Source: an optimization exercise on an open RTL-to-GDS flow (aim: small area). Production flows keep margins and buffers that such runs may drop. At most, simulation tests tie the RTL to the original design; equivalence was not proved. Some runs may be left out. An edit can pass the tests and still lose a function that they never use. The RTL of run 4 was laid out without a check of its function. Power is estimated from default activity; no workload was simulated.

run_1/cts_layout.png
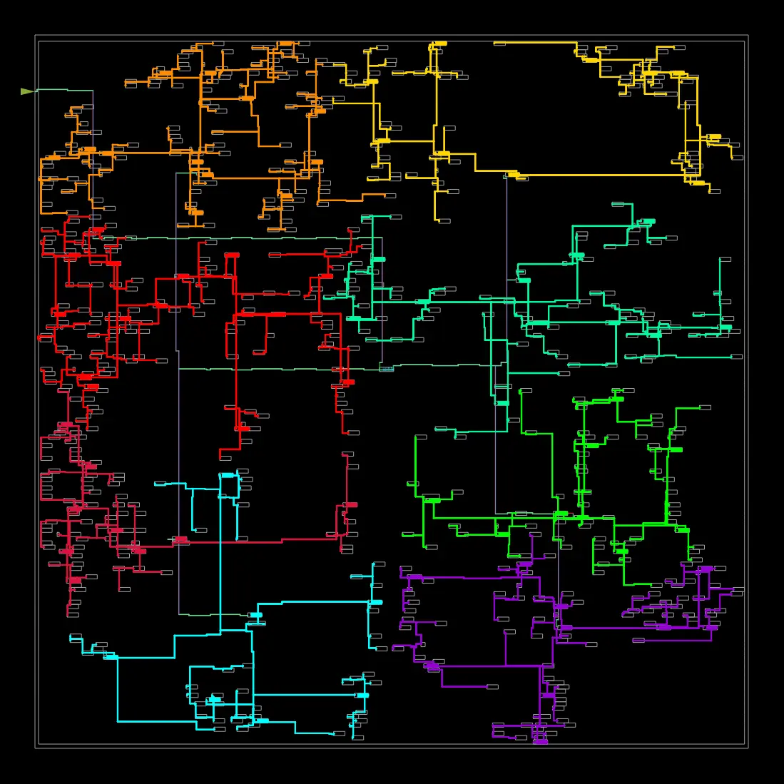
run_1/clock_map.png
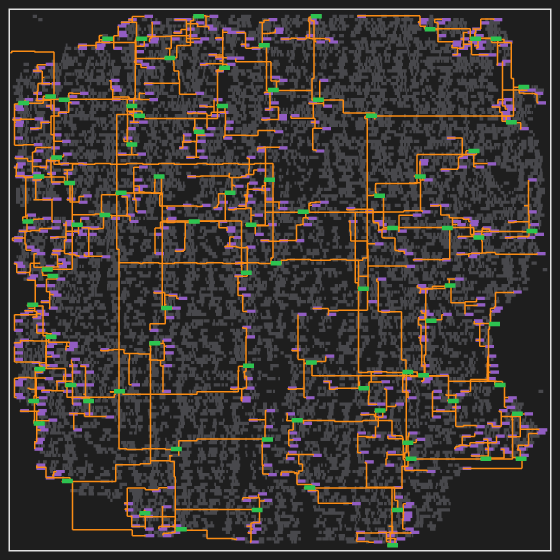
run_1/met3.png
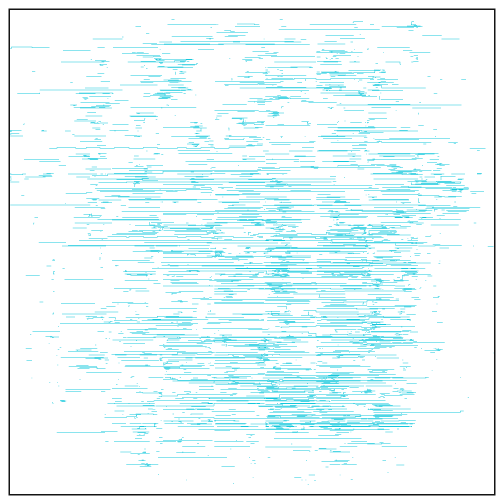
==> design/flow/design.v <==
module final_project_6(
	input CLOCK_50,
	input RESET_N,           
	input [2:0] BUTTON,
	input [9:0] SW,
	output [0:6]	HEX0,HEX1,HEX2,HEX3,
	output VGA_HS,		 
	output VGA_VS,		 
	output VGA_BLANK,		 
	output VGA_SYNC,		 
	output [3:0] VGA_R,  	 
	output [3:0] VGA_G,		 
	output [3:0] VGA_B   	 
);
	wire [3:0]	mVGA_R;
	wire [3:0]	mVGA_G;
	wire [3:0]	mVGA_B;
	wire [9:0]	mCoord_X;
	wire [9:0]	mCoord_Y;
	wire [3:0] r, g, b;
	game game(BUTTON[1], BUTTON[0], BUTTON[2], CLOCK_50, RESET_N, mCoord_X, mCoord_Y, r, g, b, HEX0, HEX1, HEX2, HEX3);
	assign mVGA_R = r;
	assign mVGA_G = g;
	assign mVGA_B = b;
	vga u1(
	   .iCLK(CLOCK_50),
	   .iRST_N(RESET_N&SW[9]),
	   .iRed(mVGA_R),
	   .iGreen(mVGA_G),
	   .iBlue(mVGA_B),
	   .px(mCoord_X),
	   .py(mCoord_Y),
	   .VGA_R(VGA_R),
	   .VGA_G(VGA_G),
	   .VGA_B(VGA_B),
	   .VGA_H_SYNC(VGA_HS),
	   .VGA_V_SYNC(VGA_VS),
	   .VGA_SYNC(VGA_SYNC),
	   .VGA_BLANK(VGA_BLANK)
	);
endmodule
module game(input jump, input jump2, input reset, input clk, input rst_n, input [9:0] x, input [9:0] y,
	output [3:0] red, output [3:0] green, output [3:0] blue, 
	output [0:6] HEX0, output [0:6] HEX1, output [0:6] HEX2, output [0:6] HEX3);
	reg [2:0] idx;
	localparam [25:0] PIPE_DIV = 26'd500;
	localparam [25:0] BIRD_DIV = 26'd3000;
	reg [25:0] pipe1;
	reg [25:0] pipe2;
	reg [25:0] pipe3;
	reg [25:0] bird1;
	reg [25:0] bird2;
	reg pipe1_clk;
	reg pipe2_clk;
	reg pipe3_clk;
	reg hit;
	reg hit2;
	reg check1;
	reg check2;
	reg check3;
	reg check11;
	reg check22;
	reg check33;
	wire [9:0] pipe1_height_temp;
	wire [9:0] pipe2_height_temp;
	wire [9:0] pipe3_height_temp;
	integer pipe1_height;
	integer pipe2_height;
	integer pipe3_height;
	integer pipe1_x_left;
	integer pipe1_x_right;
	integer pipe2_x_left;
	integer pipe2_x_right;
	integer pipe3_x_left;
	integer pipe3_x_right;
	integer bird_x;
	integer bird_y;
	integer bird2_x;
	integer bird2_y;
	integer score1;
	integer score2;
	reg [3:0] scoreFirst;
	reg [3:0] scoreSecond;
	reg [3:0] scoreFirst2;
	reg [3:0] scoreSecond2;
	always @(posedge clk)
	if (!rst_n)
	begin
		pipe1 = 0;
		pipe1_clk <= 1;
		pipe1_x_left <= 120;
		pipe1_x_right <= 200;
	end
	else
	begin
		pipe1 = pipe1 + 1;
		if (pipe1 == PIPE_DIV)
		begin
			pipe1 = 0;
			if (pipe1_x_left <= 0) 
			begin 
				pipe1_clk <= 1;
				pipe1_x_left <= 800;
			end
			else if (pipe1_x_right <= 0) 
			begin
				pipe1_clk <= 0;
				pipe1_x_right <= 800;
			end
			else 
			begin
				pipe1_clk <= 0;
				pipe1_x_left <= pipe1_x_left - 1;
				pipe1_x_right <= pipe1_x_right - 1; 
			end
		end 
	end
	random1 cpipe1 (clk, rst_n, pipe1_clk, pipe1_height_temp);
	always @(posedge clk)
	if (!rst_n)
	begin
		pipe2 = 0;
		pipe2_clk <= 1;
		pipe2_x_left <= 360;
		pipe2_x_right <= 440;
	end
	else
	begin
		pipe2 = pipe2 + 1;
		if (pipe2 == PIPE_DIV)
		begin
			pipe2 = 0;
			if (pipe2_x_left <= 0) 
			begin 
				pipe2_x_left <= 800;
				pipe2_clk <= 1; 
			end
			else if (pipe2_x_right <= 0) 
			begin
				pipe2_x_right <= 800;
				pipe2_clk <= 0; 
			end
			else 
			begin
				pipe2_x_left <= pipe2_x_left - 1;
				pipe2_x_right <= pipe2_x_right - 1; 
				pipe2_clk <= 0; 
			end
		end 
	end
	random2 cpipe2 (clk, rst_n, pipe2_clk, pipe2_height_temp);
	always @(posedge clk)
	if (!rst_n)
	begin
		pipe3 = 0;
		pipe3_clk <= 1;
		pipe3_x_left <= 600;
		pipe3_x_right <= 680;
	end
	else
	begin
		pipe3 = pipe3 + 1;
		if (pipe3 == PIPE_DIV)
		begin
			pipe3 = 0;
			if (pipe3_x_left <= 0) 
			begin
				pipe3_x_left <= 800;
				pipe3_clk <= 1; 
			end
			else if (pipe3_x_right <= 0) 		
			begin
				pipe3_x_right <= 800;
				pipe3_clk <= 0; 
			end
			else
			begin
				pipe3_x_left <= pipe3_x_left - 1;
				pipe3_x_right <= pipe3_x_right - 1; 
				pipe3_clk <= 0; 
			end
		end 
	end
	random3 cpipe3 (clk, rst_n, pipe3_clk, pipe3_height_temp);
	always @*
	begin
		pipe1_height = pipe1_height_temp;
		pipe2_height = pipe2_height_temp;
		pipe3_height = pipe3_height_temp; 
	end
	always @(posedge clk)
	if (!rst_n)
	begin
		bird1 = 0;
		bird_x = 305;
		bird_y = 250;
		hit <= 0;
		check1 = 0;
		check2 = 0;
		check3 = 0;
		score1 = 0;
		scoreFirst <= 0;
		scoreSecond <= 0;
	end
	else
	begin
		bird1 = bird1 + 1;
		if (bird1 == BIRD_DIV)
		begin
			bird1 = 0;
			if (!jump && !hit)  
				bird_y = bird_y - 10;
			else if (!reset) 
			begin
				bird_y = 250;
				hit <= 0;
				scoreFirst <= 0; 
				scoreSecond <= 0;
				score1 = 0;
				bird_x = 305; 
			end
			else if (bird_y <= 0)
			begin
				bird_y = 250;
				hit <= 1; 
			end
			else if (bird_y >= 540) 
			begin
				bird_y = 540;
				hit <= 1; 
			end
			else if (pipe1_x_left <= bird_x && pipe1_x_right + 30 >= bird_x && pipe1_height <= bird_y) 
			begin
				bird_y = bird_y;
				bird_x = pipe1_x_left -30;
				hit <= 1; 
			end
			else if (pipe1_x_left <= bird_x && pipe1_x_right + 30 >= bird_x && pipe1_height - 90 >= bird_y )
			begin
				bird_y = bird_y;
				bird_x = pipe1_x_left -30;
				hit <= 1; 
			end
			else if (pipe2_x_left <= bird_x && pipe2_x_right + 30 >= bird_x && pipe2_height <= bird_y)
			begin
				bird_y = bird_y;
				bird_x = pipe2_x_left -30;
				hit <= 1; 
			end
			else if (pipe2_x_left <= bird_x && pipe2_x_right + 30 >= bird_x && pipe2_height - 90 >= bird_y)
			begin
				bird_y = bird_y;
				bird_x = pipe2_x_left -30;
				hit <= 1; 
			end
			else if (pipe3_x_left <= bird_x && pipe3_x_right + 30 >= bird_x && pipe3_height <= bird_y)
			begin
				bird_y = bird_y;
				bird_x = pipe3_x_left -30;
				hit <= 1; 
			end
			else if (pipe3_x_left <= bird_x && pipe3_x_right + 30 >= bird_x && pipe3_height - 90 >= bird_y)
			begin
				bird_y = bird_y;
				bird_x = pipe3_x_left -30;
				hit <= 1; 
			end
			else
				bird_y = bird_y + 10;
			if (pipe1_x_right > 5)
			begin
				if (!hit && pipe1_x_left-10 <= bird_x && pipe1_x_right-10 >= bird_x + 30 && bird_y >= pipe1_height - 120 && bird_y <= pipe1_height && !check1) 
				begin
					check1 = 1;
					score1 = score1 + 1;
					scoreFirst <= scoreFirst + 1'b1;
				end
				if (scoreFirst == 4'b1010) 
				begin
					scoreSecond <= scoreSecond + 1'b1;
					scoreFirst <= 0; 
				end 
			end
			if (pipe1_x_right < 5)
				check1 = 0;
			if (pipe2_x_right > 5 )
			begin
				if (!hit && pipe2_x_left-10 <= bird_x && pipe2_x_right-10 >= bird_x + 30 && bird_y >= pipe2_height - 120 && bird_y <= pipe2_height && !check2) 
				begin
					check2 = 1;
					score1 = score1 + 1;
					scoreFirst <= scoreFirst + 1'b1;
				end
				if (scoreFirst == 4'b1010) 
				begin
					scoreSecond <= scoreSecond + 1'b1;
					scoreFirst <= 0; 
				end
			end
			if (pipe2_x_right < 5)
				check2 = 0;
			if (pipe3_x_right > 5)
			begin
				if (!hit && pipe3_x_left -10 <= bird_x && pipe3_x_right-10 >= bird_x + 30 && bird_y >= pipe3_height - 120 && bird_y <= pipe3_height && !check3) 
				begin
					check3 = 1;
					score1 = score1 + 1;
					scoreFirst <= scoreFirst + 1'b1;
					if (scoreFirst == 4'b1010)
					begin
						scoreSecond <= scoreSecond + 1'b1;
						scoreFirst <= 0; 
					end 
				end
			end
			if (pipe3_x_right < 5)
				check3 = 0;
		end
	end	
	always @(posedge clk)
	if (!rst_n)
	begin
		bird2 = 0;
		bird2_x = 305;
		bird2_y = 250;
		hit2 <= 0;
		check11 = 0;
		check22 = 0;
		check33 = 0;
		score2 = 0;
		scoreFirst2 <= 0;
		scoreSecond2 <= 0;
	end
	else
	begin
		bird2 = bird2 + 1;
		if (bird2 == BIRD_DIV)
		begin
			bird2 = 0;
			if (!jump2 && !hit2)  
				bird2_y = bird2_y - 10;
			else if (!reset) 
			begin
				bird2_y = 250;
				hit2 <= 0;
				scoreFirst2 <= 0; 
				scoreSecond2 <= 0;
				bird2_x = 305; 
				score2 = 0;
			end
			else if (bird2_y <= 0)
			begin
				bird2_y = 250;
				hit2 <= 1; 
			end
			else if (bird2_y >= 540) 
			begin
				bird2_y = 540;
				hit2 <= 1; 
			end
			else if (pipe1_x_left <= bird2_x && pipe1_x_right + 30 >= bird2_x && pipe1_height <= bird2_y) 
			begin
				bird2_y = bird2_y;
				bird2_x = pipe1_x_left -30;
				hit2 <= 1; 
			end
			else if (pipe1_x_left <= bird2_x && pipe1_x_right + 30 >= bird2_x && pipe1_height - 90 >= bird2_y )
			begin
				bird2_y = bird2_y;
				bird2_x = pipe1_x_left -30;
				hit2 <= 1; 
			end
			else if (pipe2_x_left <= bird2_x && pipe2_x_right + 30 >= bird2_x && pipe2_height <= bird2_y)
			begin
				bird2_y = bird2_y;
				bird2_x = pipe2_x_left -30;
				hit2 <= 1; 
			end
			else if (pipe2_x_left <= bird2_x && pipe2_x_right + 30 >= bird2_x && pipe2_height - 90 >= bird2_y)
			begin
				bird2_y = bird2_y;
				bird2_x = pipe2_x_left -30;
				hit2 <= 1; 
			end
			else if (pipe3_x_left <= bird2_x && pipe3_x_right + 30 >= bird2_x && pipe3_height <= bird2_y)
			begin
				bird2_y = bird2_y;
				bird2_x = pipe3_x_left -30;
				hit2 <= 1; 
			end
			else if (pipe3_x_left <= bird2_x && pipe3_x_right + 30 >= bird2_x && pipe3_height - 90 >= bird2_y)
			begin
				bird2_y = bird2_y;
				bird2_x = pipe3_x_left -30;
				hit2 <= 1; 
			end
			else
				bird2_y = bird2_y + 10;
			if (pipe1_x_right > 5)
			begin
				if (!hit2 && pipe1_x_left-10 <= bird2_x && pipe1_x_right-10 >= bird2_x + 30 && bird2_y >= pipe1_height - 120 && bird2_y <= pipe1_height && !check11) 
				begin
					check11 = 1;
					score2 = score2 + 1;
					scoreFirst2 <= scoreFirst2 + 1'b1;
				end
				if (scoreFirst2 == 4'b1010) 
				begin
					scoreSecond2 <= scoreSecond2 + 1'b1;
					scoreFirst2 <= 0; 
				end 
			end
			if (pipe1_x_right < 5)
				check11 = 0;
			if (pipe2_x_right > 5 )
			begin
				if (!hit2 && pipe2_x_left-10 <= bird2_x && pipe2_x_right-10 >= bird2_x + 30 && bird2_y >= pipe2_height - 120 && bird2_y <= pipe2_height && !check22) 
				begin
					check22 = 1;
					score2 = score2 + 1;
					scoreFirst2 <= scoreFirst2 + 1'b1;
				end
				if (scoreFirst2 == 4'b1010) 
				begin
					scoreSecond2 <= scoreSecond2 + 1'b1;
					scoreFirst2 <= 0; 
				end
			end
			if (pipe2_x_right < 5)
				check22 = 0;
			if (pipe3_x_right > 5)
			begin
				if (!hit2 && pipe3_x_left -10 <= bird2_x && pipe3_x_right-10 >= bird2_x + 30 && bird2_y >= pipe3_height - 120 && bird2_y <= pipe3_height && !check33) 
				begin
					check33 = 1;
					score2 = score2 + 1;
					scoreFirst2 <= scoreFirst2 + 1'b1;
					if (scoreFirst2 == 4'b1010)
					begin
						scoreSecond2 <= scoreSecond2 + 1'b1;
						scoreFirst2 <= 0; 
					end 
				end
			end
			if (pipe3_x_right < 5)
				check33 = 0;
		end
	end		
	always @*
	begin
		idx = 3'd0;
		if (x >= 0 && x <= 800 && y >= 0 & y <= 540)  
			idx = 3'd6;
		if (x >= 0 && x <= 800 && y >= 540 && y <= 600)  
			idx = 3'd7; 
		else if (x >= bird_x && x <= bird_x + 30 && y >= bird_y -30 && y <= bird_y ) 
			idx = 3'd3; 
		else if (x >= bird2_x && x <= bird2_x + 30 && y >= bird2_y -30 && y <= bird2_y ) 
			idx = 3'd5;  
		else if (x >= pipe1_x_left && x <= pipe1_x_right && y >= pipe1_height && y <= 540) 
			idx = 3'd2;
		else if (x >= pipe1_x_left && x <= pipe1_x_right && y <= pipe1_height - 120 && y >= 0) 
			idx = 3'd2;
		else if (x >= pipe2_x_left && x <= pipe2_x_right && y >= pipe2_height && y <= 540) 
			idx = 3'd2;
		else if (x >= pipe2_x_left && x <= pipe2_x_right && y <= pipe2_height - 120 && y >= 0) 
			idx = 3'd2;
		else if (x >= pipe3_x_left && x <= pipe3_x_right && y >= pipe3_height && y <= 540) 
			idx = 3'd2; 
		else if (x >= pipe3_x_left && x <= pipe3_x_right && y <= pipe3_height - 120 && y >= 0) 
			idx = 3'd2;
		if (hit && hit2) 
		begin 
			if (x >= 30 && x <= 770 && y >= 50 && y <= 570) 
				idx = 3'd0;
			if (x >= 130 && x <=510 && y <= 400 && y >= 100) 
			begin
				idx = 3'd7; 
				if (x >= 130 && x <= 170 && y <= 350 && y >= 100) idx = 3'd0;
				if (x >= 240 && x <= 410 && y >= 200 && y <= 250) idx = 3'd0;
				if (x >= 290 && x <= 337 && y >= 150 && y <= 350) idx = 3'd0;
				if (x >= 460 && x <= 560 && y <= 350 && y >= 100) idx = 3'd0; 
			end
			if(score1 > score2)
			begin
				if (x >= 560 && x <= 620 && y <= 350 && y >= 100)
					idx = 3'd7; 
			end	
			else if(score1 < score2)
			begin
				if (x >= 560 && x <= 620 && y <= 350 && y >= 100)
					idx = 3'd7; 
				if (x >= 660 && x <= 720 && y <= 350 && y >= 100)
					idx = 3'd7; 
			end
			else
			begin
				if (x >= 560 && x <= 720 && y <= 220 && y >= 180)
					idx = 3'd7; 		
				if (x >= 560 && x <= 720 && y <= 290 && y >= 250)
					idx = 3'd7; 		
			end
		end
	end
	assign red = (idx[0]? 4'b1111: 4'b000);
	assign green = (idx[1]? 4'b1111: 4'b0000);
	assign blue = (idx[2]? 4'b1111: 4'b0000);
	BCD DisplayScoreFirst(scoreFirst, HEX2);
	BCD DisplayScoreSecond(scoreSecond, HEX3);
	BCD DisplayScoreFirst2(scoreFirst2, HEX0);
	BCD DisplayScoreSecond2(scoreSecond2, HEX1);
endmodule
module random1(clk, rst_n, clk1, height);
	input clk;
	input rst_n;
	input clk1;
	output reg [9:0] height;
	reg [0:3] fib;
	reg clk_d;
	always @ ( posedge clk )
	begin
	clk_d <= clk1;
	if (!rst_n)
	begin
	fib <= 4'b1111;
	clk_d <= 1'b1;
	end
	else if (clk1 && !clk_d)
	fib <= {fib[3]^fib[2], fib[0:2]};
	end
	always @* begin
    case (fib)
		0 : height = 10'b0100101100;
		1 : height = 10'b0011011100;
		2 : height = 10'b0010101010;
		3 : height = 10'b0100100010;
		4 : height = 10'b0011111010;
		5 : height = 10'b0010110100;
		6 : height = 10'b0110000110;
		7 : height = 10'b0101010100;
		8 : height = 10'b0100110001;
		9 : height = 10'b0010010110;
		10 : height = 10'b0110010000;
		11 : height = 10'b0011011110;
		12 : height = 10'b0101001101;
		13 : height = 10'b0010100110;
		14 : height = 10'b0100010100;
		15 : height = 10'b0011000111;
	endcase
	end
endmodule
module random2(clk, rst_n, clk2, height);
	input clk;
	input rst_n;
	input clk2;
	output reg [9:0] height;
	reg [0:3] fib;
	reg clk_d;
	always @ ( posedge clk )
	begin
	clk_d <= clk2;
	if (!rst_n)
	begin
	fib <= 4'b1111;
	clk_d <= 1'b1;
	end
	else if (clk2 && !clk_d)
	fib <= {fib[3]^fib[2], fib[0:2]};
	end
	always @* begin
    case (fib)
		0 : height = 10'b0011000111;
		1 : height = 10'b0011011110;
		2 : height = 10'b0010101010;
		3 : height = 10'b0011111010;
		4 : height = 10'b0010010110;
		5 : height = 10'b0110010000;
		6 : height = 10'b0100110001;
		7 : height = 10'b0010100110;
		8 : height = 10'b0010110100;
		9 : height = 10'b0101010100;
		10 : height = 10'b0100100010;
		11 : height = 10'b0100101100;
		12 : height = 10'b0110000110;
		13 : height = 10'b0011011100;
		14 : height = 10'b0100010100;
		15 : height = 10'b0101001101;
    endcase
	end
endmodule
module random3(clk, rst_n, clk3, height);
	input clk;
	input rst_n;
	input clk3;
	output reg [9:0] height;
	reg [0:3] fib;
	reg clk_d;
	always @ ( posedge clk )
	begin
	clk_d <= clk3;
	if (!rst_n)
	begin
	fib <= 4'b1111;
	clk_d <= 1'b1;
	end
	else if (clk3 && !clk_d)
	fib <= {fib[3]^fib[2], fib[0:2]};
	end
	always @* begin
    case (fib)
		0 : height = 10'b0010111111;
		1 : height = 10'b0110010000;
		2 : height = 10'b0100010001;
		3 : height = 10'b0011110100;
		4 : height = 10'b0110000110;
		5 : height = 10'b0101000000;
		6 : height = 10'b0010110010;
		7 : height = 10'b0010100110;
		8 : height = 10'b0010110100;
		9 : height = 10'b0011001000;
		10 : height = 10'b0100100010;
		11 : height = 10'b0110000110;
		12 : height = 10'b0011011110;
		13 : height = 10'b0100100100;
		14 : height = 10'b0100110111;
		15 : height = 10'b0101010100;
    endcase
	end
endmodule
module BCD(temp, Display);
	input [3:0] temp;
	output [0:6] Display;
	assign Display [0:6] = (temp[3:0] == 4'b0000) ? 7'b0000001:  
							(temp[3:0] == 4'b0001) ? 7'b1001111:  
							(temp[3:0] == 4'b0010) ? 7'b0010010:  
							(temp[3:0] == 4'b0011) ? 7'b0000110:  
							(temp[3:0] == 4'b0100) ? 7'b1001100:  
							(temp[3:0] == 4'b0101) ? 7'b0100100:  
							(temp[3:0] == 4'b0110) ? 7'b0100000:  
							(temp[3:0] == 4'b0111) ? 7'b0001111:  
							(temp[3:0] == 4'b1000) ? 7'b0000000: 7'b0000100;  
endmodule
module vga(
   input iCLK,  
   input iRST_N,  
   input [3:0] iRed,
   input [3:0] iGreen,
   input [3:0] iBlue,
   output [9:0] px,
   output [9:0] py,
   output  [3:0] VGA_R,
   output  [3:0] VGA_G,
   output  [3:0] VGA_B,
   output reg VGA_H_SYNC,
   output reg VGA_V_SYNC,
   output VGA_SYNC,
   output VGA_BLANK
);
assign	VGA_BLANK	=	VGA_H_SYNC & VGA_V_SYNC;
assign	VGA_SYNC	=	1'b0;
reg [9:0] h_count, v_count;
assign px = h_count;
assign py = v_count;
parameter H_SYNC_TOTAL = 1040;
parameter H_PIXELS =     800;
parameter H_SYNC_START = 0;
parameter H_SYNC_WIDTH =  128;
always@(posedge iCLK)
begin
	if(!iRST_N)
	begin
		h_count <= 10'h000;
		VGA_H_SYNC <= 1'b0;
	end
	else
	begin
		if (h_count < H_SYNC_TOTAL-1) 
			h_count <= h_count + 1'b1;
		else 
			h_count <= 10'h0000;
		if (h_count >= H_SYNC_START && h_count < H_SYNC_START+H_SYNC_WIDTH) 
			VGA_H_SYNC <= 1'b0;
		else
			VGA_H_SYNC <= 1'b1;
	end
end
parameter V_SYNC_TOTAL = 666;
parameter V_PIXELS     = 600;
parameter V_SYNC_START = 0;
parameter V_SYNC_WIDTH =   4;
parameter H_START = 0;
always @(posedge iCLK)
begin
	if (!iRST_N)
	begin
		v_count <= 10'h0000;
		VGA_V_SYNC <= 1'b0;
	end
	else if (h_count == H_START)
	begin
		if (v_count < V_SYNC_TOTAL-1) 
			v_count <= v_count + 1'b1;
		else 
			v_count <= 10'h0000;
		if (v_count >= V_SYNC_START && v_count < V_SYNC_START+V_SYNC_WIDTH) 
			VGA_V_SYNC <= 1'b0;
		else 
			VGA_V_SYNC <= 1'b1;
	end
end
	wire video_h_on = (h_count<H_PIXELS);
	wire video_v_on = (v_count<V_PIXELS);
	wire video_on = video_h_on & video_v_on;
	assign VGA_R = (video_on? iRed: 4'b0000);
	assign VGA_G = (video_on? iGreen: 4'b0000);
	assign VGA_B = (video_on? iBlue: 4'b0000);
endmodule
==> design/flow/run.sh <==
#!/bin/bash
# synth_recipe.tcl (not shown) runs the flow's synth.tcl, then flattens the netlist and writes it again
# the make line also repeats each setting of config.mk as NAME=value (left out here)
make -C /OpenROAD-flow-scripts/flow DESIGN_CONFIG=/design/flow/config.mk WORK_HOME=/design/flow/orfs CLKGATE_MAP_FILE= SYNTH_SCRIPT=/design/flow/synth_recipe.tcl finish
==> design/flow/config.mk <==
export PLATFORM = sky130hd
export DESIGN_NAME = final_project_6
export DESIGN_NICKNAME = final_project_6
export VERILOG_FILES = /design/flow/design.v
export SDC_FILE = /design/flow/constraint.sdc
export NUM_CORES = 4
export LEC_CHECK = 0
export CAP_MARGIN = 20
export CORE_MARGIN = 2
export CORE_UTILIZATION = 40
export SLEW_MARGIN = 20
==> design/flow/constraint.sdc <==
create_clock -name core_clock -period 20.0 [get_ports {CLOCK_50}]
set_input_delay 4.0000 -clock core_clock [delete_from_list [all_inputs] [get_ports {CLOCK_50}]]
set_output_delay 4.0000 -clock core_clock [all_outputs]
set_load 0.01 [all_outputs]
==> summary.txt, run 1 <==
Global route
  – Grt met3 use: 7.23%
  – Largest net degree at the start of global routing: 72
  – Initial antenna violation count: 27

Layout
  – Diodes inserted: 9
  – Non-clk bufs: 262
  – Nets: 12500
  – Area of the multi-input gates: 66900 µm²

Critical path
  – Slowest CP cell: o221ai_1
  – Kind of end point of the critical path: flop
  – R2r endpoint: game.score2[29]
  – WP buf/inv: 6
  – Reg2reg path depth: 52
  – Crit-path max cell delay: roughly 1.0 ns

Pwr
  – Clk pwr: 1.67 mW
  – Clock power share: 54.1%
  – Pwr Total: 3.08 mW
  – Maximum VDD drop: 0.0643 mV
  – Pleak: 37.8 nW
  – PD cells: 34.6 nW/µm²

Timing
  – Slew @ Worst Pin: 1.29 ns
  – Final cycle utilization of the critical path: 86.6%
  – Final setup viols: 0
  – Crit path time final: 17.33 ns
  – Final worst setup slack: 2.67 ns
  – Setup TNS: 0 ns
  – Final hold vios: 0
  – FMAX: between 50 and 60 MHz
  – Rel. slew slack: 14.1%

Place
  – Placed insts: about 14000
  – DP Worst Slack: 3.42 ns
  – Detail Placement HPWL: slightly above 300000 µm

Clock tree
  – CTS root buffer: clkbuf_16
  – CTS tree: built
  – Post_cts resized: 0
  – Post-CTS Repair Setup Buffers: 0

Flow run
  – Max-cap viol count: 0

Logic synthesis
  – Ys flop type: dfxtp_1
  – Register area share after synthesis: roughly 15%
  – Largest family of logic cells by synthesized area: simple AND/OR/NAND/NOR gates
  – Syn nets: 12600

Die
  – Die width: 458 µm
  – Core ar.: a little over 200000 µm²
  – Die Ht: ~460 µm

Worst hold path
  – Hold Crit Start: game.pipe2[0]
  – Hold Path Class: flop to flop

Drt
  – Post-route ant nets: 0
  – DR DRC count: 0
  – WL met3: around 38000 µm

Status
  – Outcome: finished clean
-- cts_layout.png (at the start) --
CTS buffer count: 84
clock sinks: 605

-- clock_map.png (at the start) --
[clock wires] orange | length: 12900 µm
[cells driving clock nets] green | count: 84
[flip-flops] purple | count: 605
routed clock nets	85

-- met3.png (at the start) --
longest straight run	253 µm
share of all routed wire	9.9%
nets with wire on the layer	1295
main direction	horizontal
wire length on this layer	37.7 mm

[run 1: cells in the mapped netlist (all sizes together) (20+ instances only)]
library cell | count | area, µm²
inv | 431 | 1620
mux2i | 41 | 414
xnor2 | 655 | 5740
a2111oi | 24 | 254
and2 | 71 | 444
a22o | 33 | 289
nor4 | 209 | 1430
o211ai | 158 | 1190
o21bai | 20 | 150
nor3 | 350 | 1800
buf | 97 | 521
o21a | 99 | 751
or4 | 62 | 492
nor2b | 187 | 1170
ha | 1538 | 19200
o31ai | 52 | 395
nor3b | 26 | 195
nand3 | 414 | 2100
or3 | 150 | 943
xor2 | 282 | 2480
clkbuf | 422 | 1580
nor2 | 1033 | 3890
and3 | 122 | 763
o21ai | 563 | 2820
nand2 | 1064 | 4000
a21o | 263 | 1970
a21oi | 799 | 4020
dfxtp | 605 | 12100
o22ai | 38 | 251
and4 | 46 | 405
nand3b | 22 | 178
a31oi | 100 | 632
nand4 | 392 | 2450
or2 | 37 | 231
nand2b | 186 | 1170
a211oi | 98 | 751
[run 1: cell families after synthesis]
family          Yosys count
other cells               1
fa+ha+maj              1539
mux                      59
buf+inv                 956
flops                   605
compound gates         2552
simple gates           4433
xor+xnor                939
run_1/port_nets.png
Scale bar: 100 µm.
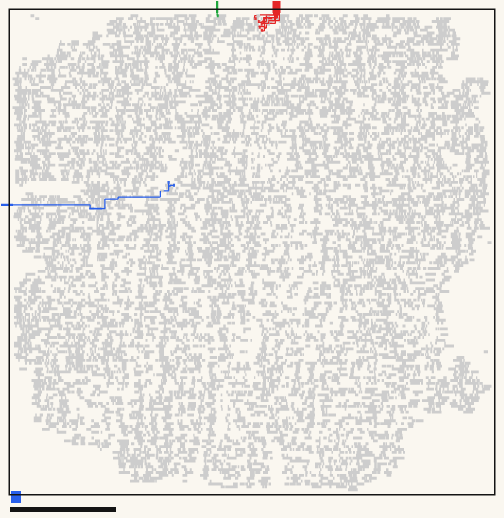

## Run 2: files that changed since run 1, shown whole
==> design/flow/design.v <==
module final_project_6(
	input CLOCK_50,
	input RESET_N,           
	input [2:0] BUTTON,
	input [9:0] SW,
	output [0:6]	HEX0,HEX1,HEX2,HEX3,
	output VGA_HS,		 
	output VGA_VS,		 
	output VGA_BLANK,		 
	output VGA_SYNC,		 
	output [3:0] VGA_R,  	 
	output [3:0] VGA_G,		 
	output [3:0] VGA_B   	 
);
	wire [3:0]	mVGA_R;
	wire [3:0]	mVGA_G;
	wire [3:0]	mVGA_B;
	wire [9:0]	mCoord_X;
	wire [9:0]	mCoord_Y;
	wire [3:0] r, g, b;
	game game(BUTTON[1], BUTTON[0], BUTTON[2], CLOCK_50, RESET_N, mCoord_X, mCoord_Y, r, g, b, HEX0, HEX1, HEX2, HEX3);
	assign mVGA_R = r;
	assign mVGA_G = g;
	assign mVGA_B = b;
	vga u1(
	   .iCLK(CLOCK_50),
	   .iRST_N(RESET_N&SW[9]),
	   .iRed(mVGA_R),
	   .iGreen(mVGA_G),
	   .iBlue(mVGA_B),
	   .px(mCoord_X),
	   .py(mCoord_Y),
	   .VGA_R(VGA_R),
	   .VGA_G(VGA_G),
	   .VGA_B(VGA_B),
	   .VGA_H_SYNC(VGA_HS),
	   .VGA_V_SYNC(VGA_VS),
	   .VGA_SYNC(VGA_SYNC),
	   .VGA_BLANK(VGA_BLANK)
	);
endmodule
module game(input jump, input jump2, input reset, input clk, input rst_n, input [9:0] x, input [9:0] y,
	output [3:0] red, output [3:0] green, output [3:0] blue,
	output [0:6] HEX0, output [0:6] HEX1, output [0:6] HEX2, output [0:6] HEX3);
	localparam SCW = 16;
	function [10:0] diff;
		input [9:0] a, b;
		integer i;
		reg bw;
		begin
			bw = 1'b0;
			for (i = 0; i < 10; i = i + 1) begin
				diff[i] = a[i] ^ b[i] ^ bw;
				bw = (~a[i] & b[i]) | (~(a[i] ^ b[i]) & bw);
			end
			diff[10] = bw;
		end
	endfunction
	function ge10;
		input [9:0] a, b;
		integer i;
		reg g;
		begin
			g = 1'b1;
			for (i = 0; i < 10; i = i + 1)
				g = (a[i] & ~b[i]) | ((a[i] | ~b[i]) & g);
			ge10 = g;
		end
	endfunction
	function sge11;
		input [10:0] a, b;
		integer i;
		reg g;
		reg [10:0] ua, ub;
		begin
			ua = a ^ 11'h400;
			ub = b ^ 11'h400;
			g = 1'b1;
			for (i = 0; i < 11; i = i + 1)
				g = (ua[i] & ~ub[i]) | ((ua[i] | ~ub[i]) & g);
			sge11 = g;
		end
	endfunction
	function gtsc;
		input [SCW-1:0] a, b;
		integer i;
		reg g;
		begin
			g = 1'b0;
			for (i = 0; i < SCW; i = i + 1)
				g = (a[i] & ~b[i]) | ((a[i] | ~b[i]) & g);
			gtsc = g;
		end
	endfunction
	function [9:0] dec10;
		input [9:0] a;
		integer i;
		reg bw;
		begin
			bw = 1'b1;
			for (i = 0; i < 10; i = i + 1) begin
				dec10[i] = a[i] ^ bw;
				bw = ~a[i] & bw;
			end
		end
	endfunction
	function [8:0] inc9;
		input [8:0] a;
		integer i;
		reg c;
		begin
			c = 1'b1;
			for (i = 0; i < 9; i = i + 1) begin
				inc9[i] = a[i] ^ c;
				c = a[i] & c;
			end
		end
	endfunction
	function inr;
		input [9:0] v, lo, hi;
		inr = ge10(v, lo) & ge10(hi, v);
	endfunction
	reg [8:0] cnt;
	reg [2:0] sub;
	wire ptick = (cnt == 9'd499);
	wire btick = ptick & (sub == 3'd5);
	always @(posedge clk)
		if (!rst_n) begin
			cnt <= 9'd0;
			sub <= 3'd0;
		end else begin
			cnt <= ptick ? 9'd0 : inc9(cnt);
			if (ptick) sub <= (sub == 3'd5) ? 3'd0 : {sub[1:0] == 2'b11 ? ~sub[2] : sub[2],
			                                          sub[1] ^ sub[0], ~sub[0]};
		end
	reg [9:0] l1, l2, l3;
	reg n1, n2, n3;
	reg [3:0] f1, f2, f3;
	always @(posedge clk)
		if (!rst_n) begin
			l1 <= 10'd120; n1 <= 1'b1; f1 <= 4'hf;
			l2 <= 10'd360; n2 <= 1'b1; f2 <= 4'hf;
			l3 <= 10'd600; n3 <= 1'b1; f3 <= 4'hf;
		end else if (ptick) begin
			if (n1 && l1 == 10'd0) begin
				l1 <= 10'd800; n1 <= 1'b0; f1 <= {f1[0] ^ f1[1], f1[3:1]};
			end else if (!n1 && l1 == 10'd720) n1 <= 1'b1;
			else l1 <= dec10(l1);
			if (n2 && l2 == 10'd0) begin
				l2 <= 10'd800; n2 <= 1'b0; f2 <= {f2[0] ^ f2[1], f2[3:1]};
			end else if (!n2 && l2 == 10'd720) n2 <= 1'b1;
			else l2 <= dec10(l2);
			if (n3 && l3 == 10'd0) begin
				l3 <= 10'd800; n3 <= 1'b0; f3 <= {f3[0] ^ f3[1], f3[3:1]};
			end else if (!n3 && l3 == 10'd720) n3 <= 1'b1;
			else l3 <= dec10(l3);
		end
	wire [9:0] h1 = (f1 == 4'd0) ? 10'd300 : (f1 == 4'd1) ? 10'd220 : (f1 == 4'd2) ? 10'd170 : (f1 == 4'd3) ? 10'd290 :
	                (f1 == 4'd4) ? 10'd250 : (f1 == 4'd5) ? 10'd180 : (f1 == 4'd6) ? 10'd390 : (f1 == 4'd7) ? 10'd340 :
	                (f1 == 4'd8) ? 10'd305 : (f1 == 4'd9) ? 10'd150 : (f1 == 4'd10) ? 10'd400 : (f1 == 4'd11) ? 10'd222 :
	                (f1 == 4'd12) ? 10'd333 : (f1 == 4'd13) ? 10'd166 : (f1 == 4'd14) ? 10'd276 : 10'd199;
	wire [9:0] h2 = (f2 == 4'd0) ? 10'd199 : (f2 == 4'd1) ? 10'd222 : (f2 == 4'd2) ? 10'd170 : (f2 == 4'd3) ? 10'd250 :
	                (f2 == 4'd4) ? 10'd150 : (f2 == 4'd5) ? 10'd400 : (f2 == 4'd6) ? 10'd305 : (f2 == 4'd7) ? 10'd166 :
	                (f2 == 4'd8) ? 10'd180 : (f2 == 4'd9) ? 10'd340 : (f2 == 4'd10) ? 10'd290 : (f2 == 4'd11) ? 10'd300 :
	                (f2 == 4'd12) ? 10'd390 : (f2 == 4'd13) ? 10'd220 : (f2 == 4'd14) ? 10'd276 : 10'd333;
	wire [9:0] h3 = (f3 == 4'd0) ? 10'd191 : (f3 == 4'd1) ? 10'd400 : (f3 == 4'd2) ? 10'd273 : (f3 == 4'd3) ? 10'd244 :
	                (f3 == 4'd4) ? 10'd390 : (f3 == 4'd5) ? 10'd320 : (f3 == 4'd6) ? 10'd178 : (f3 == 4'd7) ? 10'd166 :
	                (f3 == 4'd8) ? 10'd180 : (f3 == 4'd9) ? 10'd200 : (f3 == 4'd10) ? 10'd290 : (f3 == 4'd11) ? 10'd390 :
	                (f3 == 4'd12) ? 10'd222 : (f3 == 4'd13) ? 10'd292 : (f3 == 4'd14) ? 10'd311 : 10'd340;
	wire [9:0] bx1, by1, bx2, by2;
	wire hit1, hit2;
	wire [SCW-1:0] score1, score2;
	wire [3:0] sF1, sS1, sF2, sS2;
	wire eng = (sub == 3'd5) && (cnt[8:4] == 5'd0) && (cnt[2:1] != 2'd3);
	wire eb = cnt[3];
	wire [1:0] ek = cnt[2:1];
	wire eop = cnt[0];
	reg [9:0] eu, ev;
	reg en;
	always @* begin
		case ({eb, eop})
			2'b00: eu = bx1;
			2'b01: eu = by1;
			2'b10: eu = bx2;
			default: eu = by2;
		endcase
		case ({ek, eop})
			3'b000: ev = l1;
			3'b001: ev = h1;
			3'b010: ev = l2;
			3'b011: ev = h2;
			3'b100: ev = l3;
			default: ev = h3;
		endcase
		case (ek)
			2'd0: en = n1;
			2'd1: en = n2;
			default: en = n3;
		endcase
	end
	wire [10:0] ed = diff(eu, ev);
	wire colx = en && sge11(ed, 11'd30) && sge11(11'd140, ed);
	wire sx = en && sge11(ed, 11'd20) && sge11(11'd70, ed);
	wire rowc = !ed[10] || sge11(-11'sd90, ed);
	wire syup = sge11(ed, -11'sd110) && sge11(11'd10, ed);
	wire sydn = sge11(ed, -11'sd130) && sge11(-11'sd10, ed);
	reg t_colx, t_sx;
	reg [1:0] colidx1, colidx2, sxidx1, sxidx2;
	reg up1, up2, dn1, dn2;
	wire [1:0] kk = {ek[0], ~ek[0]} | {ek[1], ek[1]};
	always @(posedge clk)
		if (eng) begin
			if (!eop) begin
				t_colx <= colx;
				t_sx <= sx;
			end else if (!eb) begin
				if (t_colx && rowc) colidx1 <= kk; else if (ek == 2'd0) colidx1 <= 2'd0;
				if (t_sx) begin sxidx1 <= kk; up1 <= syup; dn1 <= sydn; end
				else if (ek == 2'd0) sxidx1 <= 2'd0;
			end else begin
				if (t_colx && rowc) colidx2 <= kk; else if (ek == 2'd0) colidx2 <= 2'd0;
				if (t_sx) begin sxidx2 <= kk; up2 <= syup; dn2 <= sydn; end
				else if (ek == 2'd0) sxidx2 <= 2'd0;
			end
		end
	wire [3:1] h250 = {inr(h3, 10'd250, 10'd370), inr(h2, 10'd250, 10'd370), inr(h1, 10'd250, 10'd370)};
	wire [3:1] rstwin = {n3 && inr(l3, 10'd265, 10'd315), n2 && inr(l2, 10'd265, 10'd315),
	                     n1 && inr(l1, 10'd265, 10'd315)};
	wire [3:1] rstsc = h250 & rstwin;
	wire [3:1] aok = {n3 || ge10(l3, 10'd726), n2 || ge10(l2, 10'd726), n1 || ge10(l1, 10'd726)};
	wire [3:1] clr = ~aok & {l3 != 10'd725, l2 != 10'd725, l1 != 10'd725};
	bird #(.SCW(SCW)) b1 (clk, rst_n, btick, jump, reset, l1, l2, l3, h250, rstsc, aok, clr,
		colidx1, sxidx1, up1, dn1, bx1, by1, hit1, score1, sF1, sS1);
	bird #(.SCW(SCW)) b2 (clk, rst_n, btick, jump2, reset, l1, l2, l3, h250, rstsc, aok, clr,
		colidx2, sxidx2, up2, dn2, bx2, by2, hit2, score2, sF2, sS2);
	wire [10:0] dxb1 = diff(bx1, x);
	wire [10:0] dyb1 = diff(by1, y);
	wire [10:0] dxb2 = diff(bx2, x);
	wire [10:0] dyb2 = diff(by2, y);
	wire bird1_on = ge10(bx1, 10'd30) && !dxb1[10] && ge10(10'd30, dxb1[9:0]) &&
	                ge10(by1, 10'd30) && !dyb1[10] && ge10(10'd30, dyb1[9:0]);
	wire bird2_on = ge10(bx2, 10'd30) && !dxb2[10] && ge10(10'd30, dxb2[9:0]) &&
	                ge10(by2, 10'd30) && !dyb2[10] && ge10(10'd30, dyb2[9:0]);
	wire [10:0] dxp1 = diff(x, l1);
	wire [10:0] dxp2 = diff(x, l2);
	wire [10:0] dxp3 = diff(x, l3);
	wire [10:0] dyp1 = diff(y, h1);
	wire [10:0] dyp2 = diff(y, h2);
	wire [10:0] dyp3 = diff(y, h3);
	wire pipe1_on = n1 && !dxp1[10] && ge10(10'd80, dxp1[9:0]) && (!dyp1[10] || sge11(-11'sd120, dyp1));
	wire pipe2_on = n2 && !dxp2[10] && ge10(10'd80, dxp2[9:0]) && (!dyp2[10] || sge11(-11'sd120, dyp2));
	wire pipe3_on = n3 && !dxp3[10] && ge10(10'd80, dxp3[9:0]) && (!dyp3[10] || sge11(-11'sd120, dyp3));
	wire gt12 = gtsc(score1, score2);
	wire lt12 = gtsc(score2, score1);
	reg [2:0] idx;
	always @* begin
		if (ge10(y, 10'd540))
			idx = 3'd7;
		else if (bird1_on)
			idx = 3'd3;
		else if (bird2_on)
			idx = 3'd5;
		else if (pipe1_on || pipe2_on || pipe3_on)
			idx = 3'd2;
		else
			idx = 3'd6;
		if (hit1 && hit2) begin
			if (inr(x, 30, 770) && inr(y, 50, 570))
				idx = 3'd0;
			if (inr(x, 130, 510) && inr(y, 100, 400)) begin
				idx = 3'd7;
				if (inr(x, 130, 170) && inr(y, 100, 350)) idx = 3'd0;
				if (inr(x, 240, 410) && inr(y, 200, 250)) idx = 3'd0;
				if (inr(x, 290, 337) && inr(y, 150, 350)) idx = 3'd0;
				if (inr(x, 460, 560) && inr(y, 100, 350)) idx = 3'd0;
			end
			if (gt12) begin
				if (inr(x, 560, 620) && inr(y, 100, 350))
					idx = 3'd7;
			end else if (lt12) begin
				if (inr(x, 560, 620) && inr(y, 100, 350))
					idx = 3'd7;
				if (inr(x, 660, 720) && inr(y, 100, 350))
					idx = 3'd7;
			end else begin
				if (inr(x, 560, 720) && inr(y, 180, 220))
					idx = 3'd7;
				if (inr(x, 560, 720) && inr(y, 250, 290))
					idx = 3'd7;
			end
		end
	end
	assign red = {4{idx[0]}};
	assign green = {4{idx[1]}};
	assign blue = {4{idx[2]}};
	BCD DisplayScoreFirst(sF1, HEX2);
	BCD DisplayScoreSecond(sS1, HEX3);
	BCD DisplayScoreFirst2(sF2, HEX0);
	BCD DisplayScoreSecond2(sS2, HEX1);
endmodule
module bird #(parameter SCW = 16) (
	input clk, input rst_n, input tick, input jump_n, input reset_n,
	input [9:0] l1, input [9:0] l2, input [9:0] l3,
	input [3:1] h250, input [3:1] rstsc, input [3:1] aok, input [3:1] clr,
	input [1:0] colidx, input [1:0] sxidx, input up, input dn,
	output reg [9:0] bxp, output reg [9:0] by, output reg hit,
	output reg [SCW-1:0] score, output reg [3:0] sF, output reg [3:0] sS);
	function [9:0] add10;
		input [9:0] a, b;
		integer i;
		reg c;
		begin
			c = 1'b0;
			for (i = 0; i < 10; i = i + 1) begin
				add10[i] = a[i] ^ b[i] ^ c;
				c = (a[i] & b[i]) | (a[i] & c) | (b[i] & c);
			end
		end
	endfunction
	function [SCW-1:0] incs;
		input [SCW-1:0] a;
		input ci;
		integer i;
		reg c;
		begin
			c = ci;
			for (i = 0; i < SCW; i = i + 1) begin
				incs[i] = a[i] ^ c;
				c = a[i] & c;
			end
		end
	endfunction
	function [3:0] inc4;
		input [3:0] a;
		inc4 = {a[3] ^ (a[2] & a[1] & a[0]), a[2] ^ (a[1] & a[0]), a[1] ^ a[0], ~a[0]};
	endfunction
	reg [3:1] c;
	reg [9:0] nbx, nby;
	reg nhit, rst_b;
	reg [3:1] s;
	wire [3:1] sxh = {sxidx == 2'd3, sxidx == 2'd2, sxidx == 2'd1};
	always @* begin
		nbx = bxp;
		nby = by;
		nhit = hit;
		rst_b = 1'b0;
		s = 3'b000;
		if (!jump_n && !hit) begin
			nby = (by == 10'd0) ? 10'd0 : add10(by, -10'sd10);
			if (up) s = sxh;
		end else if (!reset_n) begin
			nby = 10'd250;
			nhit = 1'b0;
			nbx = 10'd335;
			rst_b = 1'b1;
			s = rstsc;
		end else if (by == 10'd0) begin
			nby = 10'd250;
			nhit = 1'b1;
			s = sxh & h250;
		end else if (by == 10'd540) begin
			nby = 10'd540;
			nhit = 1'b1;
		end else if (colidx != 2'd0) begin
			nbx = (colidx == 2'd1) ? l1 : (colidx == 2'd2) ? l2 : l3;
			nhit = 1'b1;
		end else begin
			nby = add10(by, 10'd10);
			if (dn) s = sxh;
		end
		s = hit ? 3'b000 : (s & ~c);
	end
	wire sc = |s;
	wire ten = (sF == 4'd10);
	wire carry = ten & (aok[1] | aok[2] | s[3]);
	always @(posedge clk)
		if (!rst_n) begin
			bxp <= 10'd335;
			by <= 10'd250;
			hit <= 1'b0;
			c <= 3'b000;
			score <= 0;
			sF <= 4'd0;
			sS <= 4'd0;
		end else if (tick) begin
			bxp <= nbx;
			by <= nby;
			hit <= nhit;
			c <= s | (c & ~clr);
			score <= incs(rst_b ? {SCW{1'b0}} : score, sc);
			if (carry) begin
				sF <= 4'd0;
				sS <= inc4(sS);
			end else if (sc) begin
				sF <= inc4(sF);
				if (rst_b) sS <= 4'd0;
			end else if (rst_b) begin
				sF <= 4'd0;
				sS <= 4'd0;
			end
		end
endmodule
module BCD(temp, Display);
	input [3:0] temp;
	output [0:6] Display;
	assign Display [0:6] = (temp[3:0] == 4'b0000) ? 7'b0000001:
							(temp[3:0] == 4'b0001) ? 7'b1001111:
							(temp[3:0] == 4'b0010) ? 7'b0010010:
							(temp[3:0] == 4'b0011) ? 7'b0000110:
							(temp[3:0] == 4'b0100) ? 7'b1001100:
							(temp[3:0] == 4'b0101) ? 7'b0100100:
							(temp[3:0] == 4'b0110) ? 7'b0100000:
							(temp[3:0] == 4'b0111) ? 7'b0001111:
							(temp[3:0] == 4'b1000) ? 7'b0000000: 7'b0000100;
endmodule
module vga(
   input iCLK,
   input iRST_N,
   input [3:0] iRed,
   input [3:0] iGreen,
   input [3:0] iBlue,
   output [9:0] px,
   output [9:0] py,
   output  [3:0] VGA_R,
   output  [3:0] VGA_G,
   output  [3:0] VGA_B,
   output reg VGA_H_SYNC,
   output reg VGA_V_SYNC,
   output VGA_SYNC,
   output VGA_BLANK
);
function [9:0] inc10;
	input [9:0] a;
	integer i;
	reg c;
	begin
		c = 1'b1;
		for (i = 0; i < 10; i = i + 1) begin
			inc10[i] = a[i] ^ c;
			c = a[i] & c;
		end
	end
endfunction
function lt10;
	input [9:0] a, b;
	integer i;
	reg l;
	begin
		l = 1'b0;
		for (i = 0; i < 10; i = i + 1)
			l = (~a[i] & b[i]) | ((~a[i] | b[i]) & l);
		lt10 = l;
	end
endfunction
assign VGA_BLANK = VGA_H_SYNC & VGA_V_SYNC;
assign VGA_SYNC  = 1'b0;
reg [9:0] h_count, v_count;
assign px = h_count;
assign py = v_count;
always @(posedge iCLK)
	if (!iRST_N) begin
		h_count <= 10'd0;
		VGA_H_SYNC <= 1'b0;
	end else begin
		h_count <= inc10(h_count);
		VGA_H_SYNC <= (h_count[9:7] != 3'd0);
	end
wire v_last = (v_count == 10'd665);
always @(posedge iCLK)
	if (!iRST_N) begin
		v_count <= 10'd0;
		VGA_V_SYNC <= 1'b0;
	end else if (h_count == 10'd0) begin
		v_count <= v_last ? 10'd0 : inc10(v_count);
		VGA_V_SYNC <= (v_count[9:2] != 8'd0);
	end
wire video_on = lt10(h_count, 10'd800) & lt10(v_count, 10'd600);
assign VGA_R = video_on ? iRed : 4'b0000;
assign VGA_G = video_on ? iGreen : 4'b0000;
assign VGA_B = video_on ? iBlue : 4'b0000;
endmodule
run_2/port_nets.png
Scale bar: 50 µm.
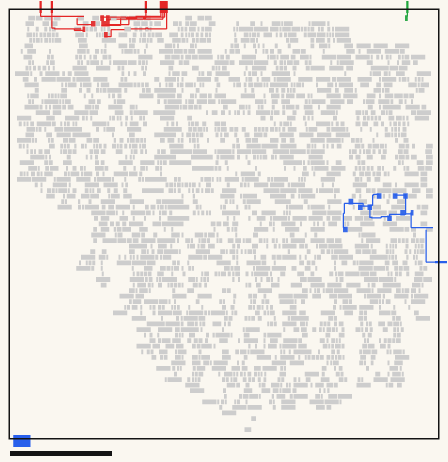
port	color	bits	direction	edge	end cells	buffers	wire
VGA_SYNC	green	1	output	north	1	0	2.90 µm
HEX0	red	7	output	north	7	7	219 µm
SW	blue	10	input	9 south, 1 east	10	1	122 µm

run_2/met3.png
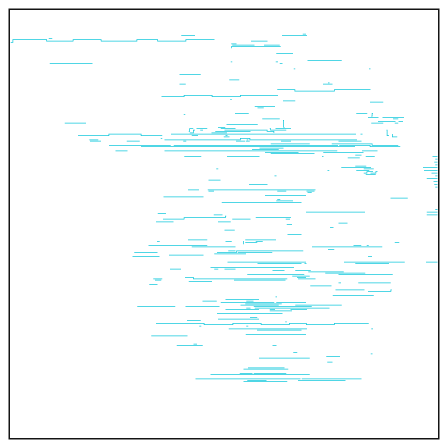
share of all routed wire	6.4%
main direction	horizontal
longest straight run	104 µm
nets with wire on the layer	189
wire length on this layer	3270 µm

==> run 2 against run 1 <==
Critical path depth is 27 lower. Combinational power is 53% lower. Synthesized cell count is 81% lower. Register-to-register slack better by 10 ns. Non-clock buffer count is 192 lower. Design area is 80% lower. Via count is 82% lower. Worst setup slack better by 4.9 ns. Clock power is 79% lower. Fmax is 39% higher. Largest cell class unchanged.
==> summary.txt, run 2 <==
Status
  – Outcome: finished clean (unchanged)

Pwr
  – PD cells: 44.9 nW/µm² (was 34.6 nW/µm²)
  – Maximum VDD drop: 0.0470 mV (was 0.0643 mV)
  – Pleak: 7.53 nW (was 37.8 nW)
  – Clk pwr: 0.343 mW (was 1.67 mW)
  – Internal power: 0.576 mW (was 2.22 mW)
  – Clock power share: 41.9% (was 54.1%)
  – Pwr Total: 0.818 mW (was 3.08 mW)

Critical path
  – WP buf/inv: 5 (was 6)
  – Slowest CP cell: ha_1 (was o221ai_1)
  – CP Class: flop to output pin (was flop to flop)
  – Crit-path max cell delay: 0.72 ns (was 1.03 ns)
  – Kind of end point of the critical path: output pin (was flop)
  – Critical Path RT: 16.00 ns (was 20.60 ns)

Logic synthesis
  – Register area share after synthesis: 23.0% (was 14.7%)
  – Dominant cells by area after synthesis: dfxtp_1 21%, ha_1 12%, fa_1 11%, nand2_1 5.6%, nor2_1 4.5% (was ha_1 23%, dfxtp_1 15%, xnor2_1 6.9%, nand2_1 4.8%, a21oi_1 4.8%)
  – Synth top cells by count: 251 x nand2_1, 204 x nor2_1, 200 x inv_1 (was 1538 x ha_1, 1060 x nand2_1, 1028 x nor2_1)
  – Share of the synthesized area in the top cell type: 20.5% (was 23.3%)
  – Syn nets: 2421 (was 12600)
  – Ys flop type: dfxtp_1 (unchanged)
  – Most frequent cell after synthesis: nand2_1 (was ha_1)
  – Synth area leader: dfxtp_1 (was ha_1)

Global route
  – Initial antenna violation count: 1 (was 27)
  – Grt ovf: 0 (unchanged)

Layout
  – Core Util, Final: 43.6% (was 43.5%)
  – Diodes inserted: 0 (was 9)
  – Nets: 2375 (was 12500)
  – Fill cells: 4162 (was 20800)

Place
  – Detail Placement HPWL: 39200 µm (was 304000 µm)
  – Placed insts: 2615 (was 13500)
  – DP Worst Slack: 8.05 ns (was 3.42 ns)

Timing
  – Rel. slew slack: 22.5% (was 14.1%)
  – Setup TNS: 0 ns (unchanged)
  – Slew @ Worst Pin: 1.15 ns (was 1.29 ns)
  – Final hold vios: 0 (unchanged)
  – FMAX: 80.2 MHz (was 57.7 MHz)
  – WHS: 0.458 ns (was 0.452 ns)

Clock tree
  – Post_cts resized: 0 (unchanged)
  – Post-CTS Repair Setup Buffers: 0 (unchanged)
  – CTS tree: built (unchanged)

Drt
  – Post-route ant nets: 0 (unchanged)
  – DR DRC count: 0 (unchanged)

Flow run
  – Max-cap viol count: 0 (unchanged)

Die
  – Die Ht: 209 µm (was 458 µm)
  – Die width: 209 µm (was 458 µm)
  – Core ar.: 41800 µm² (was 205000 µm²)

Worst hold path
  – Hold Path Class: flop to flop (unchanged)
run_2/cts_layout.png
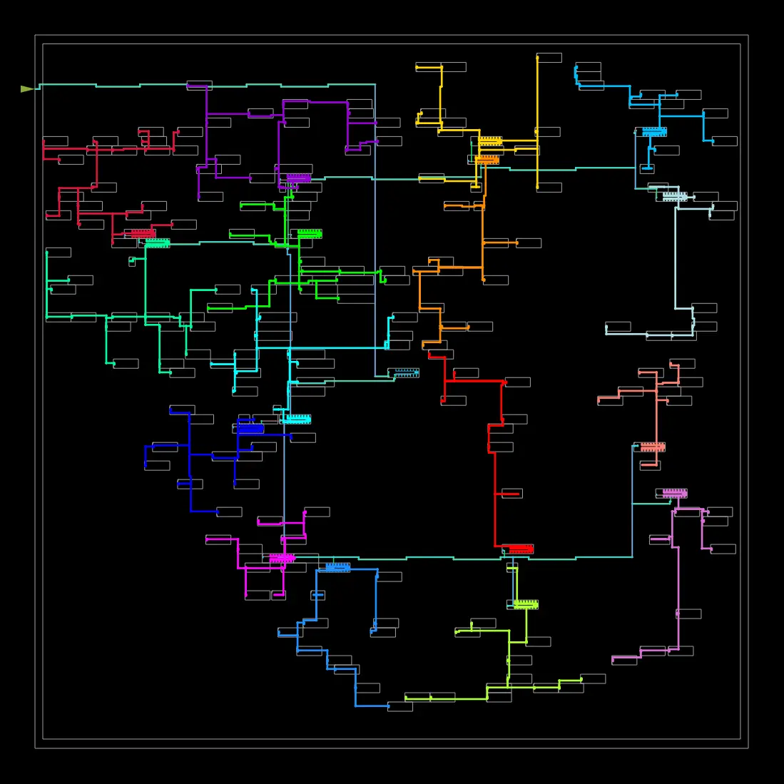
CTS root buffer: clkbuf_16
CTS buffer count: 17
clock sinks: 187
H-tree Lvls: 4
Seq Cell Count: 187

run_2/clock_map.png
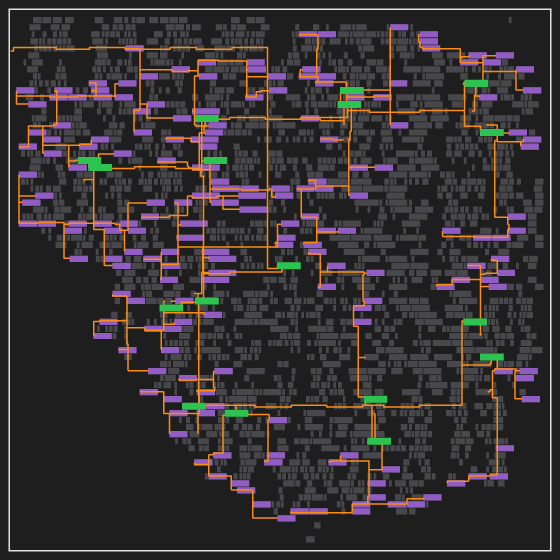
[flip-flops] purple | count: 187
[cells driving clock nets] green | count: 17
[clock wires] orange | length: 2770 µm
routed clock nets	18
flops lie	all over the die

[run 2: final cells by class]
class	instances	area (µm²)	area share [%]
Clock buffer	17	425	2.34
Clock inverter	15	155	0.852
Inverter	203	762	4.18
Multi-Input combinational cell	1617	11700	64.1
Sequential cell	187	3880	21.3
Tap cell	539	674	3.70
Timing Repair Buffer	70	638	3.50
[run 2: worst paths after layout]
check / from / endpoint / slack (ns) / depth (start not counted)
worst max-delay path: game.f2[1] / VGA_B[2] / 7.53 / 25
worst min-delay path: game.b1.score[3] / game.b1.score[3] / 0.46 / 2
worst min register to register: game.b1.score[3] / game.b1.score[3] / 0.46 / 2
worst max register to register: game.cnt[0] / game.colidx2[0] / 12.90 / 26
[run 2: logic make-up (layout without fill, tap and decap cells)]
kind of cell	count (synthesis)	after routing
AO/OA/AOI/OAI	532	532
XOR/XNOR	7	7
adder cells (fa/ha/maj)	267	267
buffers and inverters	338	305
flip-flops	187	187
multiplexers	18	18
other	1	1
AND/OR/NAND/NOR	792	792
[run 2: routing by layer]
layer,vias to the layer above,part of all wire [%],routed length (µm)
met4,2,2.9,1490
met3,62,6.4,3270
met1,7347,45,23000
met5,-,0.023,12
li1,7427,-,-
met2,467,46,23300
run_2/drive_strength.png
Scale bar: 50 µm.
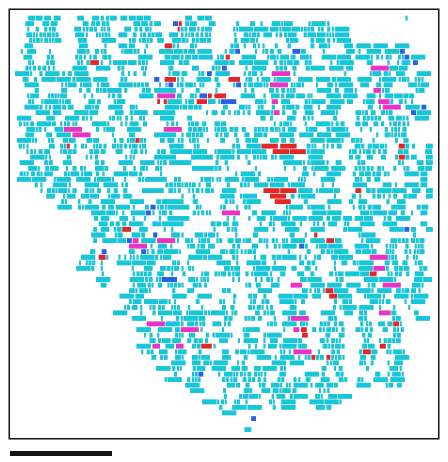

## Run 3: files that changed since run 2, shown whole
==> design/flow/design.v <==
module final_project_6(
	input CLOCK_50,
	input RESET_N,           
	input [2:0] BUTTON,
	input [9:0] SW,
	output [0:6]	HEX0,HEX1,HEX2,HEX3,
	output VGA_HS,		 
	output VGA_VS,		 
	output VGA_BLANK,		 
	output VGA_SYNC,		 
	output [3:0] VGA_R,  	 
	output [3:0] VGA_G,		 
	output [3:0] VGA_B   	 
);
	wire [9:0] x;
	wire [6:0] yq;
	wire [3:0] yr;
	wire [2:0] idx;
	game game(BUTTON[1], BUTTON[0], BUTTON[2], CLOCK_50, RESET_N, x, yq, yr, idx, HEX0, HEX1, HEX2, HEX3);
	vga u1(
	   .iCLK(CLOCK_50),
	   .iRST_N(RESET_N & SW[9]),
	   .idx(idx),
	   .px(x),
	   .pyq(yq),
	   .pyr(yr),
	   .VGA_R(VGA_R),
	   .VGA_G(VGA_G),
	   .VGA_B(VGA_B),
	   .VGA_H_SYNC(VGA_HS),
	   .VGA_V_SYNC(VGA_VS),
	   .VGA_SYNC(VGA_SYNC),
	   .VGA_BLANK(VGA_BLANK)
	);
endmodule
module game(input jump, input jump2, input reset, input clk, input rst_n,
	input [9:0] x, input [6:0] yq, input [3:0] yr,
	output reg [2:0] idx,
	output [0:6] HEX0, output [0:6] HEX1, output [0:6] HEX2, output [0:6] HEX3);
	localparam SCW = 12;
	localparam [159:0] TAB1 = 160'h4e5b641a1358a803c1e5882704819074110581e0;
	localparam [15:0] TAB1_MID = 16'h5199;
	localparam [159:0] TAB2 = 160'h84db658270781d088120419e5a00f06411058939;
	localparam [15:0] TAB2_MID = 16'hce48;
	localparam [159:0] TAB3 = 160'h881f1749629c1d0501204191880270611b3a0131;
	localparam [15:0] TAB3_MID = 16'he424;
	function [10:0] diff;
		input [9:0] a, b;
		integer i;
		reg bw;
		begin
			bw = 1'b0;
			for (i = 0; i < 10; i = i + 1) begin
				diff[i] = a[i] ^ b[i] ^ bw;
				bw = (~a[i] & b[i]) | ((~a[i] | b[i]) & bw);
			end
			diff[10] = bw;
		end
	endfunction
	function [7:0] diff7;
		input [6:0] a, b;
		integer i;
		reg bw;
		begin
			bw = 1'b0;
			for (i = 0; i < 7; i = i + 1) begin
				diff7[i] = a[i] ^ b[i] ^ bw;
				bw = (~a[i] & b[i]) | ((~a[i] | b[i]) & bw);
			end
			diff7[7] = bw;
		end
	endfunction
	function ge10;
		input [9:0] a, b;
		integer i;
		reg g;
		begin
			g = 1'b1;
			for (i = 0; i < 10; i = i + 1)
				g = (a[i] & ~b[i]) | ((a[i] | ~b[i]) & g);
			ge10 = g;
		end
	endfunction
	function ge7;
		input [6:0] a, b;
		integer i;
		reg g;
		begin
			g = 1'b1;
			for (i = 0; i < 7; i = i + 1)
				g = (a[i] & ~b[i]) | ((a[i] | ~b[i]) & g);
			ge7 = g;
		end
	endfunction
	function ge4;
		input [3:0] a, b;
		integer i;
		reg g;
		begin
			g = 1'b1;
			for (i = 0; i < 4; i = i + 1)
				g = (a[i] & ~b[i]) | ((a[i] | ~b[i]) & g);
			ge4 = g;
		end
	endfunction
	function sge11;
		input [10:0] a, b;
		integer i;
		reg g;
		reg [10:0] ua, ub;
		begin
			ua = a ^ 11'h400;
			ub = b ^ 11'h400;
			g = 1'b1;
			for (i = 0; i < 11; i = i + 1)
				g = (ua[i] & ~ub[i]) | ((ua[i] | ~ub[i]) & g);
			sge11 = g;
		end
	endfunction
	function gtsc;
		input [SCW-1:0] a, b;
		integer i;
		reg g;
		begin
			g = 1'b0;
			for (i = 0; i < SCW; i = i + 1)
				g = (a[i] & ~b[i]) | ((a[i] | ~b[i]) & g);
			gtsc = g;
		end
	endfunction
	function [9:0] dec10;
		input [9:0] a;
		integer i;
		reg bw;
		begin
			bw = 1'b1;
			for (i = 0; i < 10; i = i + 1) begin
				dec10[i] = a[i] ^ bw;
				bw = ~a[i] & bw;
			end
		end
	endfunction
	function [8:0] inc9;
		input [8:0] a;
		integer i;
		reg c;
		begin
			c = 1'b1;
			for (i = 0; i < 9; i = i + 1) begin
				inc9[i] = a[i] ^ c;
				c = a[i] & c;
			end
		end
	endfunction
	function inr;
		input [9:0] v, lo, hi;
		inr = ge10(v, lo) & ge10(hi, v);
	endfunction
	function yin;
		input [6:0] q;
		input [3:0] r;
		input [6:0] lo, hi;
		yin = ge7(q, lo) & (ge7(hi, q) & ((q != hi) | (r == 4'd0)));
	endfunction
	reg [8:0] cnt;
	reg [2:0] sub;
	wire ptick = (cnt == 9'd499);
	wire btick = ptick & (sub == 3'd5);
	always @(posedge clk)
		if (!rst_n) begin
			cnt <= 9'd0;
			sub <= 3'd0;
		end else begin
			cnt <= ptick ? 9'd0 : inc9(cnt);
			if (ptick) sub <= (sub == 3'd5) ? 3'd0 : {sub[1:0] == 2'b11 ? ~sub[2] : sub[2],
			                                          sub[1] ^ sub[0], ~sub[0]};
		end
	reg [9:0] l1, l2, l3;
	reg n1, n2, n3;
	reg [3:0] f1, f2, f3;
	always @(posedge clk)
		if (!rst_n) begin
			l1 <= 10'd120; n1 <= 1'b1; f1 <= 4'hf;
			l2 <= 10'd360; n2 <= 1'b1; f2 <= 4'hf;
			l3 <= 10'd600; n3 <= 1'b1; f3 <= 4'hf;
		end else if (ptick) begin
			if (n1 && l1 == 10'd0) begin
				l1 <= 10'd800; n1 <= 1'b0; f1 <= {f1[0] ^ f1[1], f1[3:1]};
			end else if (!n1 && l1 == 10'd720) n1 <= 1'b1;
			else l1 <= dec10(l1);
			if (n2 && l2 == 10'd0) begin
				l2 <= 10'd800; n2 <= 1'b0; f2 <= {f2[0] ^ f2[1], f2[3:1]};
			end else if (!n2 && l2 == 10'd720) n2 <= 1'b1;
			else l2 <= dec10(l2);
			if (n3 && l3 == 10'd0) begin
				l3 <= 10'd800; n3 <= 1'b0; f3 <= {f3[0] ^ f3[1], f3[3:1]};
			end else if (!n3 && l3 == 10'd720) n3 <= 1'b1;
			else l3 <= dec10(l3);
		end
	wire [9:0] e1 = TAB1[f1*10 +: 10];
	wire [9:0] e2 = TAB2[f2*10 +: 10];
	wire [9:0] e3 = TAB3[f3*10 +: 10];
	wire [5:0] hq1 = e1[9:4], hq2 = e2[9:4], hq3 = e3[9:4];
	wire [3:0] hr1 = e1[3:0], hr2 = e2[3:0], hr3 = e3[3:0];
	wire [3:1] h250 = {TAB3_MID[f3], TAB2_MID[f2], TAB1_MID[f1]};
	wire [9:0] bx1, bx2;
	wire [5:0] k1, k2;
	wire hit1, hit2;
	wire [SCW-1:0] score1, score2;
	wire [3:0] sF1, sS1, sF2, sS2;
	wire eng = (sub == 3'd5) && (cnt[8:4] == 5'd0) && (cnt[2:1] != 2'd3);
	wire eb = cnt[3];
	wire [1:0] ek = cnt[2:1];
	wire eop = cnt[0];
	reg [9:0] eu, ev;
	reg en, ez;
	always @* begin
		case ({eb, eop})
			2'b00: eu = bx1;
			2'b01: eu = {4'd0, k1};
			2'b10: eu = bx2;
			default: eu = {4'd0, k2};
		endcase
		case ({ek, eop})
			3'b000: ev = l1;
			3'b001: ev = {4'd0, hq1};
			3'b010: ev = l2;
			3'b011: ev = {4'd0, hq2};
			3'b100: ev = l3;
			default: ev = {4'd0, hq3};
		endcase
		case (ek)
			2'd0: begin en = n1; ez = (hr1 == 4'd0); end
			2'd1: begin en = n2; ez = (hr2 == 4'd0); end
			default: begin en = n3; ez = (hr3 == 4'd0); end
		endcase
	end
	wire [10:0] ed = diff(eu, ev);
	wire colx = en && sge11(ed, 11'd30) && sge11(11'd140, ed);
	wire sx = en && sge11(ed, 11'd20) && sge11(11'd70, ed);
	wire e_0 = (ed == 11'd0);
	wire rowc = sge11(ed, 11'd1) || (e_0 && ez) || sge11(-11'sd9, ed);
	wire syup = (sge11(ed, -11'sd10) && sge11(11'd1, ed)) || (ed == -11'sd11 && ez);
	wire sydn = (sge11(ed, -11'sd12) && sge11(-11'sd1, ed)) || (ed == -11'sd13 && ez);
	reg t_colx, t_sx;
	reg [1:0] colidx1, colidx2, sxidx1, sxidx2;
	reg up1, up2, dn1, dn2;
	wire [1:0] kk = {ek[0], ~ek[0]} | {ek[1], ek[1]};
	always @(posedge clk)
		if (eng) begin
			if (!eop) begin
				t_colx <= colx;
				t_sx <= sx;
			end else if (!eb) begin
				if (t_colx && rowc) colidx1 <= kk; else if (ek == 2'd0) colidx1 <= 2'd0;
				if (t_sx) begin sxidx1 <= kk; up1 <= syup; dn1 <= sydn; end
				else if (ek == 2'd0) sxidx1 <= 2'd0;
			end else begin
				if (t_colx && rowc) colidx2 <= kk; else if (ek == 2'd0) colidx2 <= 2'd0;
				if (t_sx) begin sxidx2 <= kk; up2 <= syup; dn2 <= sydn; end
				else if (ek == 2'd0) sxidx2 <= 2'd0;
			end
		end
	wire [3:1] rstwin = {n3 && inr(l3, 10'd265, 10'd315), n2 && inr(l2, 10'd265, 10'd315),
	                     n1 && inr(l1, 10'd265, 10'd315)};
	wire [3:1] rstsc = h250 & rstwin;
	wire [3:1] aok = {n3 || ge10(l3, 10'd726), n2 || ge10(l2, 10'd726), n1 || ge10(l1, 10'd726)};
	wire [3:1] clr = ~aok & {l3 != 10'd725, l2 != 10'd725, l1 != 10'd725};
	bird #(.SCW(SCW)) b1 (clk, rst_n, btick, jump, reset, l1, l2, l3, h250, rstsc, aok, clr,
		colidx1, sxidx1, up1, dn1, bx1, k1, hit1, score1, sF1, sS1);
	bird #(.SCW(SCW)) b2 (clk, rst_n, btick, jump2, reset, l1, l2, l3, h250, rstsc, aok, clr,
		colidx2, sxidx2, up2, dn2, bx2, k2, hit2, score2, sF2, sS2);
	wire [10:0] dxb1 = diff(bx1, x);
	wire [10:0] dxb2 = diff(bx2, x);
	wire [7:0] dyb1 = diff7({1'b0, k1}, yq);
	wire [7:0] dyb2 = diff7({1'b0, k2}, yq);
	wire bird1_on = ge10(bx1, 10'd30) && !dxb1[10] && ge10(10'd30, dxb1[9:0]) &&
	                ge7({1'b0, k1}, 7'd3) && !dyb1[7] && (dyb1[6:2] == 5'd0) && ((dyb1[1:0] != 2'd0) || (yr == 4'd0));
	wire bird2_on = ge10(bx2, 10'd30) && !dxb2[10] && ge10(10'd30, dxb2[9:0]) &&
	                ge7({1'b0, k2}, 7'd3) && !dyb2[7] && (dyb2[6:2] == 5'd0) && ((dyb2[1:0] != 2'd0) || (yr == 4'd0));
	wire [10:0] dxp1 = diff(x, l1);
	wire [10:0] dxp2 = diff(x, l2);
	wire [10:0] dxp3 = diff(x, l3);
	wire xin1 = n1 && !dxp1[10] && ge10(10'd80, dxp1[9:0]);
	wire xin2 = n2 && !dxp2[10] && ge10(10'd80, dxp2[9:0]);
	wire xin3 = n3 && !dxp3[10] && ge10(10'd80, dxp3[9:0]);
	wire [5:0] hqs = ({6{xin1}} & hq1) | ({6{xin2}} & hq2) | ({6{xin3}} & hq3);
	wire [3:0] hrs = ({4{xin1}} & hr1) | ({4{xin2}} & hr2) | ({4{xin3}} & hr3);
	wire [7:0] dyp = diff7(yq, {1'b0, hqs});
	wire rowp = (!dyp[7] && ((dyp[6:0] != 7'd0) || ge4(yr, hrs))) ||
	            (dyp[7] && (!ge7(dyp[6:0], 7'd116) || ((dyp[6:0] == 7'd116) && ge4(hrs, yr))));
	wire pipe_on = (xin1 | xin2 | xin3) && rowp;
	wire gt12 = gtsc(score1, score2);
	wire lt12 = gtsc(score2, score1);
	always @* begin
		if (ge7(yq, 7'd54))
			idx = 3'd7;
		else if (bird1_on)
			idx = 3'd3;
		else if (bird2_on)
			idx = 3'd5;
		else if (pipe_on)
			idx = 3'd2;
		else
			idx = 3'd6;
		if (hit1 && hit2) begin
			if (inr(x, 30, 770) && yin(yq, yr, 5, 57))
				idx = 3'd0;
			if (inr(x, 130, 510) && yin(yq, yr, 10, 40)) begin
				idx = 3'd7;
				if (inr(x, 130, 170) && yin(yq, yr, 10, 35)) idx = 3'd0;
				if (inr(x, 240, 410) && yin(yq, yr, 20, 25)) idx = 3'd0;
				if (inr(x, 290, 337) && yin(yq, yr, 15, 35)) idx = 3'd0;
				if (inr(x, 460, 560) && yin(yq, yr, 10, 35)) idx = 3'd0;
			end
			if (gt12) begin
				if (inr(x, 560, 620) && yin(yq, yr, 10, 35))
					idx = 3'd7;
			end else if (lt12) begin
				if (inr(x, 560, 620) && yin(yq, yr, 10, 35))
					idx = 3'd7;
				if (inr(x, 660, 720) && yin(yq, yr, 10, 35))
					idx = 3'd7;
			end else begin
				if (inr(x, 560, 720) && yin(yq, yr, 18, 22))
					idx = 3'd7;
				if (inr(x, 560, 720) && yin(yq, yr, 25, 29))
					idx = 3'd7;
			end
		end
	end
	BCD DisplayScoreFirst(sF1, HEX2);
	BCD DisplayScoreSecond(sS1, HEX3);
	BCD DisplayScoreFirst2(sF2, HEX0);
	BCD DisplayScoreSecond2(sS2, HEX1);
endmodule
module bird #(parameter SCW = 12) (
	input clk, input rst_n, input tick, input jump_n, input reset_n,
	input [9:0] l1, input [9:0] l2, input [9:0] l3,
	input [3:1] h250, input [3:1] rstsc, input [3:1] aok, input [3:1] clr,
	input [1:0] colidx, input [1:0] sxidx, input up, input dn,
	output reg [9:0] bxp, output reg [5:0] k, output reg hit,
	output reg [SCW-1:0] score, output reg [3:0] sF, output reg [3:0] sS);
	function [SCW-1:0] incs;
		input [SCW-1:0] a;
		input ci;
		integer i;
		reg c;
		begin
			c = ci;
			for (i = 0; i < SCW; i = i + 1) begin
				incs[i] = a[i] ^ c;
				c = a[i] & c;
			end
		end
	endfunction
	function [5:0] inc6;
		input [5:0] a;
		integer i;
		reg c;
		begin
			c = 1'b1;
			for (i = 0; i < 6; i = i + 1) begin
				inc6[i] = a[i] ^ c;
				c = a[i] & c;
			end
		end
	endfunction
	function [5:0] dec6;
		input [5:0] a;
		integer i;
		reg c;
		begin
			c = 1'b1;
			for (i = 0; i < 6; i = i + 1) begin
				dec6[i] = a[i] ^ c;
				c = ~a[i] & c;
			end
		end
	endfunction
	function [3:0] inc4;
		input [3:0] a;
		inc4 = {a[3] ^ (a[2] & a[1] & a[0]), a[2] ^ (a[1] & a[0]), a[1] ^ a[0], ~a[0]};
	endfunction
	reg [3:1] c;
	reg [9:0] nbx;
	reg [5:0] nk;
	reg nhit, rst_b;
	reg [3:1] s;
	wire [3:1] sxh = {sxidx == 2'd3, sxidx == 2'd2, sxidx == 2'd1};
	always @* begin
		nbx = bxp;
		nk = k;
		nhit = hit;
		rst_b = 1'b0;
		s = 3'b000;
		if (!jump_n && !hit) begin
			nk = (k == 6'd0) ? 6'd0 : dec6(k);
			if (up) s = sxh;
		end else if (!reset_n) begin
			nk = 6'd25;
			nhit = 1'b0;
			nbx = 10'd335;
			rst_b = 1'b1;
			s = rstsc;
		end else if (k == 6'd0) begin
			nk = 6'd25;
			nhit = 1'b1;
			s = sxh & h250;
		end else if (k == 6'd54) begin
			nhit = 1'b1;
		end else if (colidx != 2'd0) begin
			nbx = (colidx == 2'd1) ? l1 : (colidx == 2'd2) ? l2 : l3;
			nhit = 1'b1;
		end else begin
			nk = inc6(k);
			if (dn) s = sxh;
		end
		s = hit ? 3'b000 : (s & ~c);
	end
	wire sc = |s;
	wire ten = (sF == 4'd10);
	wire carry = ten & (aok[1] | aok[2] | s[3]);
	always @(posedge clk)
		if (!rst_n) begin
			bxp <= 10'd335;
			k <= 6'd25;
			hit <= 1'b0;
			c <= 3'b000;
			score <= 0;
			sF <= 4'd0;
			sS <= 4'd0;
		end else if (tick) begin
			bxp <= nbx;
			k <= nk;
			hit <= nhit;
			c <= s | (c & ~clr);
			score <= incs(rst_b ? {SCW{1'b0}} : score, sc);
			if (carry) begin
				sF <= 4'd0;
				sS <= inc4(sS);
			end else if (sc) begin
				sF <= inc4(sF);
				if (rst_b) sS <= 4'd0;
			end else if (rst_b) begin
				sF <= 4'd0;
				sS <= 4'd0;
			end
		end
endmodule
module BCD(temp, Display);
	input [3:0] temp;
	output [0:6] Display;
	assign Display [0:6] = (temp[3:0] == 4'b0000) ? 7'b0000001:
							(temp[3:0] == 4'b0001) ? 7'b1001111:
							(temp[3:0] == 4'b0010) ? 7'b0010010:
							(temp[3:0] == 4'b0011) ? 7'b0000110:
							(temp[3:0] == 4'b0100) ? 7'b1001100:
							(temp[3:0] == 4'b0101) ? 7'b0100100:
							(temp[3:0] == 4'b0110) ? 7'b0100000:
							(temp[3:0] == 4'b0111) ? 7'b0001111:
							(temp[3:0] == 4'b1000) ? 7'b0000000: 7'b0000100;
endmodule
module vga(
   input iCLK,
   input iRST_N,
   input [2:0] idx,
   output [9:0] px,
   output [6:0] pyq,
   output [3:0] pyr,
   output  [3:0] VGA_R,
   output  [3:0] VGA_G,
   output  [3:0] VGA_B,
   output reg VGA_H_SYNC,
   output reg VGA_V_SYNC,
   output VGA_SYNC,
   output VGA_BLANK
);
function [9:0] inc10;
	input [9:0] a;
	integer i;
	reg c;
	begin
		c = 1'b1;
		for (i = 0; i < 10; i = i + 1) begin
			inc10[i] = a[i] ^ c;
			c = a[i] & c;
		end
	end
endfunction
function [6:0] inc7;
	input [6:0] a;
	integer i;
	reg c;
	begin
		c = 1'b1;
		for (i = 0; i < 7; i = i + 1) begin
			inc7[i] = a[i] ^ c;
			c = a[i] & c;
		end
	end
endfunction
assign VGA_BLANK = VGA_H_SYNC & VGA_V_SYNC;
assign VGA_SYNC  = 1'b0;
reg [9:0] h_count;
reg [6:0] yq;
reg [3:0] yr;
assign px = h_count;
assign pyq = yq;
assign pyr = yr;
always @(posedge iCLK)
	if (!iRST_N) begin
		h_count <= 10'd0;
		VGA_H_SYNC <= 1'b0;
	end else begin
		h_count <= inc10(h_count);
		VGA_H_SYNC <= (h_count[9:7] != 3'd0);
	end
wire v_last = (yq == 7'd66) && (yr == 4'd5);
wire r_last = (yr == 4'd9);
always @(posedge iCLK)
	if (!iRST_N) begin
		yq <= 7'd0;
		yr <= 4'd0;
		VGA_V_SYNC <= 1'b0;
	end else if (h_count == 10'd0) begin
		if (v_last) begin
			yq <= 7'd0;
			yr <= 4'd0;
		end else if (r_last) begin
			yq <= inc7(yq);
			yr <= 4'd0;
		end else
			yr <= {yr[3] ^ (yr[2] & yr[1] & yr[0]), yr[2] ^ (yr[1] & yr[0]), yr[1] ^ yr[0], ~yr[0]};
		VGA_V_SYNC <= (yq != 7'd0) || (yr[3:2] != 2'd0);
	end
wire h_on = ~(h_count[9] & h_count[8] & (h_count[7] | h_count[6] | h_count[5]));
wire v_on = ~(yq[6] | (yq[5] & yq[4] & yq[3] & yq[2]));
wire video_on = h_on & v_on;
assign VGA_R = {4{video_on & idx[0]}};
assign VGA_G = {4{video_on & idx[1]}};
assign VGA_B = {4{video_on & idx[2]}};
endmodule
==> design/flow/config.mk <==
export PLATFORM = sky130hd
export DESIGN_NAME = final_project_6
export DESIGN_NICKNAME = final_project_6
export VERILOG_FILES = /design/flow/design.v
export SDC_FILE = /design/flow/constraint.sdc
export NUM_CORES = 4
export LEC_CHECK = 0
export CAP_MARGIN = 20
export CORE_MARGIN = 2
export CORE_UTILIZATION = 70
export PLACE_DENSITY = 0.8
export SLEW_MARGIN = 20
run_3/drive_strength.png
Scale bar: 50 µm.
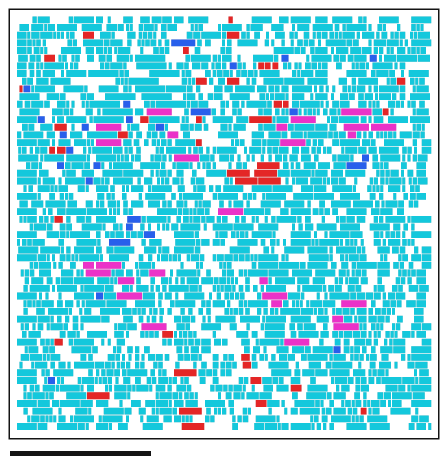
size	color	cells	most used
drive 3 to 4	blue	26	buf_4
drive 6 and up	magenta	27	clkbuf_16
drive 1 or less	cyan	1821	nand2_1
drive 2	red	41	mux4_2

run_3/registers.png
Scale bar: 50 µm. Other sequential cells in the stronger gray, the rest of the logic in the fainter gray.
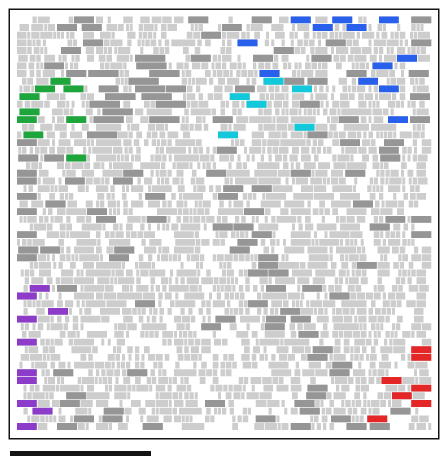
signal	color	placed flops	where
game.cnt	green	9	north-west
game.b1.k	cyan	6	north
game.l1	purple	10	south-west
u1.yq	red	7	south-east
game.b1.score	blue	12	north-east

run_3/port_nets.png
Scale bar: 50 µm.
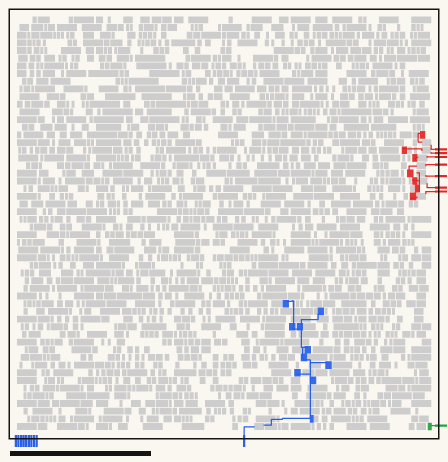
IO buf count: 48
Top Ports: 59

run_3/cts_layout.png
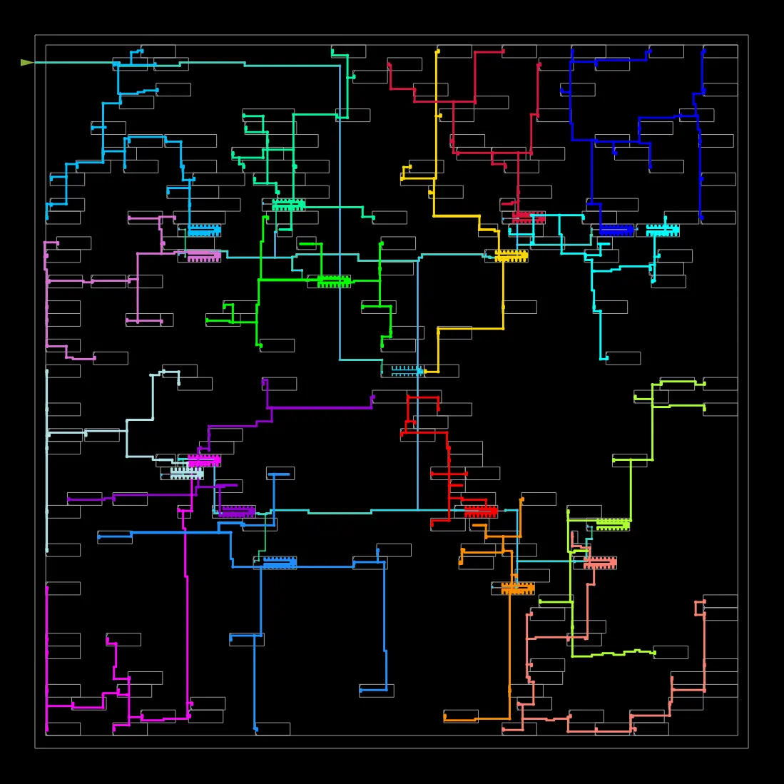
clock sinks: 174
Seq Cell Count: 174

==> run 3 against run 2 <==
Still clean on timing, DRC and antenna. Worst hold slack lost 0.0020 ns. Sequential power fell by 7.1%. Combinational power fell by 28%. Design area decreased by 10%. Worst setup slack worse by 1.0 ns. Utilization up 32 points. Clock power is 2% higher. Routed wire length shrank 14%.
==> summary.txt, run 3 <==
Status
  – Outcome: finished clean (unchanged)

Layout
  – Area of the multi-input gates: 10500 µm² (was 11700 µm²)
  – Nets: 2139 (was 2375)
  – Fill cells: 1679 (was 4162)
  – Multi-input combinational area share: 64.3% (was 64.1%)
  – Comb_multi_in: 1471 (was 1617)
  – Reg area: 3620 µm² (was 3880 µm²)
  – Diodes inserted: 0 (unchanged)

Timing
  – Rel. slew slack: 40.6% (was 22.5%)
  – Final worst setup slack: 6.49 ns (was 7.53 ns)
  – WHS: 0.456 ns (was 0.458 ns)
  – Final hold vios: 0 (unchanged)
  – Final cycle utilization of the critical path: 67.5% (was 62.4%)

Logic synthesis
  – Syn nets: 2185 (was 2421)
  – Synth area leader: dfxtp_1 (unchanged)
  – Most frequent cell after synthesis: nand2_1 (unchanged)
  – Register area share after synthesis: 23.7% (was 23.0%)
  – Largest family of logic cells by synthesized area: simple AND/OR/NAND/NOR gates (was adder cells)
  – Dominant cells by area after synthesis: dfxtp_1 21%, ha_1 13%, fa_1 9.0%, nand2_1 5.4%, inv_1 4.3% (was dfxtp_1 21%, ha_1 12%, fa_1 11%, nand2_1 5.6%, nor2_1 4.5%)

Global route
  – Initial antenna violation count: 0 (was 1)
  – Grt ovf: 0 (unchanged)
  – Largest net degree at the start of global routing: 46 (was 75)

Critical path
  – Reg2Reg Setup Slack: 12.77 ns (was 12.90 ns)
  – R2r endpoint: game.colidx1[1] (was game.colidx2[0])
  – Kind of end point of the critical path: output pin (unchanged)
  – Worst R2R Start: game.cnt[0] (unchanged)
  – Slowest CP cell: nor3_1 (was ha_1)
  – WP buf/inv: 11 (was 5)
  – Crit-path max cell delay: 0.68 ns (was 0.72 ns)
  – Critical Path RT: 16.00 ns (about the same)

Clock tree
  – CTS tree: built (unchanged)
  – CTS root buffer: clkbuf_16 (unchanged)

Worst hold path
  – WHS Path Cells: 2 (unchanged)
  – Hold Path Class: flop to flop (unchanged)

Pwr
  – PD cells: 47.2 nW/µm² (was 44.9 nW/µm²)
  – Pleak: 6.80 nW (was 7.53 nW)
  – Pwr Total: 0.770 mW (was 0.818 mW)
  – Maximum VDD drop: 0.0478 mV (was 0.0470 mV)
  – Clk pwr: 0.349 mW (was 0.343 mW)
  – Internal power: 0.553 mW (was 0.576 mW)
  – Clock power share: 45.2% (was 41.9%)

Place
  – Detail Placement HPWL: 33100 µm (was 39200 µm)
  – Placed insts: 2163 (was 2615)

Flow run
  – Max-cap viol count: 0 (unchanged)

Drt
  – Post-route ant nets: 0 (unchanged)
  – DR DRC count: 0 (unchanged)

Die
  – TAP cells: 280 (was 539)
==> run 3: cell types whose count changed in the layout (fill, tap and decap cells not counted), moves of 13 or more <==
cell / previous run / this run
dfxtp_1: 173 / 160
nor2_1: 204 / 153
inv_1: 200 / 173
nand2_1: 251 / 219
nor3_1: 61 / 74
fa_1: 96 / 69
ha_1: 168 / 153
nand3_1: 42 / 75
o21ai_0: 131 / 116
a21oi_1: 152 / 130
o22ai_1: 18 / 5
mux2i_1: 7 / 22
==> run 3: routing by layer <==
| metal | global-route usage [%] | routed length, µm | vias to the layer above |
|---|---|---|---|
| met3 | 8.62 | 3970 | 157 |
| met2 | 59.5 | 19500 | 724 |
| met1 | 50.7 | 18100 | 6850 |
| met4 | 19.5 | 2480 | 0 |
| met5 | 0 | 0 | - |
| li1 | - | - | 6797 |
==> run 3: worst register-to-register path, delay by kind of cell, from the launching register on <==
family | cells | cell delay, ns
AO/OA/AOI/OAI | 4 | 1.20
flip-flops | 1 | 0.79
AND/OR/NAND/NOR | 6 | 0.87
adder cells (fa/ha/maj) | 12 | 3.79
buffers and inverters | 5 | 0.31
run_3/met3.png
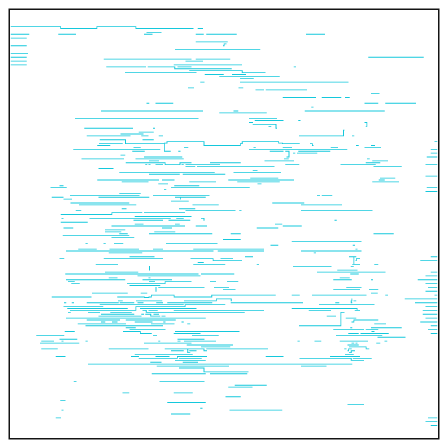

==> run 3 -> run 4 <==
--- a/design/flow/design.v
+++ b/design/flow/design.v
@@ -176,26 +176,25 @@
 			                                          sub[1] ^ sub[0], ~sub[0]};
 		end
 	reg [9:0] l1, l2, l3;
-	reg n1, n2, n3;
 	reg [3:0] f1, f2, f3;
+	wire n1 = !ge10(l1, 10'd721);
+	wire n2 = !ge10(l2, 10'd721);
+	wire n3 = !ge10(l3, 10'd721);
 	always @(posedge clk)
 		if (!rst_n) begin
-			l1 <= 10'd120; n1 <= 1'b1; f1 <= 4'hf;
-			l2 <= 10'd360; n2 <= 1'b1; f2 <= 4'hf;
-			l3 <= 10'd600; n3 <= 1'b1; f3 <= 4'hf;
+			l1 <= 10'd120; f1 <= 4'hf;
+			l2 <= 10'd360; f2 <= 4'hf;
+			l3 <= 10'd600; f3 <= 4'hf;
 		end else if (ptick) begin
-			if (n1 && l1 == 10'd0) begin
-				l1 <= 10'd800; n1 <= 1'b0; f1 <= {f1[0] ^ f1[1], f1[3:1]};
-			end else if (!n1 && l1 == 10'd720) n1 <= 1'b1;
-			else l1 <= dec10(l1);
-			if (n2 && l2 == 10'd0) begin
-				l2 <= 10'd800; n2 <= 1'b0; f2 <= {f2[0] ^ f2[1], f2[3:1]};
-			end else if (!n2 && l2 == 10'd720) n2 <= 1'b1;
-			else l2 <= dec10(l2);
-			if (n3 && l3 == 10'd0) begin
-				l3 <= 10'd800; n3 <= 1'b0; f3 <= {f3[0] ^ f3[1], f3[3:1]};
-			end else if (!n3 && l3 == 10'd720) n3 <= 1'b1;
-			else l3 <= dec10(l3);
+			if (l1 == 10'd0) begin
+				l1 <= 10'd801; f1 <= {f1[0] ^ f1[1], f1[3:1]};
+			end else l1 <= dec10(l1);
+			if (l2 == 10'd0) begin
+				l2 <= 10'd801; f2 <= {f2[0] ^ f2[1], f2[3:1]};
+			end else l2 <= dec10(l2);
+			if (l3 == 10'd0) begin
+				l3 <= 10'd801; f3 <= {f3[0] ^ f3[1], f3[3:1]};
+			end else l3 <= dec10(l3);
 		end
 	wire [9:0] e1 = TAB1[f1*10 +: 10];
 	wire [9:0] e2 = TAB2[f2*10 +: 10];
@@ -264,8 +263,8 @@
 	wire [3:1] rstwin = {n3 && inr(l3, 10'd265, 10'd315), n2 && inr(l2, 10'd265, 10'd315),
 	                     n1 && inr(l1, 10'd265, 10'd315)};
 	wire [3:1] rstsc = h250 & rstwin;
-	wire [3:1] aok = {n3 || ge10(l3, 10'd726), n2 || ge10(l2, 10'd726), n1 || ge10(l1, 10'd726)};
-	wire [3:1] clr = ~aok & {l3 != 10'd725, l2 != 10'd725, l1 != 10'd725};
+	wire [3:1] aok = {n3 || ge10(l3, 10'd727), n2 || ge10(l2, 10'd727), n1 || ge10(l1, 10'd727)};
+	wire [3:1] clr = ~aok & {l3 != 10'd726, l2 != 10'd726, l1 != 10'd726};
 	bird #(.SCW(SCW)) b1 (clk, rst_n, btick, jump, reset, l1, l2, l3, h250, rstsc, aok, clr,
 		colidx1, sxidx1, up1, dn1, bx1, k1, hit1, score1, sF1, sS1);
 	bird #(.SCW(SCW)) b2 (clk, rst_n, btick, jump2, reset, l1, l2, l3, h250, rstsc, aok, clr,
@@ -383,6 +382,8 @@
 		inc4 = {a[3] ^ (a[2] & a[1] & a[0]), a[2] ^ (a[1] & a[0]), a[1] ^ a[0], ~a[0]};
 	endfunction
 	reg [3:1] c;
+	wire r = !rst_n;
+	wire go = tick | r;
 	reg [9:0] nbx;
 	reg [5:0] nk;
 	reg nhit, rst_b;
@@ -394,10 +395,10 @@
 		nhit = hit;
 		rst_b = 1'b0;
 		s = 3'b000;
-		if (!jump_n && !hit) begin
+		if (!r && !jump_n && !hit) begin
 			nk = (k == 6'd0) ? 6'd0 : dec6(k);
 			if (up) s = sxh;
-		end else if (!reset_n) begin
+		end else if (r || !reset_n) begin
 			nk = 6'd25;
 			nhit = 1'b0;
 			nbx = 10'd335;
@@ -416,25 +417,17 @@
 			nk = inc6(k);
 			if (dn) s = sxh;
 		end
-		s = hit ? 3'b000 : (s & ~c);
+		s = (hit | r) ? 3'b000 : (s & ~c);
 	end
 	wire sc = |s;
 	wire ten = (sF == 4'd10);
-	wire carry = ten & (aok[1] | aok[2] | s[3]);
+	wire carry = !r & ten & (aok[1] | aok[2] | s[3]);
 	always @(posedge clk)
-		if (!rst_n) begin
-			bxp <= 10'd335;
-			k <= 6'd25;
-			hit <= 1'b0;
-			c <= 3'b000;
-			score <= 0;
-			sF <= 4'd0;
-			sS <= 4'd0;
-		end else if (tick) begin
+		if (go) begin
 			bxp <= nbx;
 			k <= nk;
 			hit <= nhit;
-			c <= s | (c & ~clr);
+			c <= r ? 3'b000 : (s | (c & ~clr));
 			score <= incs(rst_b ? {SCW{1'b0}} : score, sc);
 			if (carry) begin
 				sF <= 4'd0;
==> design/flow/flow/run.sh (new file) <==
#!/bin/bash
# Layout flow: the standard synthesis, then the combinational logic between the
# registers is re-mapped by ABC for area (the registers are kept as they are, same
# cells and names), then the standard layout from floorplan to the end.
set -euo pipefail
HERE=$(pwd)
R=$HERE/orfs/results/sky130hd/final_project_6/base
LIB=$FLOW_HOME/platforms/sky130hd/lib/sky130_fd_sc_hd__tt_025C_1v80.lib
YOSYS=$FLOW_HOME/../tools/install/yosys/bin/yosys
[ -x "$YOSYS" ] || YOSYS=$(command -v yosys)

# 1. standard synthesis
bash standard.sh synth > 1_standard_synth.log 2>&1

# 2. re-map the logic
cp $R/1_2_yosys.v $HERE/standard_netlist.v
DU=""
for c in $(cat flow/dont_use.txt); do DU="$DU -dont_use $c"; done
cat > $HERE/abc_area.abc <<EOA
strash
&get -n
&deepsyn -I 4 -T 60
&put
dch -f
amap
EOA
$YOSYS -p "
read_liberty -ignore_miss_func $LIB
blackbox sky130_fd_sc_hd__dfxtp_1 sky130_fd_sc_hd__edfxtp_1 sky130_fd_sc_hd__dfrtp_1 sky130_fd_sc_hd__dfstp_1 sky130_fd_sc_hd__conb_1
read_verilog $HERE/standard_netlist.v
hierarchy -check -top final_project_6
flatten
opt -purge
tee -o $HERE/stat_before.txt stat -liberty $LIB
abc -liberty $LIB $DU -script $HERE/abc_area.abc
read_liberty -lib -ignore_redef $LIB
hierarchy -check -top final_project_6
opt_clean -purge
splitnets
opt_clean -purge
hilomap -singleton -hicell sky130_fd_sc_hd__conb_1 HI -locell sky130_fd_sc_hd__conb_1 LO
insbuf -buf sky130_fd_sc_hd__buf_1 A X
opt_clean -purge
check -assert -mapped
tee -o $HERE/stat_after.txt stat -liberty $LIB
write_verilog -noattr -nohex -nodec $HERE/reopt_netlist.v
" > 2_reopt.log 2>&1
cp $HERE/reopt_netlist.v $R/1_2_yosys.v
rm -f $R/1_synth.odb $R/1_synth.sdc

# 3. standard layout from the new netlist
# smallest buffer on the ports; a lighter clock tree
bash standard.sh BUFFER_PORTS_ARGS="-buffer_cell sky130_fd_sc_hd__buf_1" \
	CTS_ARGS="$(cat flow/cts_args.txt)" finish > 3_standard_finish.log 2>&1
==> design/flow/flow/cts_args.txt (new file) <==
-sink_clustering_enable -repair_clock_nets -dont_use_dummy_load -buf_list sky130_fd_sc_hd__clkbuf_8 -sink_clustering_size 20
==> design/flow/flow/dont_use.txt (new file) <==
sky130_fd_sc_hd__lpflow_bleeder_1
sky130_fd_sc_hd__lpflow_clkbufkapwr_1
sky130_fd_sc_hd__lpflow_clkbufkapwr_16
sky130_fd_sc_hd__lpflow_clkbufkapwr_2
sky130_fd_sc_hd__lpflow_clkbufkapwr_4
sky130_fd_sc_hd__lpflow_clkbufkapwr_8
sky130_fd_sc_hd__lpflow_clkinvkapwr_1
sky130_fd_sc_hd__lpflow_clkinvkapwr_16
sky130_fd_sc_hd__lpflow_clkinvkapwr_2
sky130_fd_sc_hd__lpflow_clkinvkapwr_4
sky130_fd_sc_hd__lpflow_clkinvkapwr_8
sky130_fd_sc_hd__lpflow_decapkapwr_12
sky130_fd_sc_hd__lpflow_decapkapwr_3
sky130_fd_sc_hd__lpflow_decapkapwr_4
sky130_fd_sc_hd__lpflow_decapkapwr_6
sky130_fd_sc_hd__lpflow_decapkapwr_8
sky130_fd_sc_hd__lpflow_inputiso0n_1
sky130_fd_sc_hd__lpflow_inputiso0p_1
sky130_fd_sc_hd__lpflow_inputiso1n_1
sky130_fd_sc_hd__lpflow_inputiso1p_1
sky130_fd_sc_hd__lpflow_inputisolatch_1
sky130_fd_sc_hd__lpflow_isobufsrc_1
sky130_fd_sc_hd__lpflow_isobufsrc_16
sky130_fd_sc_hd__lpflow_isobufsrc_2
sky130_fd_sc_hd__lpflow_isobufsrc_4
sky130_fd_sc_hd__lpflow_isobufsrc_8
sky130_fd_sc_hd__lpflow_isobufsrckapwr_16
sky130_fd_sc_hd__lpflow_lsbuf_lh_hl_isowell_tap_1
sky130_fd_sc_hd__lpflow_lsbuf_lh_hl_isowell_tap_2
sky130_fd_sc_hd__lpflow_lsbuf_lh_hl_isowell_tap_4
sky130_fd_sc_hd__lpflow_lsbuf_lh_isowell_4
sky130_fd_sc_hd__lpflow_lsbuf_lh_isowell_tap_1
sky130_fd_sc_hd__lpflow_lsbuf_lh_isowell_tap_2
sky130_fd_sc_hd__lpflow_lsbuf_lh_isowell_tap_4
sky130_fd_sc_hd__probe_p_8
sky130_fd_sc_hd__probec_p_8
==> design/flow/standard.sh (new file) <==
#!/bin/bash
# synth_recipe.tcl (not shown) runs the flow's synth.tcl, then flattens the netlist and writes it again
# the make line also repeats each setting of config.mk as NAME=value (left out here)
make -C /OpenROAD-flow-scripts/flow DESIGN_CONFIG=/design/flow/config.mk WORK_HOME=/design/flow/orfs CLKGATE_MAP_FILE= SYNTH_SCRIPT=/design/flow/synth_recipe.tcl "${@:-finish}"
--- a/design/flow/config.mk
+++ b/design/flow/config.mk
@@ -5,6 +5,7 @@
 export SDC_FILE = /design/flow/constraint.sdc
 export NUM_CORES = 4
 export LEC_CHECK = 0
+export ABC_AREA = 1
 export CAP_MARGIN = 20
 export CORE_MARGIN = 2
 export CORE_UTILIZATION = 70
removed: design/flow/run.sh
run_4/met3.png
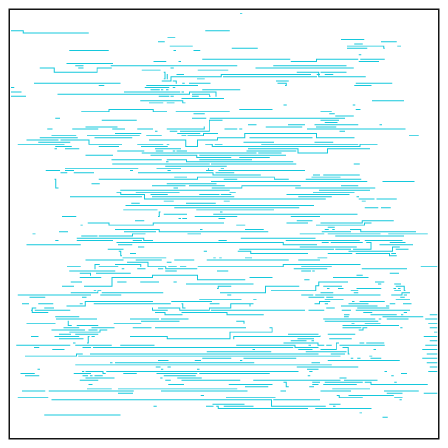
nets with wire on the layer	344
main direction	horizontal
longest straight run	81.4 µm
wire length on this layer	5680 µm
share of all routed wire	15%

run_4/port_nets.png
Scale bar: 50 µm.
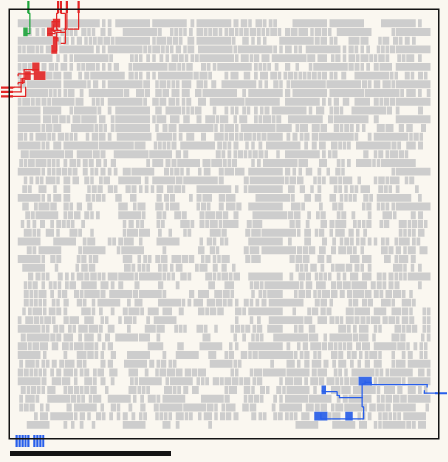
port	color	bits	direction	edge	end cells	buffers	wire
SW	blue	10	input	9 south, 1 east	4	1	68.6 µm
HEX0	red	7	output	4 north, 3 west	7	7	97.9 µm
VGA_SYNC	green	1	output	north	1	0	8.30 µm

==> run 4 against run 3 <==
Highest routed layer unchanged. Clock power fell by 45%. First-iteration DRC count grew 29%. Still clean on timing, DRC and antenna. Total power shrank 13%. Register-to-register slack improved by 1.4 ns. Via count decreased by 10%. Flip-flop and latch count shrank 3. Combinational power increased by 32%. Critical path type unchanged. Clock-buffer cell count stayed put. Sequential power rose by about 10%.
==> summary.txt, run 4 <==
Status
  – Outcome: finished clean (unchanged)

Clock tree
  – Clock sinks: 171 (was 174)
  – CTS buffer count: 17 (unchanged)
  – Post_cts resized: 0 (unchanged)
  – H-tree Lvls: 4 (unchanged)
  – CTS root buffer: clkbuf_8 (was clkbuf_16)
  – CTS tree: built (unchanged)
  – Worst-Skew Late Latency: 0.51 ns (was 0.45 ns)

Pwr
  – Pwr Total: 0.671 mW (was 0.770 mW)
  – Pleak: 4.11 nW (was 6.80 nW)
  – Maximum VDD drop: 0.0501 mV (was 0.0478 mV)
  – PD cells: 54.4 nW/µm² (was 47.2 nW/µm²)

Timing
  – Max-slew violation count: 0 (unchanged)
  – FMAX: 91.8 MHz (was 74.0 MHz)
  – Final setup viols: 0 (unchanged)
  – Slew @ Worst Pin: 0.919 ns (was 0.884 ns)
  – Setup TNS: 0 ns (unchanged)
  – Final hold vios: 0 (unchanged)

Critical path
  – Crit-path max cell delay: 0.72 ns (was 0.68 ns)
  – WP buf/inv: 4 (was 11)
  – Slowest CP cell: a2111oi_0 (was nor3_1)
  – Reg2reg path depth: 22 (was 27)
  – Number of cells on the critical path: 18 (was 37)
  – Worst R2R Start: game.cnt[0] (unchanged)
  – Reg2Reg Setup Slack: 14.19 ns (was 12.77 ns)
  – Kind of end point of the critical path: output pin (unchanged)
  – Crit path DAT: 6.89 ns (was 9.51 ns)
  – Crit path launch: u1.h_count[6] (was u1.h_count[0])
  – Critical Path RT: 16.00 ns (about the same)

Drt
  – DR DRC count: 0 (unchanged)
  – Post-route ant nets: 0 (unchanged)

Die
  – Core ar.: 16500 µm² (was 21600 µm²)
  – Die width: 133 µm (was 152 µm)
  – Top Ports: 59 (unchanged)
  – Die Ht: 133 µm (was 152 µm)

Layout
  – Fill cells: 1349 (was 1679)
  – Nets: 1713 (was 2139)
  – Diodes inserted: 0 (unchanged)

Global route
  – Largest net degree at the start of global routing: 33 (was 46)
  – Initial antenna violation count: 0 (unchanged)
  – Grt ovf: 0 (unchanged)

Worst hold path
  – WHS Path Cells: 2 (unchanged)
  – Hold Path Class: flop to flop (unchanged)
  – WHS Endpoint: game.sub[1] (was game.b2.score[6])
  – Hold Crit Start: game.sub[1] (was game.b2.score[6])

Place
  – Detail Placement HPWL: 29400 µm (was 33100 µm)
  – IO buf count: 48 (unchanged)
  – DP Worst Slack: 10.14 ns (was 7.13 ns)

Logic synthesis
  – Syn nets: 1675 (was 2185)

Flow run
  – Max-cap viol count: 0 (unchanged)
run_4/drive_strength.png
Scale bar: 50 µm.
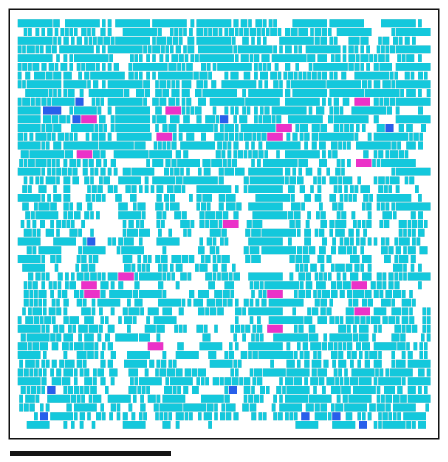
final worst setup slack: 9.11 ns
Final Cell Area: 12300 µm²

run_4/registers.png
Scale bar: 50 µm. Other sequential cells in the stronger gray, the rest of the logic in the fainter gray.
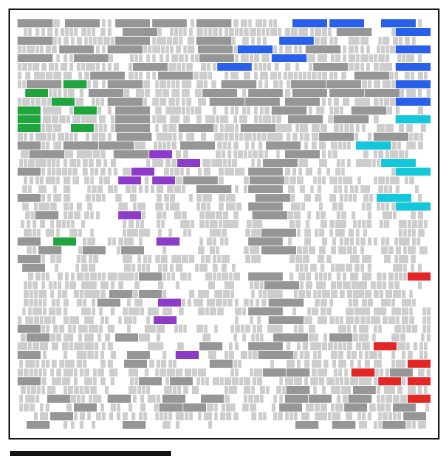
Reg area: 4360 µm²
Seq area share: 35.4%
P_seq: 0.390 mW
Core Util, Final: 74.9%

[run 4: changes by cell type in the layout (fill, tap and decap cells not counted), moves of 46 or more]
cell	previous run	this run
nor2_1	153	409
clkinv_1	1	214
inv_1	173	0
ha_1	153	0
nand2_1	219	130
dfxtp_1	160	77
edfxtp_1	14	94
fa_1	69	0
buf_1	0	48
clkdlybuf4s50_1	47	0
nand3_1	75	29
[run 4: report_power, final]
group | internal, mW | leakage (nW) | switching, mW
Sequential | 0.380 | 1.49 | 0.0100
Combinational | 0.0275 | 2.50 | 0.0622
Clock | 0.0751 | 0.122 | 0.116
Total | 0.482 | 4.11 | 0.189
[run 4: cell type report]
| class | count | area [µm²] | area share [%] |
|---|---|---|---|
| clock buffers | 17 | 234 | 1.90 |
| inverters | 214 | 803 | 6.51 |
| multi-input cells | 1235 | 6400 | 51.9 |
| flip-flops and latches | 171 | 4360 | 35.4 |
| well taps | 220 | 275 | 2.23 |
| repair buffers | 59 | 263 | 2.13 |
[run 4: per-layer routing]
metal / GRT usage [%] / wire length [µm] / part of all wire, %
met1: 55.6 / 14200 / 36
met2: 68.0 / 16800 / 43
met3: 13.7 / 5680 / 15
met4: 24.2 / 2530 / 6.5
met5: 0 / 0 / 0
run_4/cts_layout.png
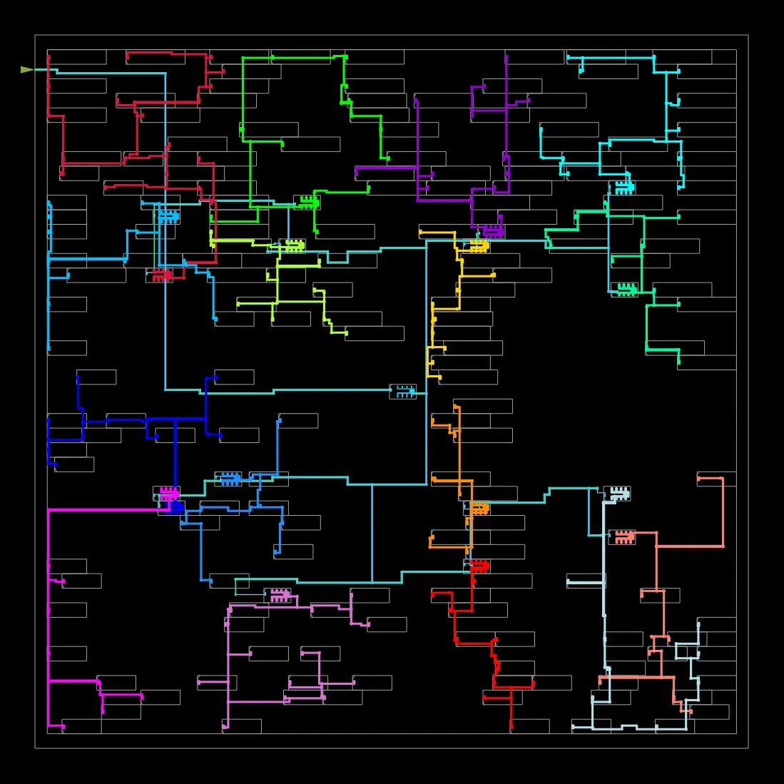

==> run 4 -> run 5 <==
--- a/design/flow/design.v
+++ b/design/flow/design.v
@@ -246,7 +246,11 @@
 	reg up1, up2, dn1, dn2;
 	wire [1:0] kk = {ek[0], ~ek[0]} | {ek[1], ek[1]};
 	always @(posedge clk)
-		if (eng) begin
+		if (!rst_n) begin
+			t_colx <= 1'b0; t_sx <= 1'b0;
+			colidx1 <= 2'd0; colidx2 <= 2'd0; sxidx1 <= 2'd0; sxidx2 <= 2'd0;
+			up1 <= 1'b0; up2 <= 1'b0; dn1 <= 1'b0; dn2 <= 1'b0;
+		end else if (eng) begin
 			if (!eop) begin
 				t_colx <= colx;
 				t_sx <= sx;
@@ -382,8 +386,6 @@
 		inc4 = {a[3] ^ (a[2] & a[1] & a[0]), a[2] ^ (a[1] & a[0]), a[1] ^ a[0], ~a[0]};
 	endfunction
 	reg [3:1] c;
-	wire r = !rst_n;
-	wire go = tick | r;
 	reg [9:0] nbx;
 	reg [5:0] nk;
 	reg nhit, rst_b;
@@ -395,10 +397,10 @@
 		nhit = hit;
 		rst_b = 1'b0;
 		s = 3'b000;
-		if (!r && !jump_n && !hit) begin
+		if (!jump_n && !hit) begin
 			nk = (k == 6'd0) ? 6'd0 : dec6(k);
 			if (up) s = sxh;
-		end else if (r || !reset_n) begin
+		end else if (!reset_n) begin
 			nk = 6'd25;
 			nhit = 1'b0;
 			nbx = 10'd335;
@@ -417,17 +419,25 @@
 			nk = inc6(k);
 			if (dn) s = sxh;
 		end
-		s = (hit | r) ? 3'b000 : (s & ~c);
+		s = hit ? 3'b000 : (s & ~c);
 	end
 	wire sc = |s;
 	wire ten = (sF == 4'd10);
-	wire carry = !r & ten & (aok[1] | aok[2] | s[3]);
+	wire carry = ten & (aok[1] | aok[2] | s[3]);
 	always @(posedge clk)
-		if (go) begin
+		if (!rst_n) begin
+			bxp <= 10'd335;
+			k <= 6'd25;
+			hit <= 1'b0;
+			c <= 3'b000;
+			score <= 0;
+			sF <= 4'd0;
+			sS <= 4'd0;
+		end else if (tick) begin
 			bxp <= nbx;
 			k <= nk;
 			hit <= nhit;
-			c <= r ? 3'b000 : (s | (c & ~clr));
+			c <= s | (c & ~clr);
 			score <= incs(rst_b ? {SCW{1'b0}} : score, sc);
 			if (carry) begin
 				sF <= 4'd0;
==> design/flow/flow/cts_args.txt (replaced) <==
-sink_clustering_enable -repair_clock_nets -dont_use_dummy_load -buf_list sky130_fd_sc_hd__clkbuf_8 -sink_clustering_size 12
run_5/cts_layout.png
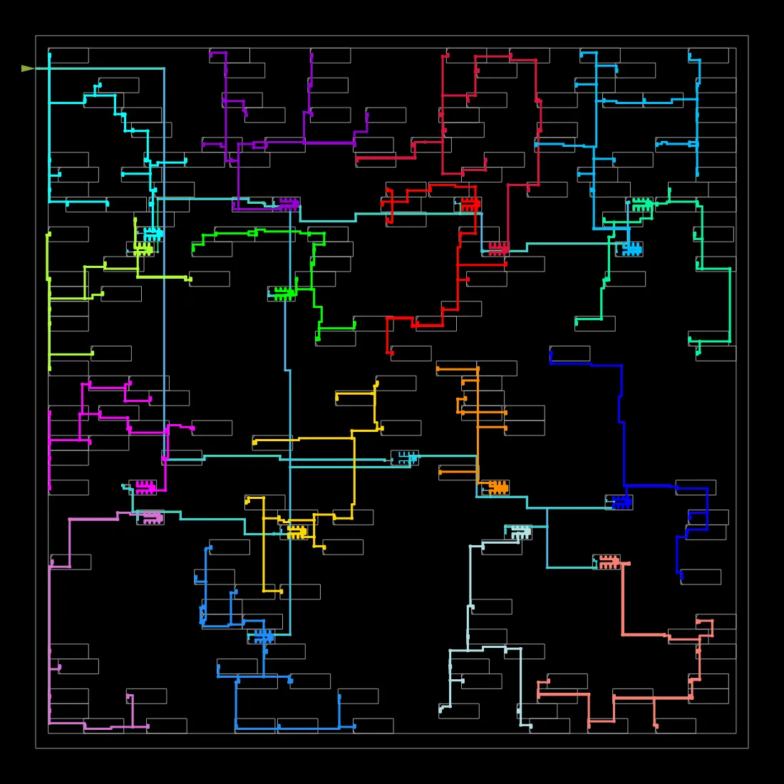
clock sinks: 171
Seq Cell Count: 171
CTS root buffer: clkbuf_8

run_5/port_nets.png
Scale bar: 50 µm.
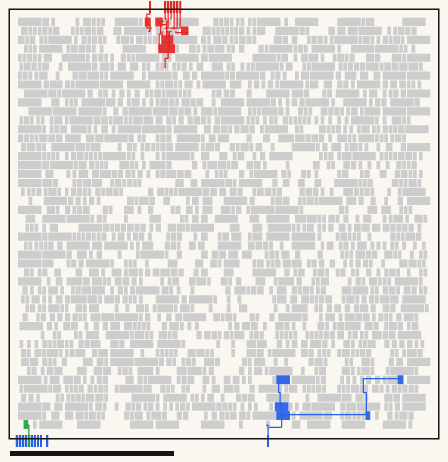
port	color	bits	direction	edge	end cells	buffers	wire
VGA_SYNC	green	1	output	south	1	0	4.00 µm
HEX0	red	7	output	north	7	7	84.2 µm
SW	blue	10	input	south	5	1	74.5 µm

run_5/registers.png
Scale bar: 50 µm. Other sequential cells in the stronger gray, the rest of the logic in the fainter gray.
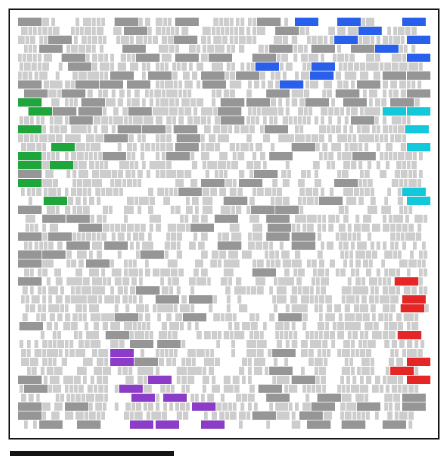
P_seq: 0.345 mW
Core Util, Final: 74.7%
Reg area: 3420 µm²

run_5/met3.png
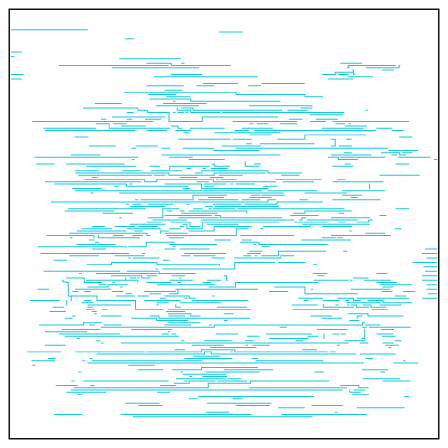
main direction	horizontal
nets with wire on the layer	340
wire length on this layer	5530 µm

==> run 5 against run 4 <==
Still clean. Area after synthesis down 4.9%. Total power shrank 12%. Global-route usage is 0.16 points higher. Flip-flop and latch count stayed put. Design area shrank 4.9%. Worst setup slack worse by 0.16 ns. Final cell count is 2.1% higher. Routed wire length down 2.8%. Clock skew down 0.020 ns. Utilization decreased by 0.27 points. Critical path type unchanged.
==> summary.txt, run 5 <==
Status
  – Outcome: finished clean (unchanged)

Global route
  – Most used routing layer: met2 (unchanged)
  – Largest net degree at the start of global routing: 42 (was 33)
  – M2 GR Usage: 64.9% (was 68.0%)
  – Grt ovf: 0 (unchanged)
  – Initial antenna violation count: 0 (unchanged)

Clock tree
  – CTS tree: built (unchanged)
  – CTS buffer count: 17 (unchanged)
  – Post_cts resized: 0 (unchanged)
  – H-tree Lvls: 4 (unchanged)
  – Worst-Skew Late Latency: 0.49 ns (was 0.51 ns)

Timing
  – Final cycle utilization of the critical path: 55.3% (was 54.5%)
  – Rel. slew slack: 31.0% (was 38.5%)
  – Crit path time final: 11.05 ns (was 10.89 ns)
  – WHS: 0.476 ns (was 0.474 ns)
  – Max-slew violation count: 0 (unchanged)
  – FMAX: 90.5 MHz (was 91.8 MHz)
  – Setup TNS: 0 ns (unchanged)

Critical path
  – Kind of end point of the critical path: output pin (unchanged)
  – Critical Path RT: 16.00 ns (about the same)
  – Worst R2R Start: game.cnt[3] (was game.cnt[0])
  – Crit path DAT: 7.05 ns (was 6.89 ns)
  – Crit path launch: game.l2[3] (was u1.h_count[6])
  – Slowest CP cell: nor4_1 (was a2111oi_0)
  – CP Class: flop to output pin (unchanged)
  – Crit-path max cell delay: 0.81 ns (was 0.72 ns)

Pwr
  – Maximum VDD drop: 0.0674 mV (was 0.0501 mV)
  – Sw frac: 26.7% (was 28.1%)
  – Share of power burned in registers: 58.2% (was 58.1%)
  – Biggest consumer: sequential cells (unchanged)
  – Pwr Total: 0.592 mW (was 0.671 mW)
  – Internal power: 0.434 mW (was 0.482 mW)
  – Clk pwr: 0.189 mW (was 0.191 mW)
  – Pleak: 3.78 nW (was 4.11 nW)
  – PD cells: 50.5 nW/µm² (was 54.4 nW/µm²)

Layout
  – Diodes inserted: 0 (unchanged)
  – Final Cell Area: 11700 µm² (was 12300 µm²)
  – Fill cells: 1318 (was 1349)

Worst hold path
  – Hold Crit Start: game.sxidx2[1] (was game.sub[1])

Logic synthesis
  – Syn nets: 1723 (was 1675)

Place
  – IO buf count: 48 (unchanged)
  – DP Worst Slack: 9.95 ns (was 10.14 ns)

Die
  – Top Ports: 59 (unchanged)
  – Die width: 130 µm (was 133 µm)
  – Core ar.: 15700 µm² (was 16500 µm²)
  – Die Ht: 130 µm (was 133 µm)

Flow run
  – Max-cap viol count: 0 (unchanged)

Drt
  – Post-route ant nets: 0 (unchanged)
-- run 5: cell type report --
cell class                      count  area [µm²]  share of cell area (%)
Tap cell                          216         270                    2.30
Clock buffer                       17         234                    1.99
Multi-Input combinational cell   1284        6760                    57.7
Sequential cell                   171        3420                    29.2
Inverter                          213         800                    6.82
Timing Repair Buffer               56         240                    2.05
-- run 5: routing by layer --
| layer | up-vias | share of wire [%] |
|---|---|---|
| met4 | 0 | 6.7 |
| met1 | 5885 | 38 |
| met5 | - | 0 |
| met2 | 970 | 41 |
| met3 | 209 | 15 |
| li1 | 6219 | - |
-- run 5: worst paths after layout --
| path | end | slack [ns] | depth (start not counted) |
|---|---|---|---|
| worst max-delay path | VGA_B[2] | 8.95 | 25 |
| worst min-delay path | game.sxidx2[1] | 0.48 | 2 |
| worst max register to register | game.t_sx | 14.24 | 26 |
| worst min register to register | game.sxidx2[1] | 0.48 | 2 |
-- run 5: worst register-to-register path, delay by kind of cell (launching register included) --
kind,cells,cell delay [ns]
AOI/OAI and AO/OA,15,2.68
and+or+nand+nor,9,1.77
DFF,1,0.61
buffers and inverters,2,0.60
run_5/drive_strength.png
Scale bar: 50 µm.
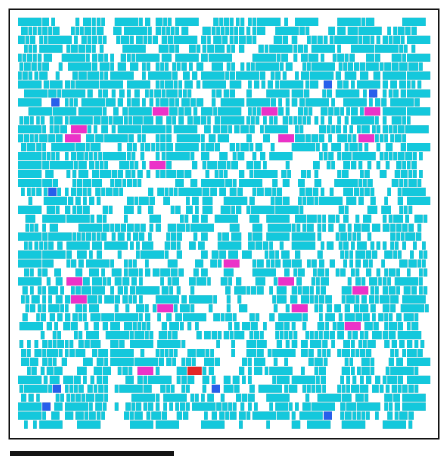

==> run 5 -> run 6 <==
==> design/flow/flow/cts_args.txt (replaced) <==
-sink_clustering_enable -repair_clock_nets -dont_use_dummy_load -buf_list sky130_fd_sc_hd__clkbuf_16 -sink_clustering_size 30 -sink_clustering_max_diameter 150
run_6/drive_strength.png
Scale bar: 50 µm.
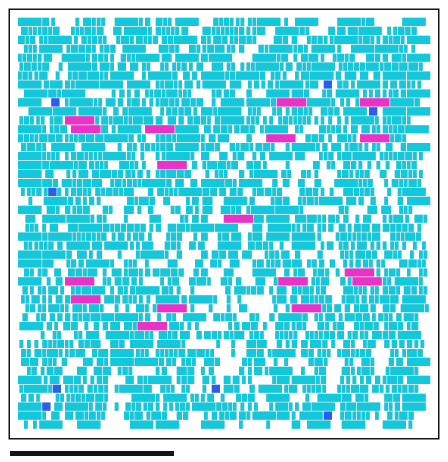
size	color	cells	most used
drive 3 to 4	blue	8	buf_4
drive 1 or less	cyan	1716	nor2_1
drive 6 and up	magenta	17	clkbuf_16

run_6/met3.png
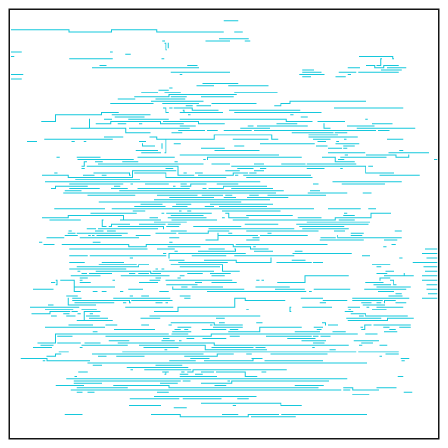
wire length on this layer	5720 µm
main direction	horizontal
longest straight run	85.1 µm
share of all routed wire	15%

run_6/registers.png
Scale bar: 50 µm. Other sequential cells in the stronger gray, the rest of the logic in the fainter gray.
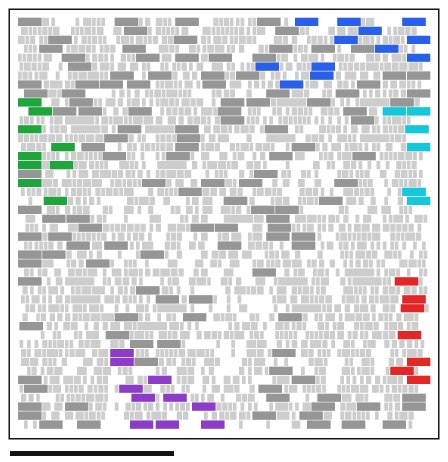
signal	color	placed flops
u1.yq	red	7
game.l1	purple	10
game.cnt	green	9
game.b1.score	blue	12
game.b1.k	cyan	6
not colored	127

run_6/cts_layout.png
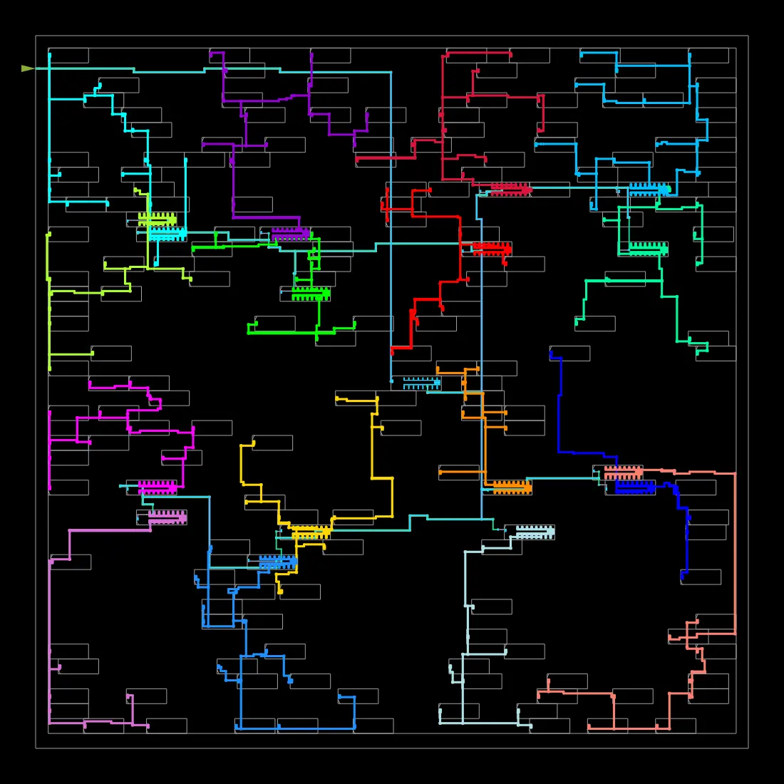
CTS root buffer: clkbuf_16

==> run 6 against run 5 <==
Still clean. Worst hold slack worse by 0.0057 ns. Clock power up 45%. Critical path depth unchanged. Total power up 15%. Die area unchanged. Fmax down 0.19%. Flip-flop and latch count unchanged. Design area up 1.6%. Utilization up 1.2 points. Non-clock buffer count unchanged. Register-to-register slack worse by 0.03 ns. Global-route usage up 1.2 points. Critical path type unchanged. Largest cell class unchanged.
==> summary.txt, run 6 <==
Global route
  – Grt ovf: 0 (unchanged)
  – Initial antenna violation count: 0 (unchanged)

Timing
  – Final hold vios: 0 (unchanged)
  – WHS: 0.470 ns (was 0.476 ns)
  – Rel. slew slack: 30.3% (was 31.0%)
  – Final setup viols: 0 (unchanged)
  – Max-slew violation count: 0 (unchanged)
  – Final cycle utilization of the critical path: 55.4% (was 55.3%)
  – Setup TNS: 0 ns (unchanged)

Critical path
  – Crit path launch: game.l2[3] (unchanged)
  – Worst R2R Start: game.cnt[3] (unchanged)
  – Critical Path RT: 16.00 ns (about the same)
  – WP buf/inv: 2 (unchanged)
  – Crit-path max cell delay: 0.87 ns (was 0.81 ns)
  – Number of cells on the critical path: 25 (unchanged)
  – Reg2reg path depth: 26 (unchanged)
  – R2r endpoint: game.t_sx (unchanged)
  – Kind of end point of the critical path: output pin (unchanged)
  – Critical path endpoint: VGA_B[0] (was VGA_B[2])

Flow run
  – Max-cap viol count: 0 (unchanged)

Clock tree
  – CTS tree: built (unchanged)
  – Post_cts resized: 0 (unchanged)
  – Worst-Skew Late Latency: 0.44 ns (was 0.49 ns)
  – H-tree Lvls: 4 (unchanged)
  – Clock sinks: 171 (unchanged)

Worst hold path
  – WHS Endpoint: game.b2.c[2] (was game.sxidx2[1])
  – WHS Path Cells: 2 (unchanged)

Pwr
  – PD cells: 56.9 nW/µm² (was 50.5 nW/µm²)
  – Pwr Total: 0.678 mW (was 0.592 mW)
  – Maximum VDD drop: 0.0659 mV (was 0.0674 mV)

Place
  – Detail Placement HPWL: 28500 µm (unchanged)
  – IO buf count: 48 (unchanged)

Die
  – Top Ports: 59 (unchanged)
  – Die Ht: 130 µm (unchanged)

Layout
  – Fill cells: 1281 (was 1318)
  – Nets: 1758 (unchanged)
  – Final Cell Area: 11900 µm² (was 11700 µm²)

Drt
  – Post-route ant nets: 0 (unchanged)

Status
  – Outcome: finished clean (unchanged)
==> run 6: power breakdown <==
part / switching (mW) / internal, mW / total (mW) / leakage [nW]
clock: 0.126 / 0.148 / 0.274 / 0.209
sequential: 0.00307 / 0.342 / 0.345 / 1.38
combinational: 0.0428 / 0.0170 / 0.0598 / 2.27
total: 0.172 / 0.507 / 0.678 / 3.86
==> run 6: metrics by stage <==
| stage | cells | setup slack, ns |
|---|---|---|
| final | 1957 | 8.92 |
| after global routing | 1957 | 8.76 |
| after CTS | 1957 | 9.52 |
| after detailed placement | 1940 | 9.95 |
| after global placement | 1940 | 10.09 |
| after floorplan | 1708 | 11.74 |
==> run 6: per-layer routing <==
metal | track usage (%) | vias to the layer above | share of wire, %
li1 | - | 6222 | -
met1 | 58.3 | 5968 | 37
met2 | 67.6 | 1043 | 41
met3 | 13.9 | 260 | 15
met4 | 26.7 | 2 | 7.3
met5 | 2.65 | - | 0.15
==> run 6: cell type report <==
cell class | instances | area (µm²) | share of cell area, %
clock buffer | 17 | 425 | 3.57
inverter | 213 | 800 | 6.71
multi-input combinational | 1284 | 6760 | 56.7
sequential | 171 | 3420 | 28.7
tap | 216 | 270 | 2.27
timing repair buffer | 56 | 240 | 2.02

[static timing again, ports no longer ideal]
The flow's constraints put no driver on any port. The routed layouts listed below were extracted and timed again, unchanged, in two steps.
Step 1 assumes that a clkbuf_16 drives the clock port and a buf_2 every other input.
Step 2 also shifts input and output timing later by t, the mid clock arrival at the registers, as if the neighbouring blocks saw the same clock.
Slacks: ideal / step 1 / step 2; pairs: ideal / step 1.
run | t, ns | slack for setup (ns) | hold WS [ns] | worst setup path at the end | worst register clock-pin slew, ns
run 1 | 0.857 | 2.673 / 2.673 / 2.673 | 0.452 / 0.452 / 0.452 | register to register | 0.08 / 0.08
run 2 | 0.527 | 7.529 / 7.471 / 7.998 | 0.458 / 0.458 / 0.458 | register to output | 0.08 / 0.08
run 3 | 0.490 | 6.490 / 6.441 / 6.931 | 0.456 / 0.456 / 0.456 | register to output | 0.09 / 0.09
run 4 | 0.529 | 9.109 / 9.065 / 9.594 | 0.474 / 0.474 / 0.474 | register to output | 0.12 / 0.12
run 5 | 0.517 | 8.946 / 8.900 / 9.417 | 0.476 / 0.476 / 0.476 | register to output | 0.10 / 0.10
run 6 | 0.473 | 8.925 / 8.878 / 9.351 | 0.470 / 0.470 / 0.470 | register to output | 0.07 / 0.07
After both steps every run listed still meets setup and hold.
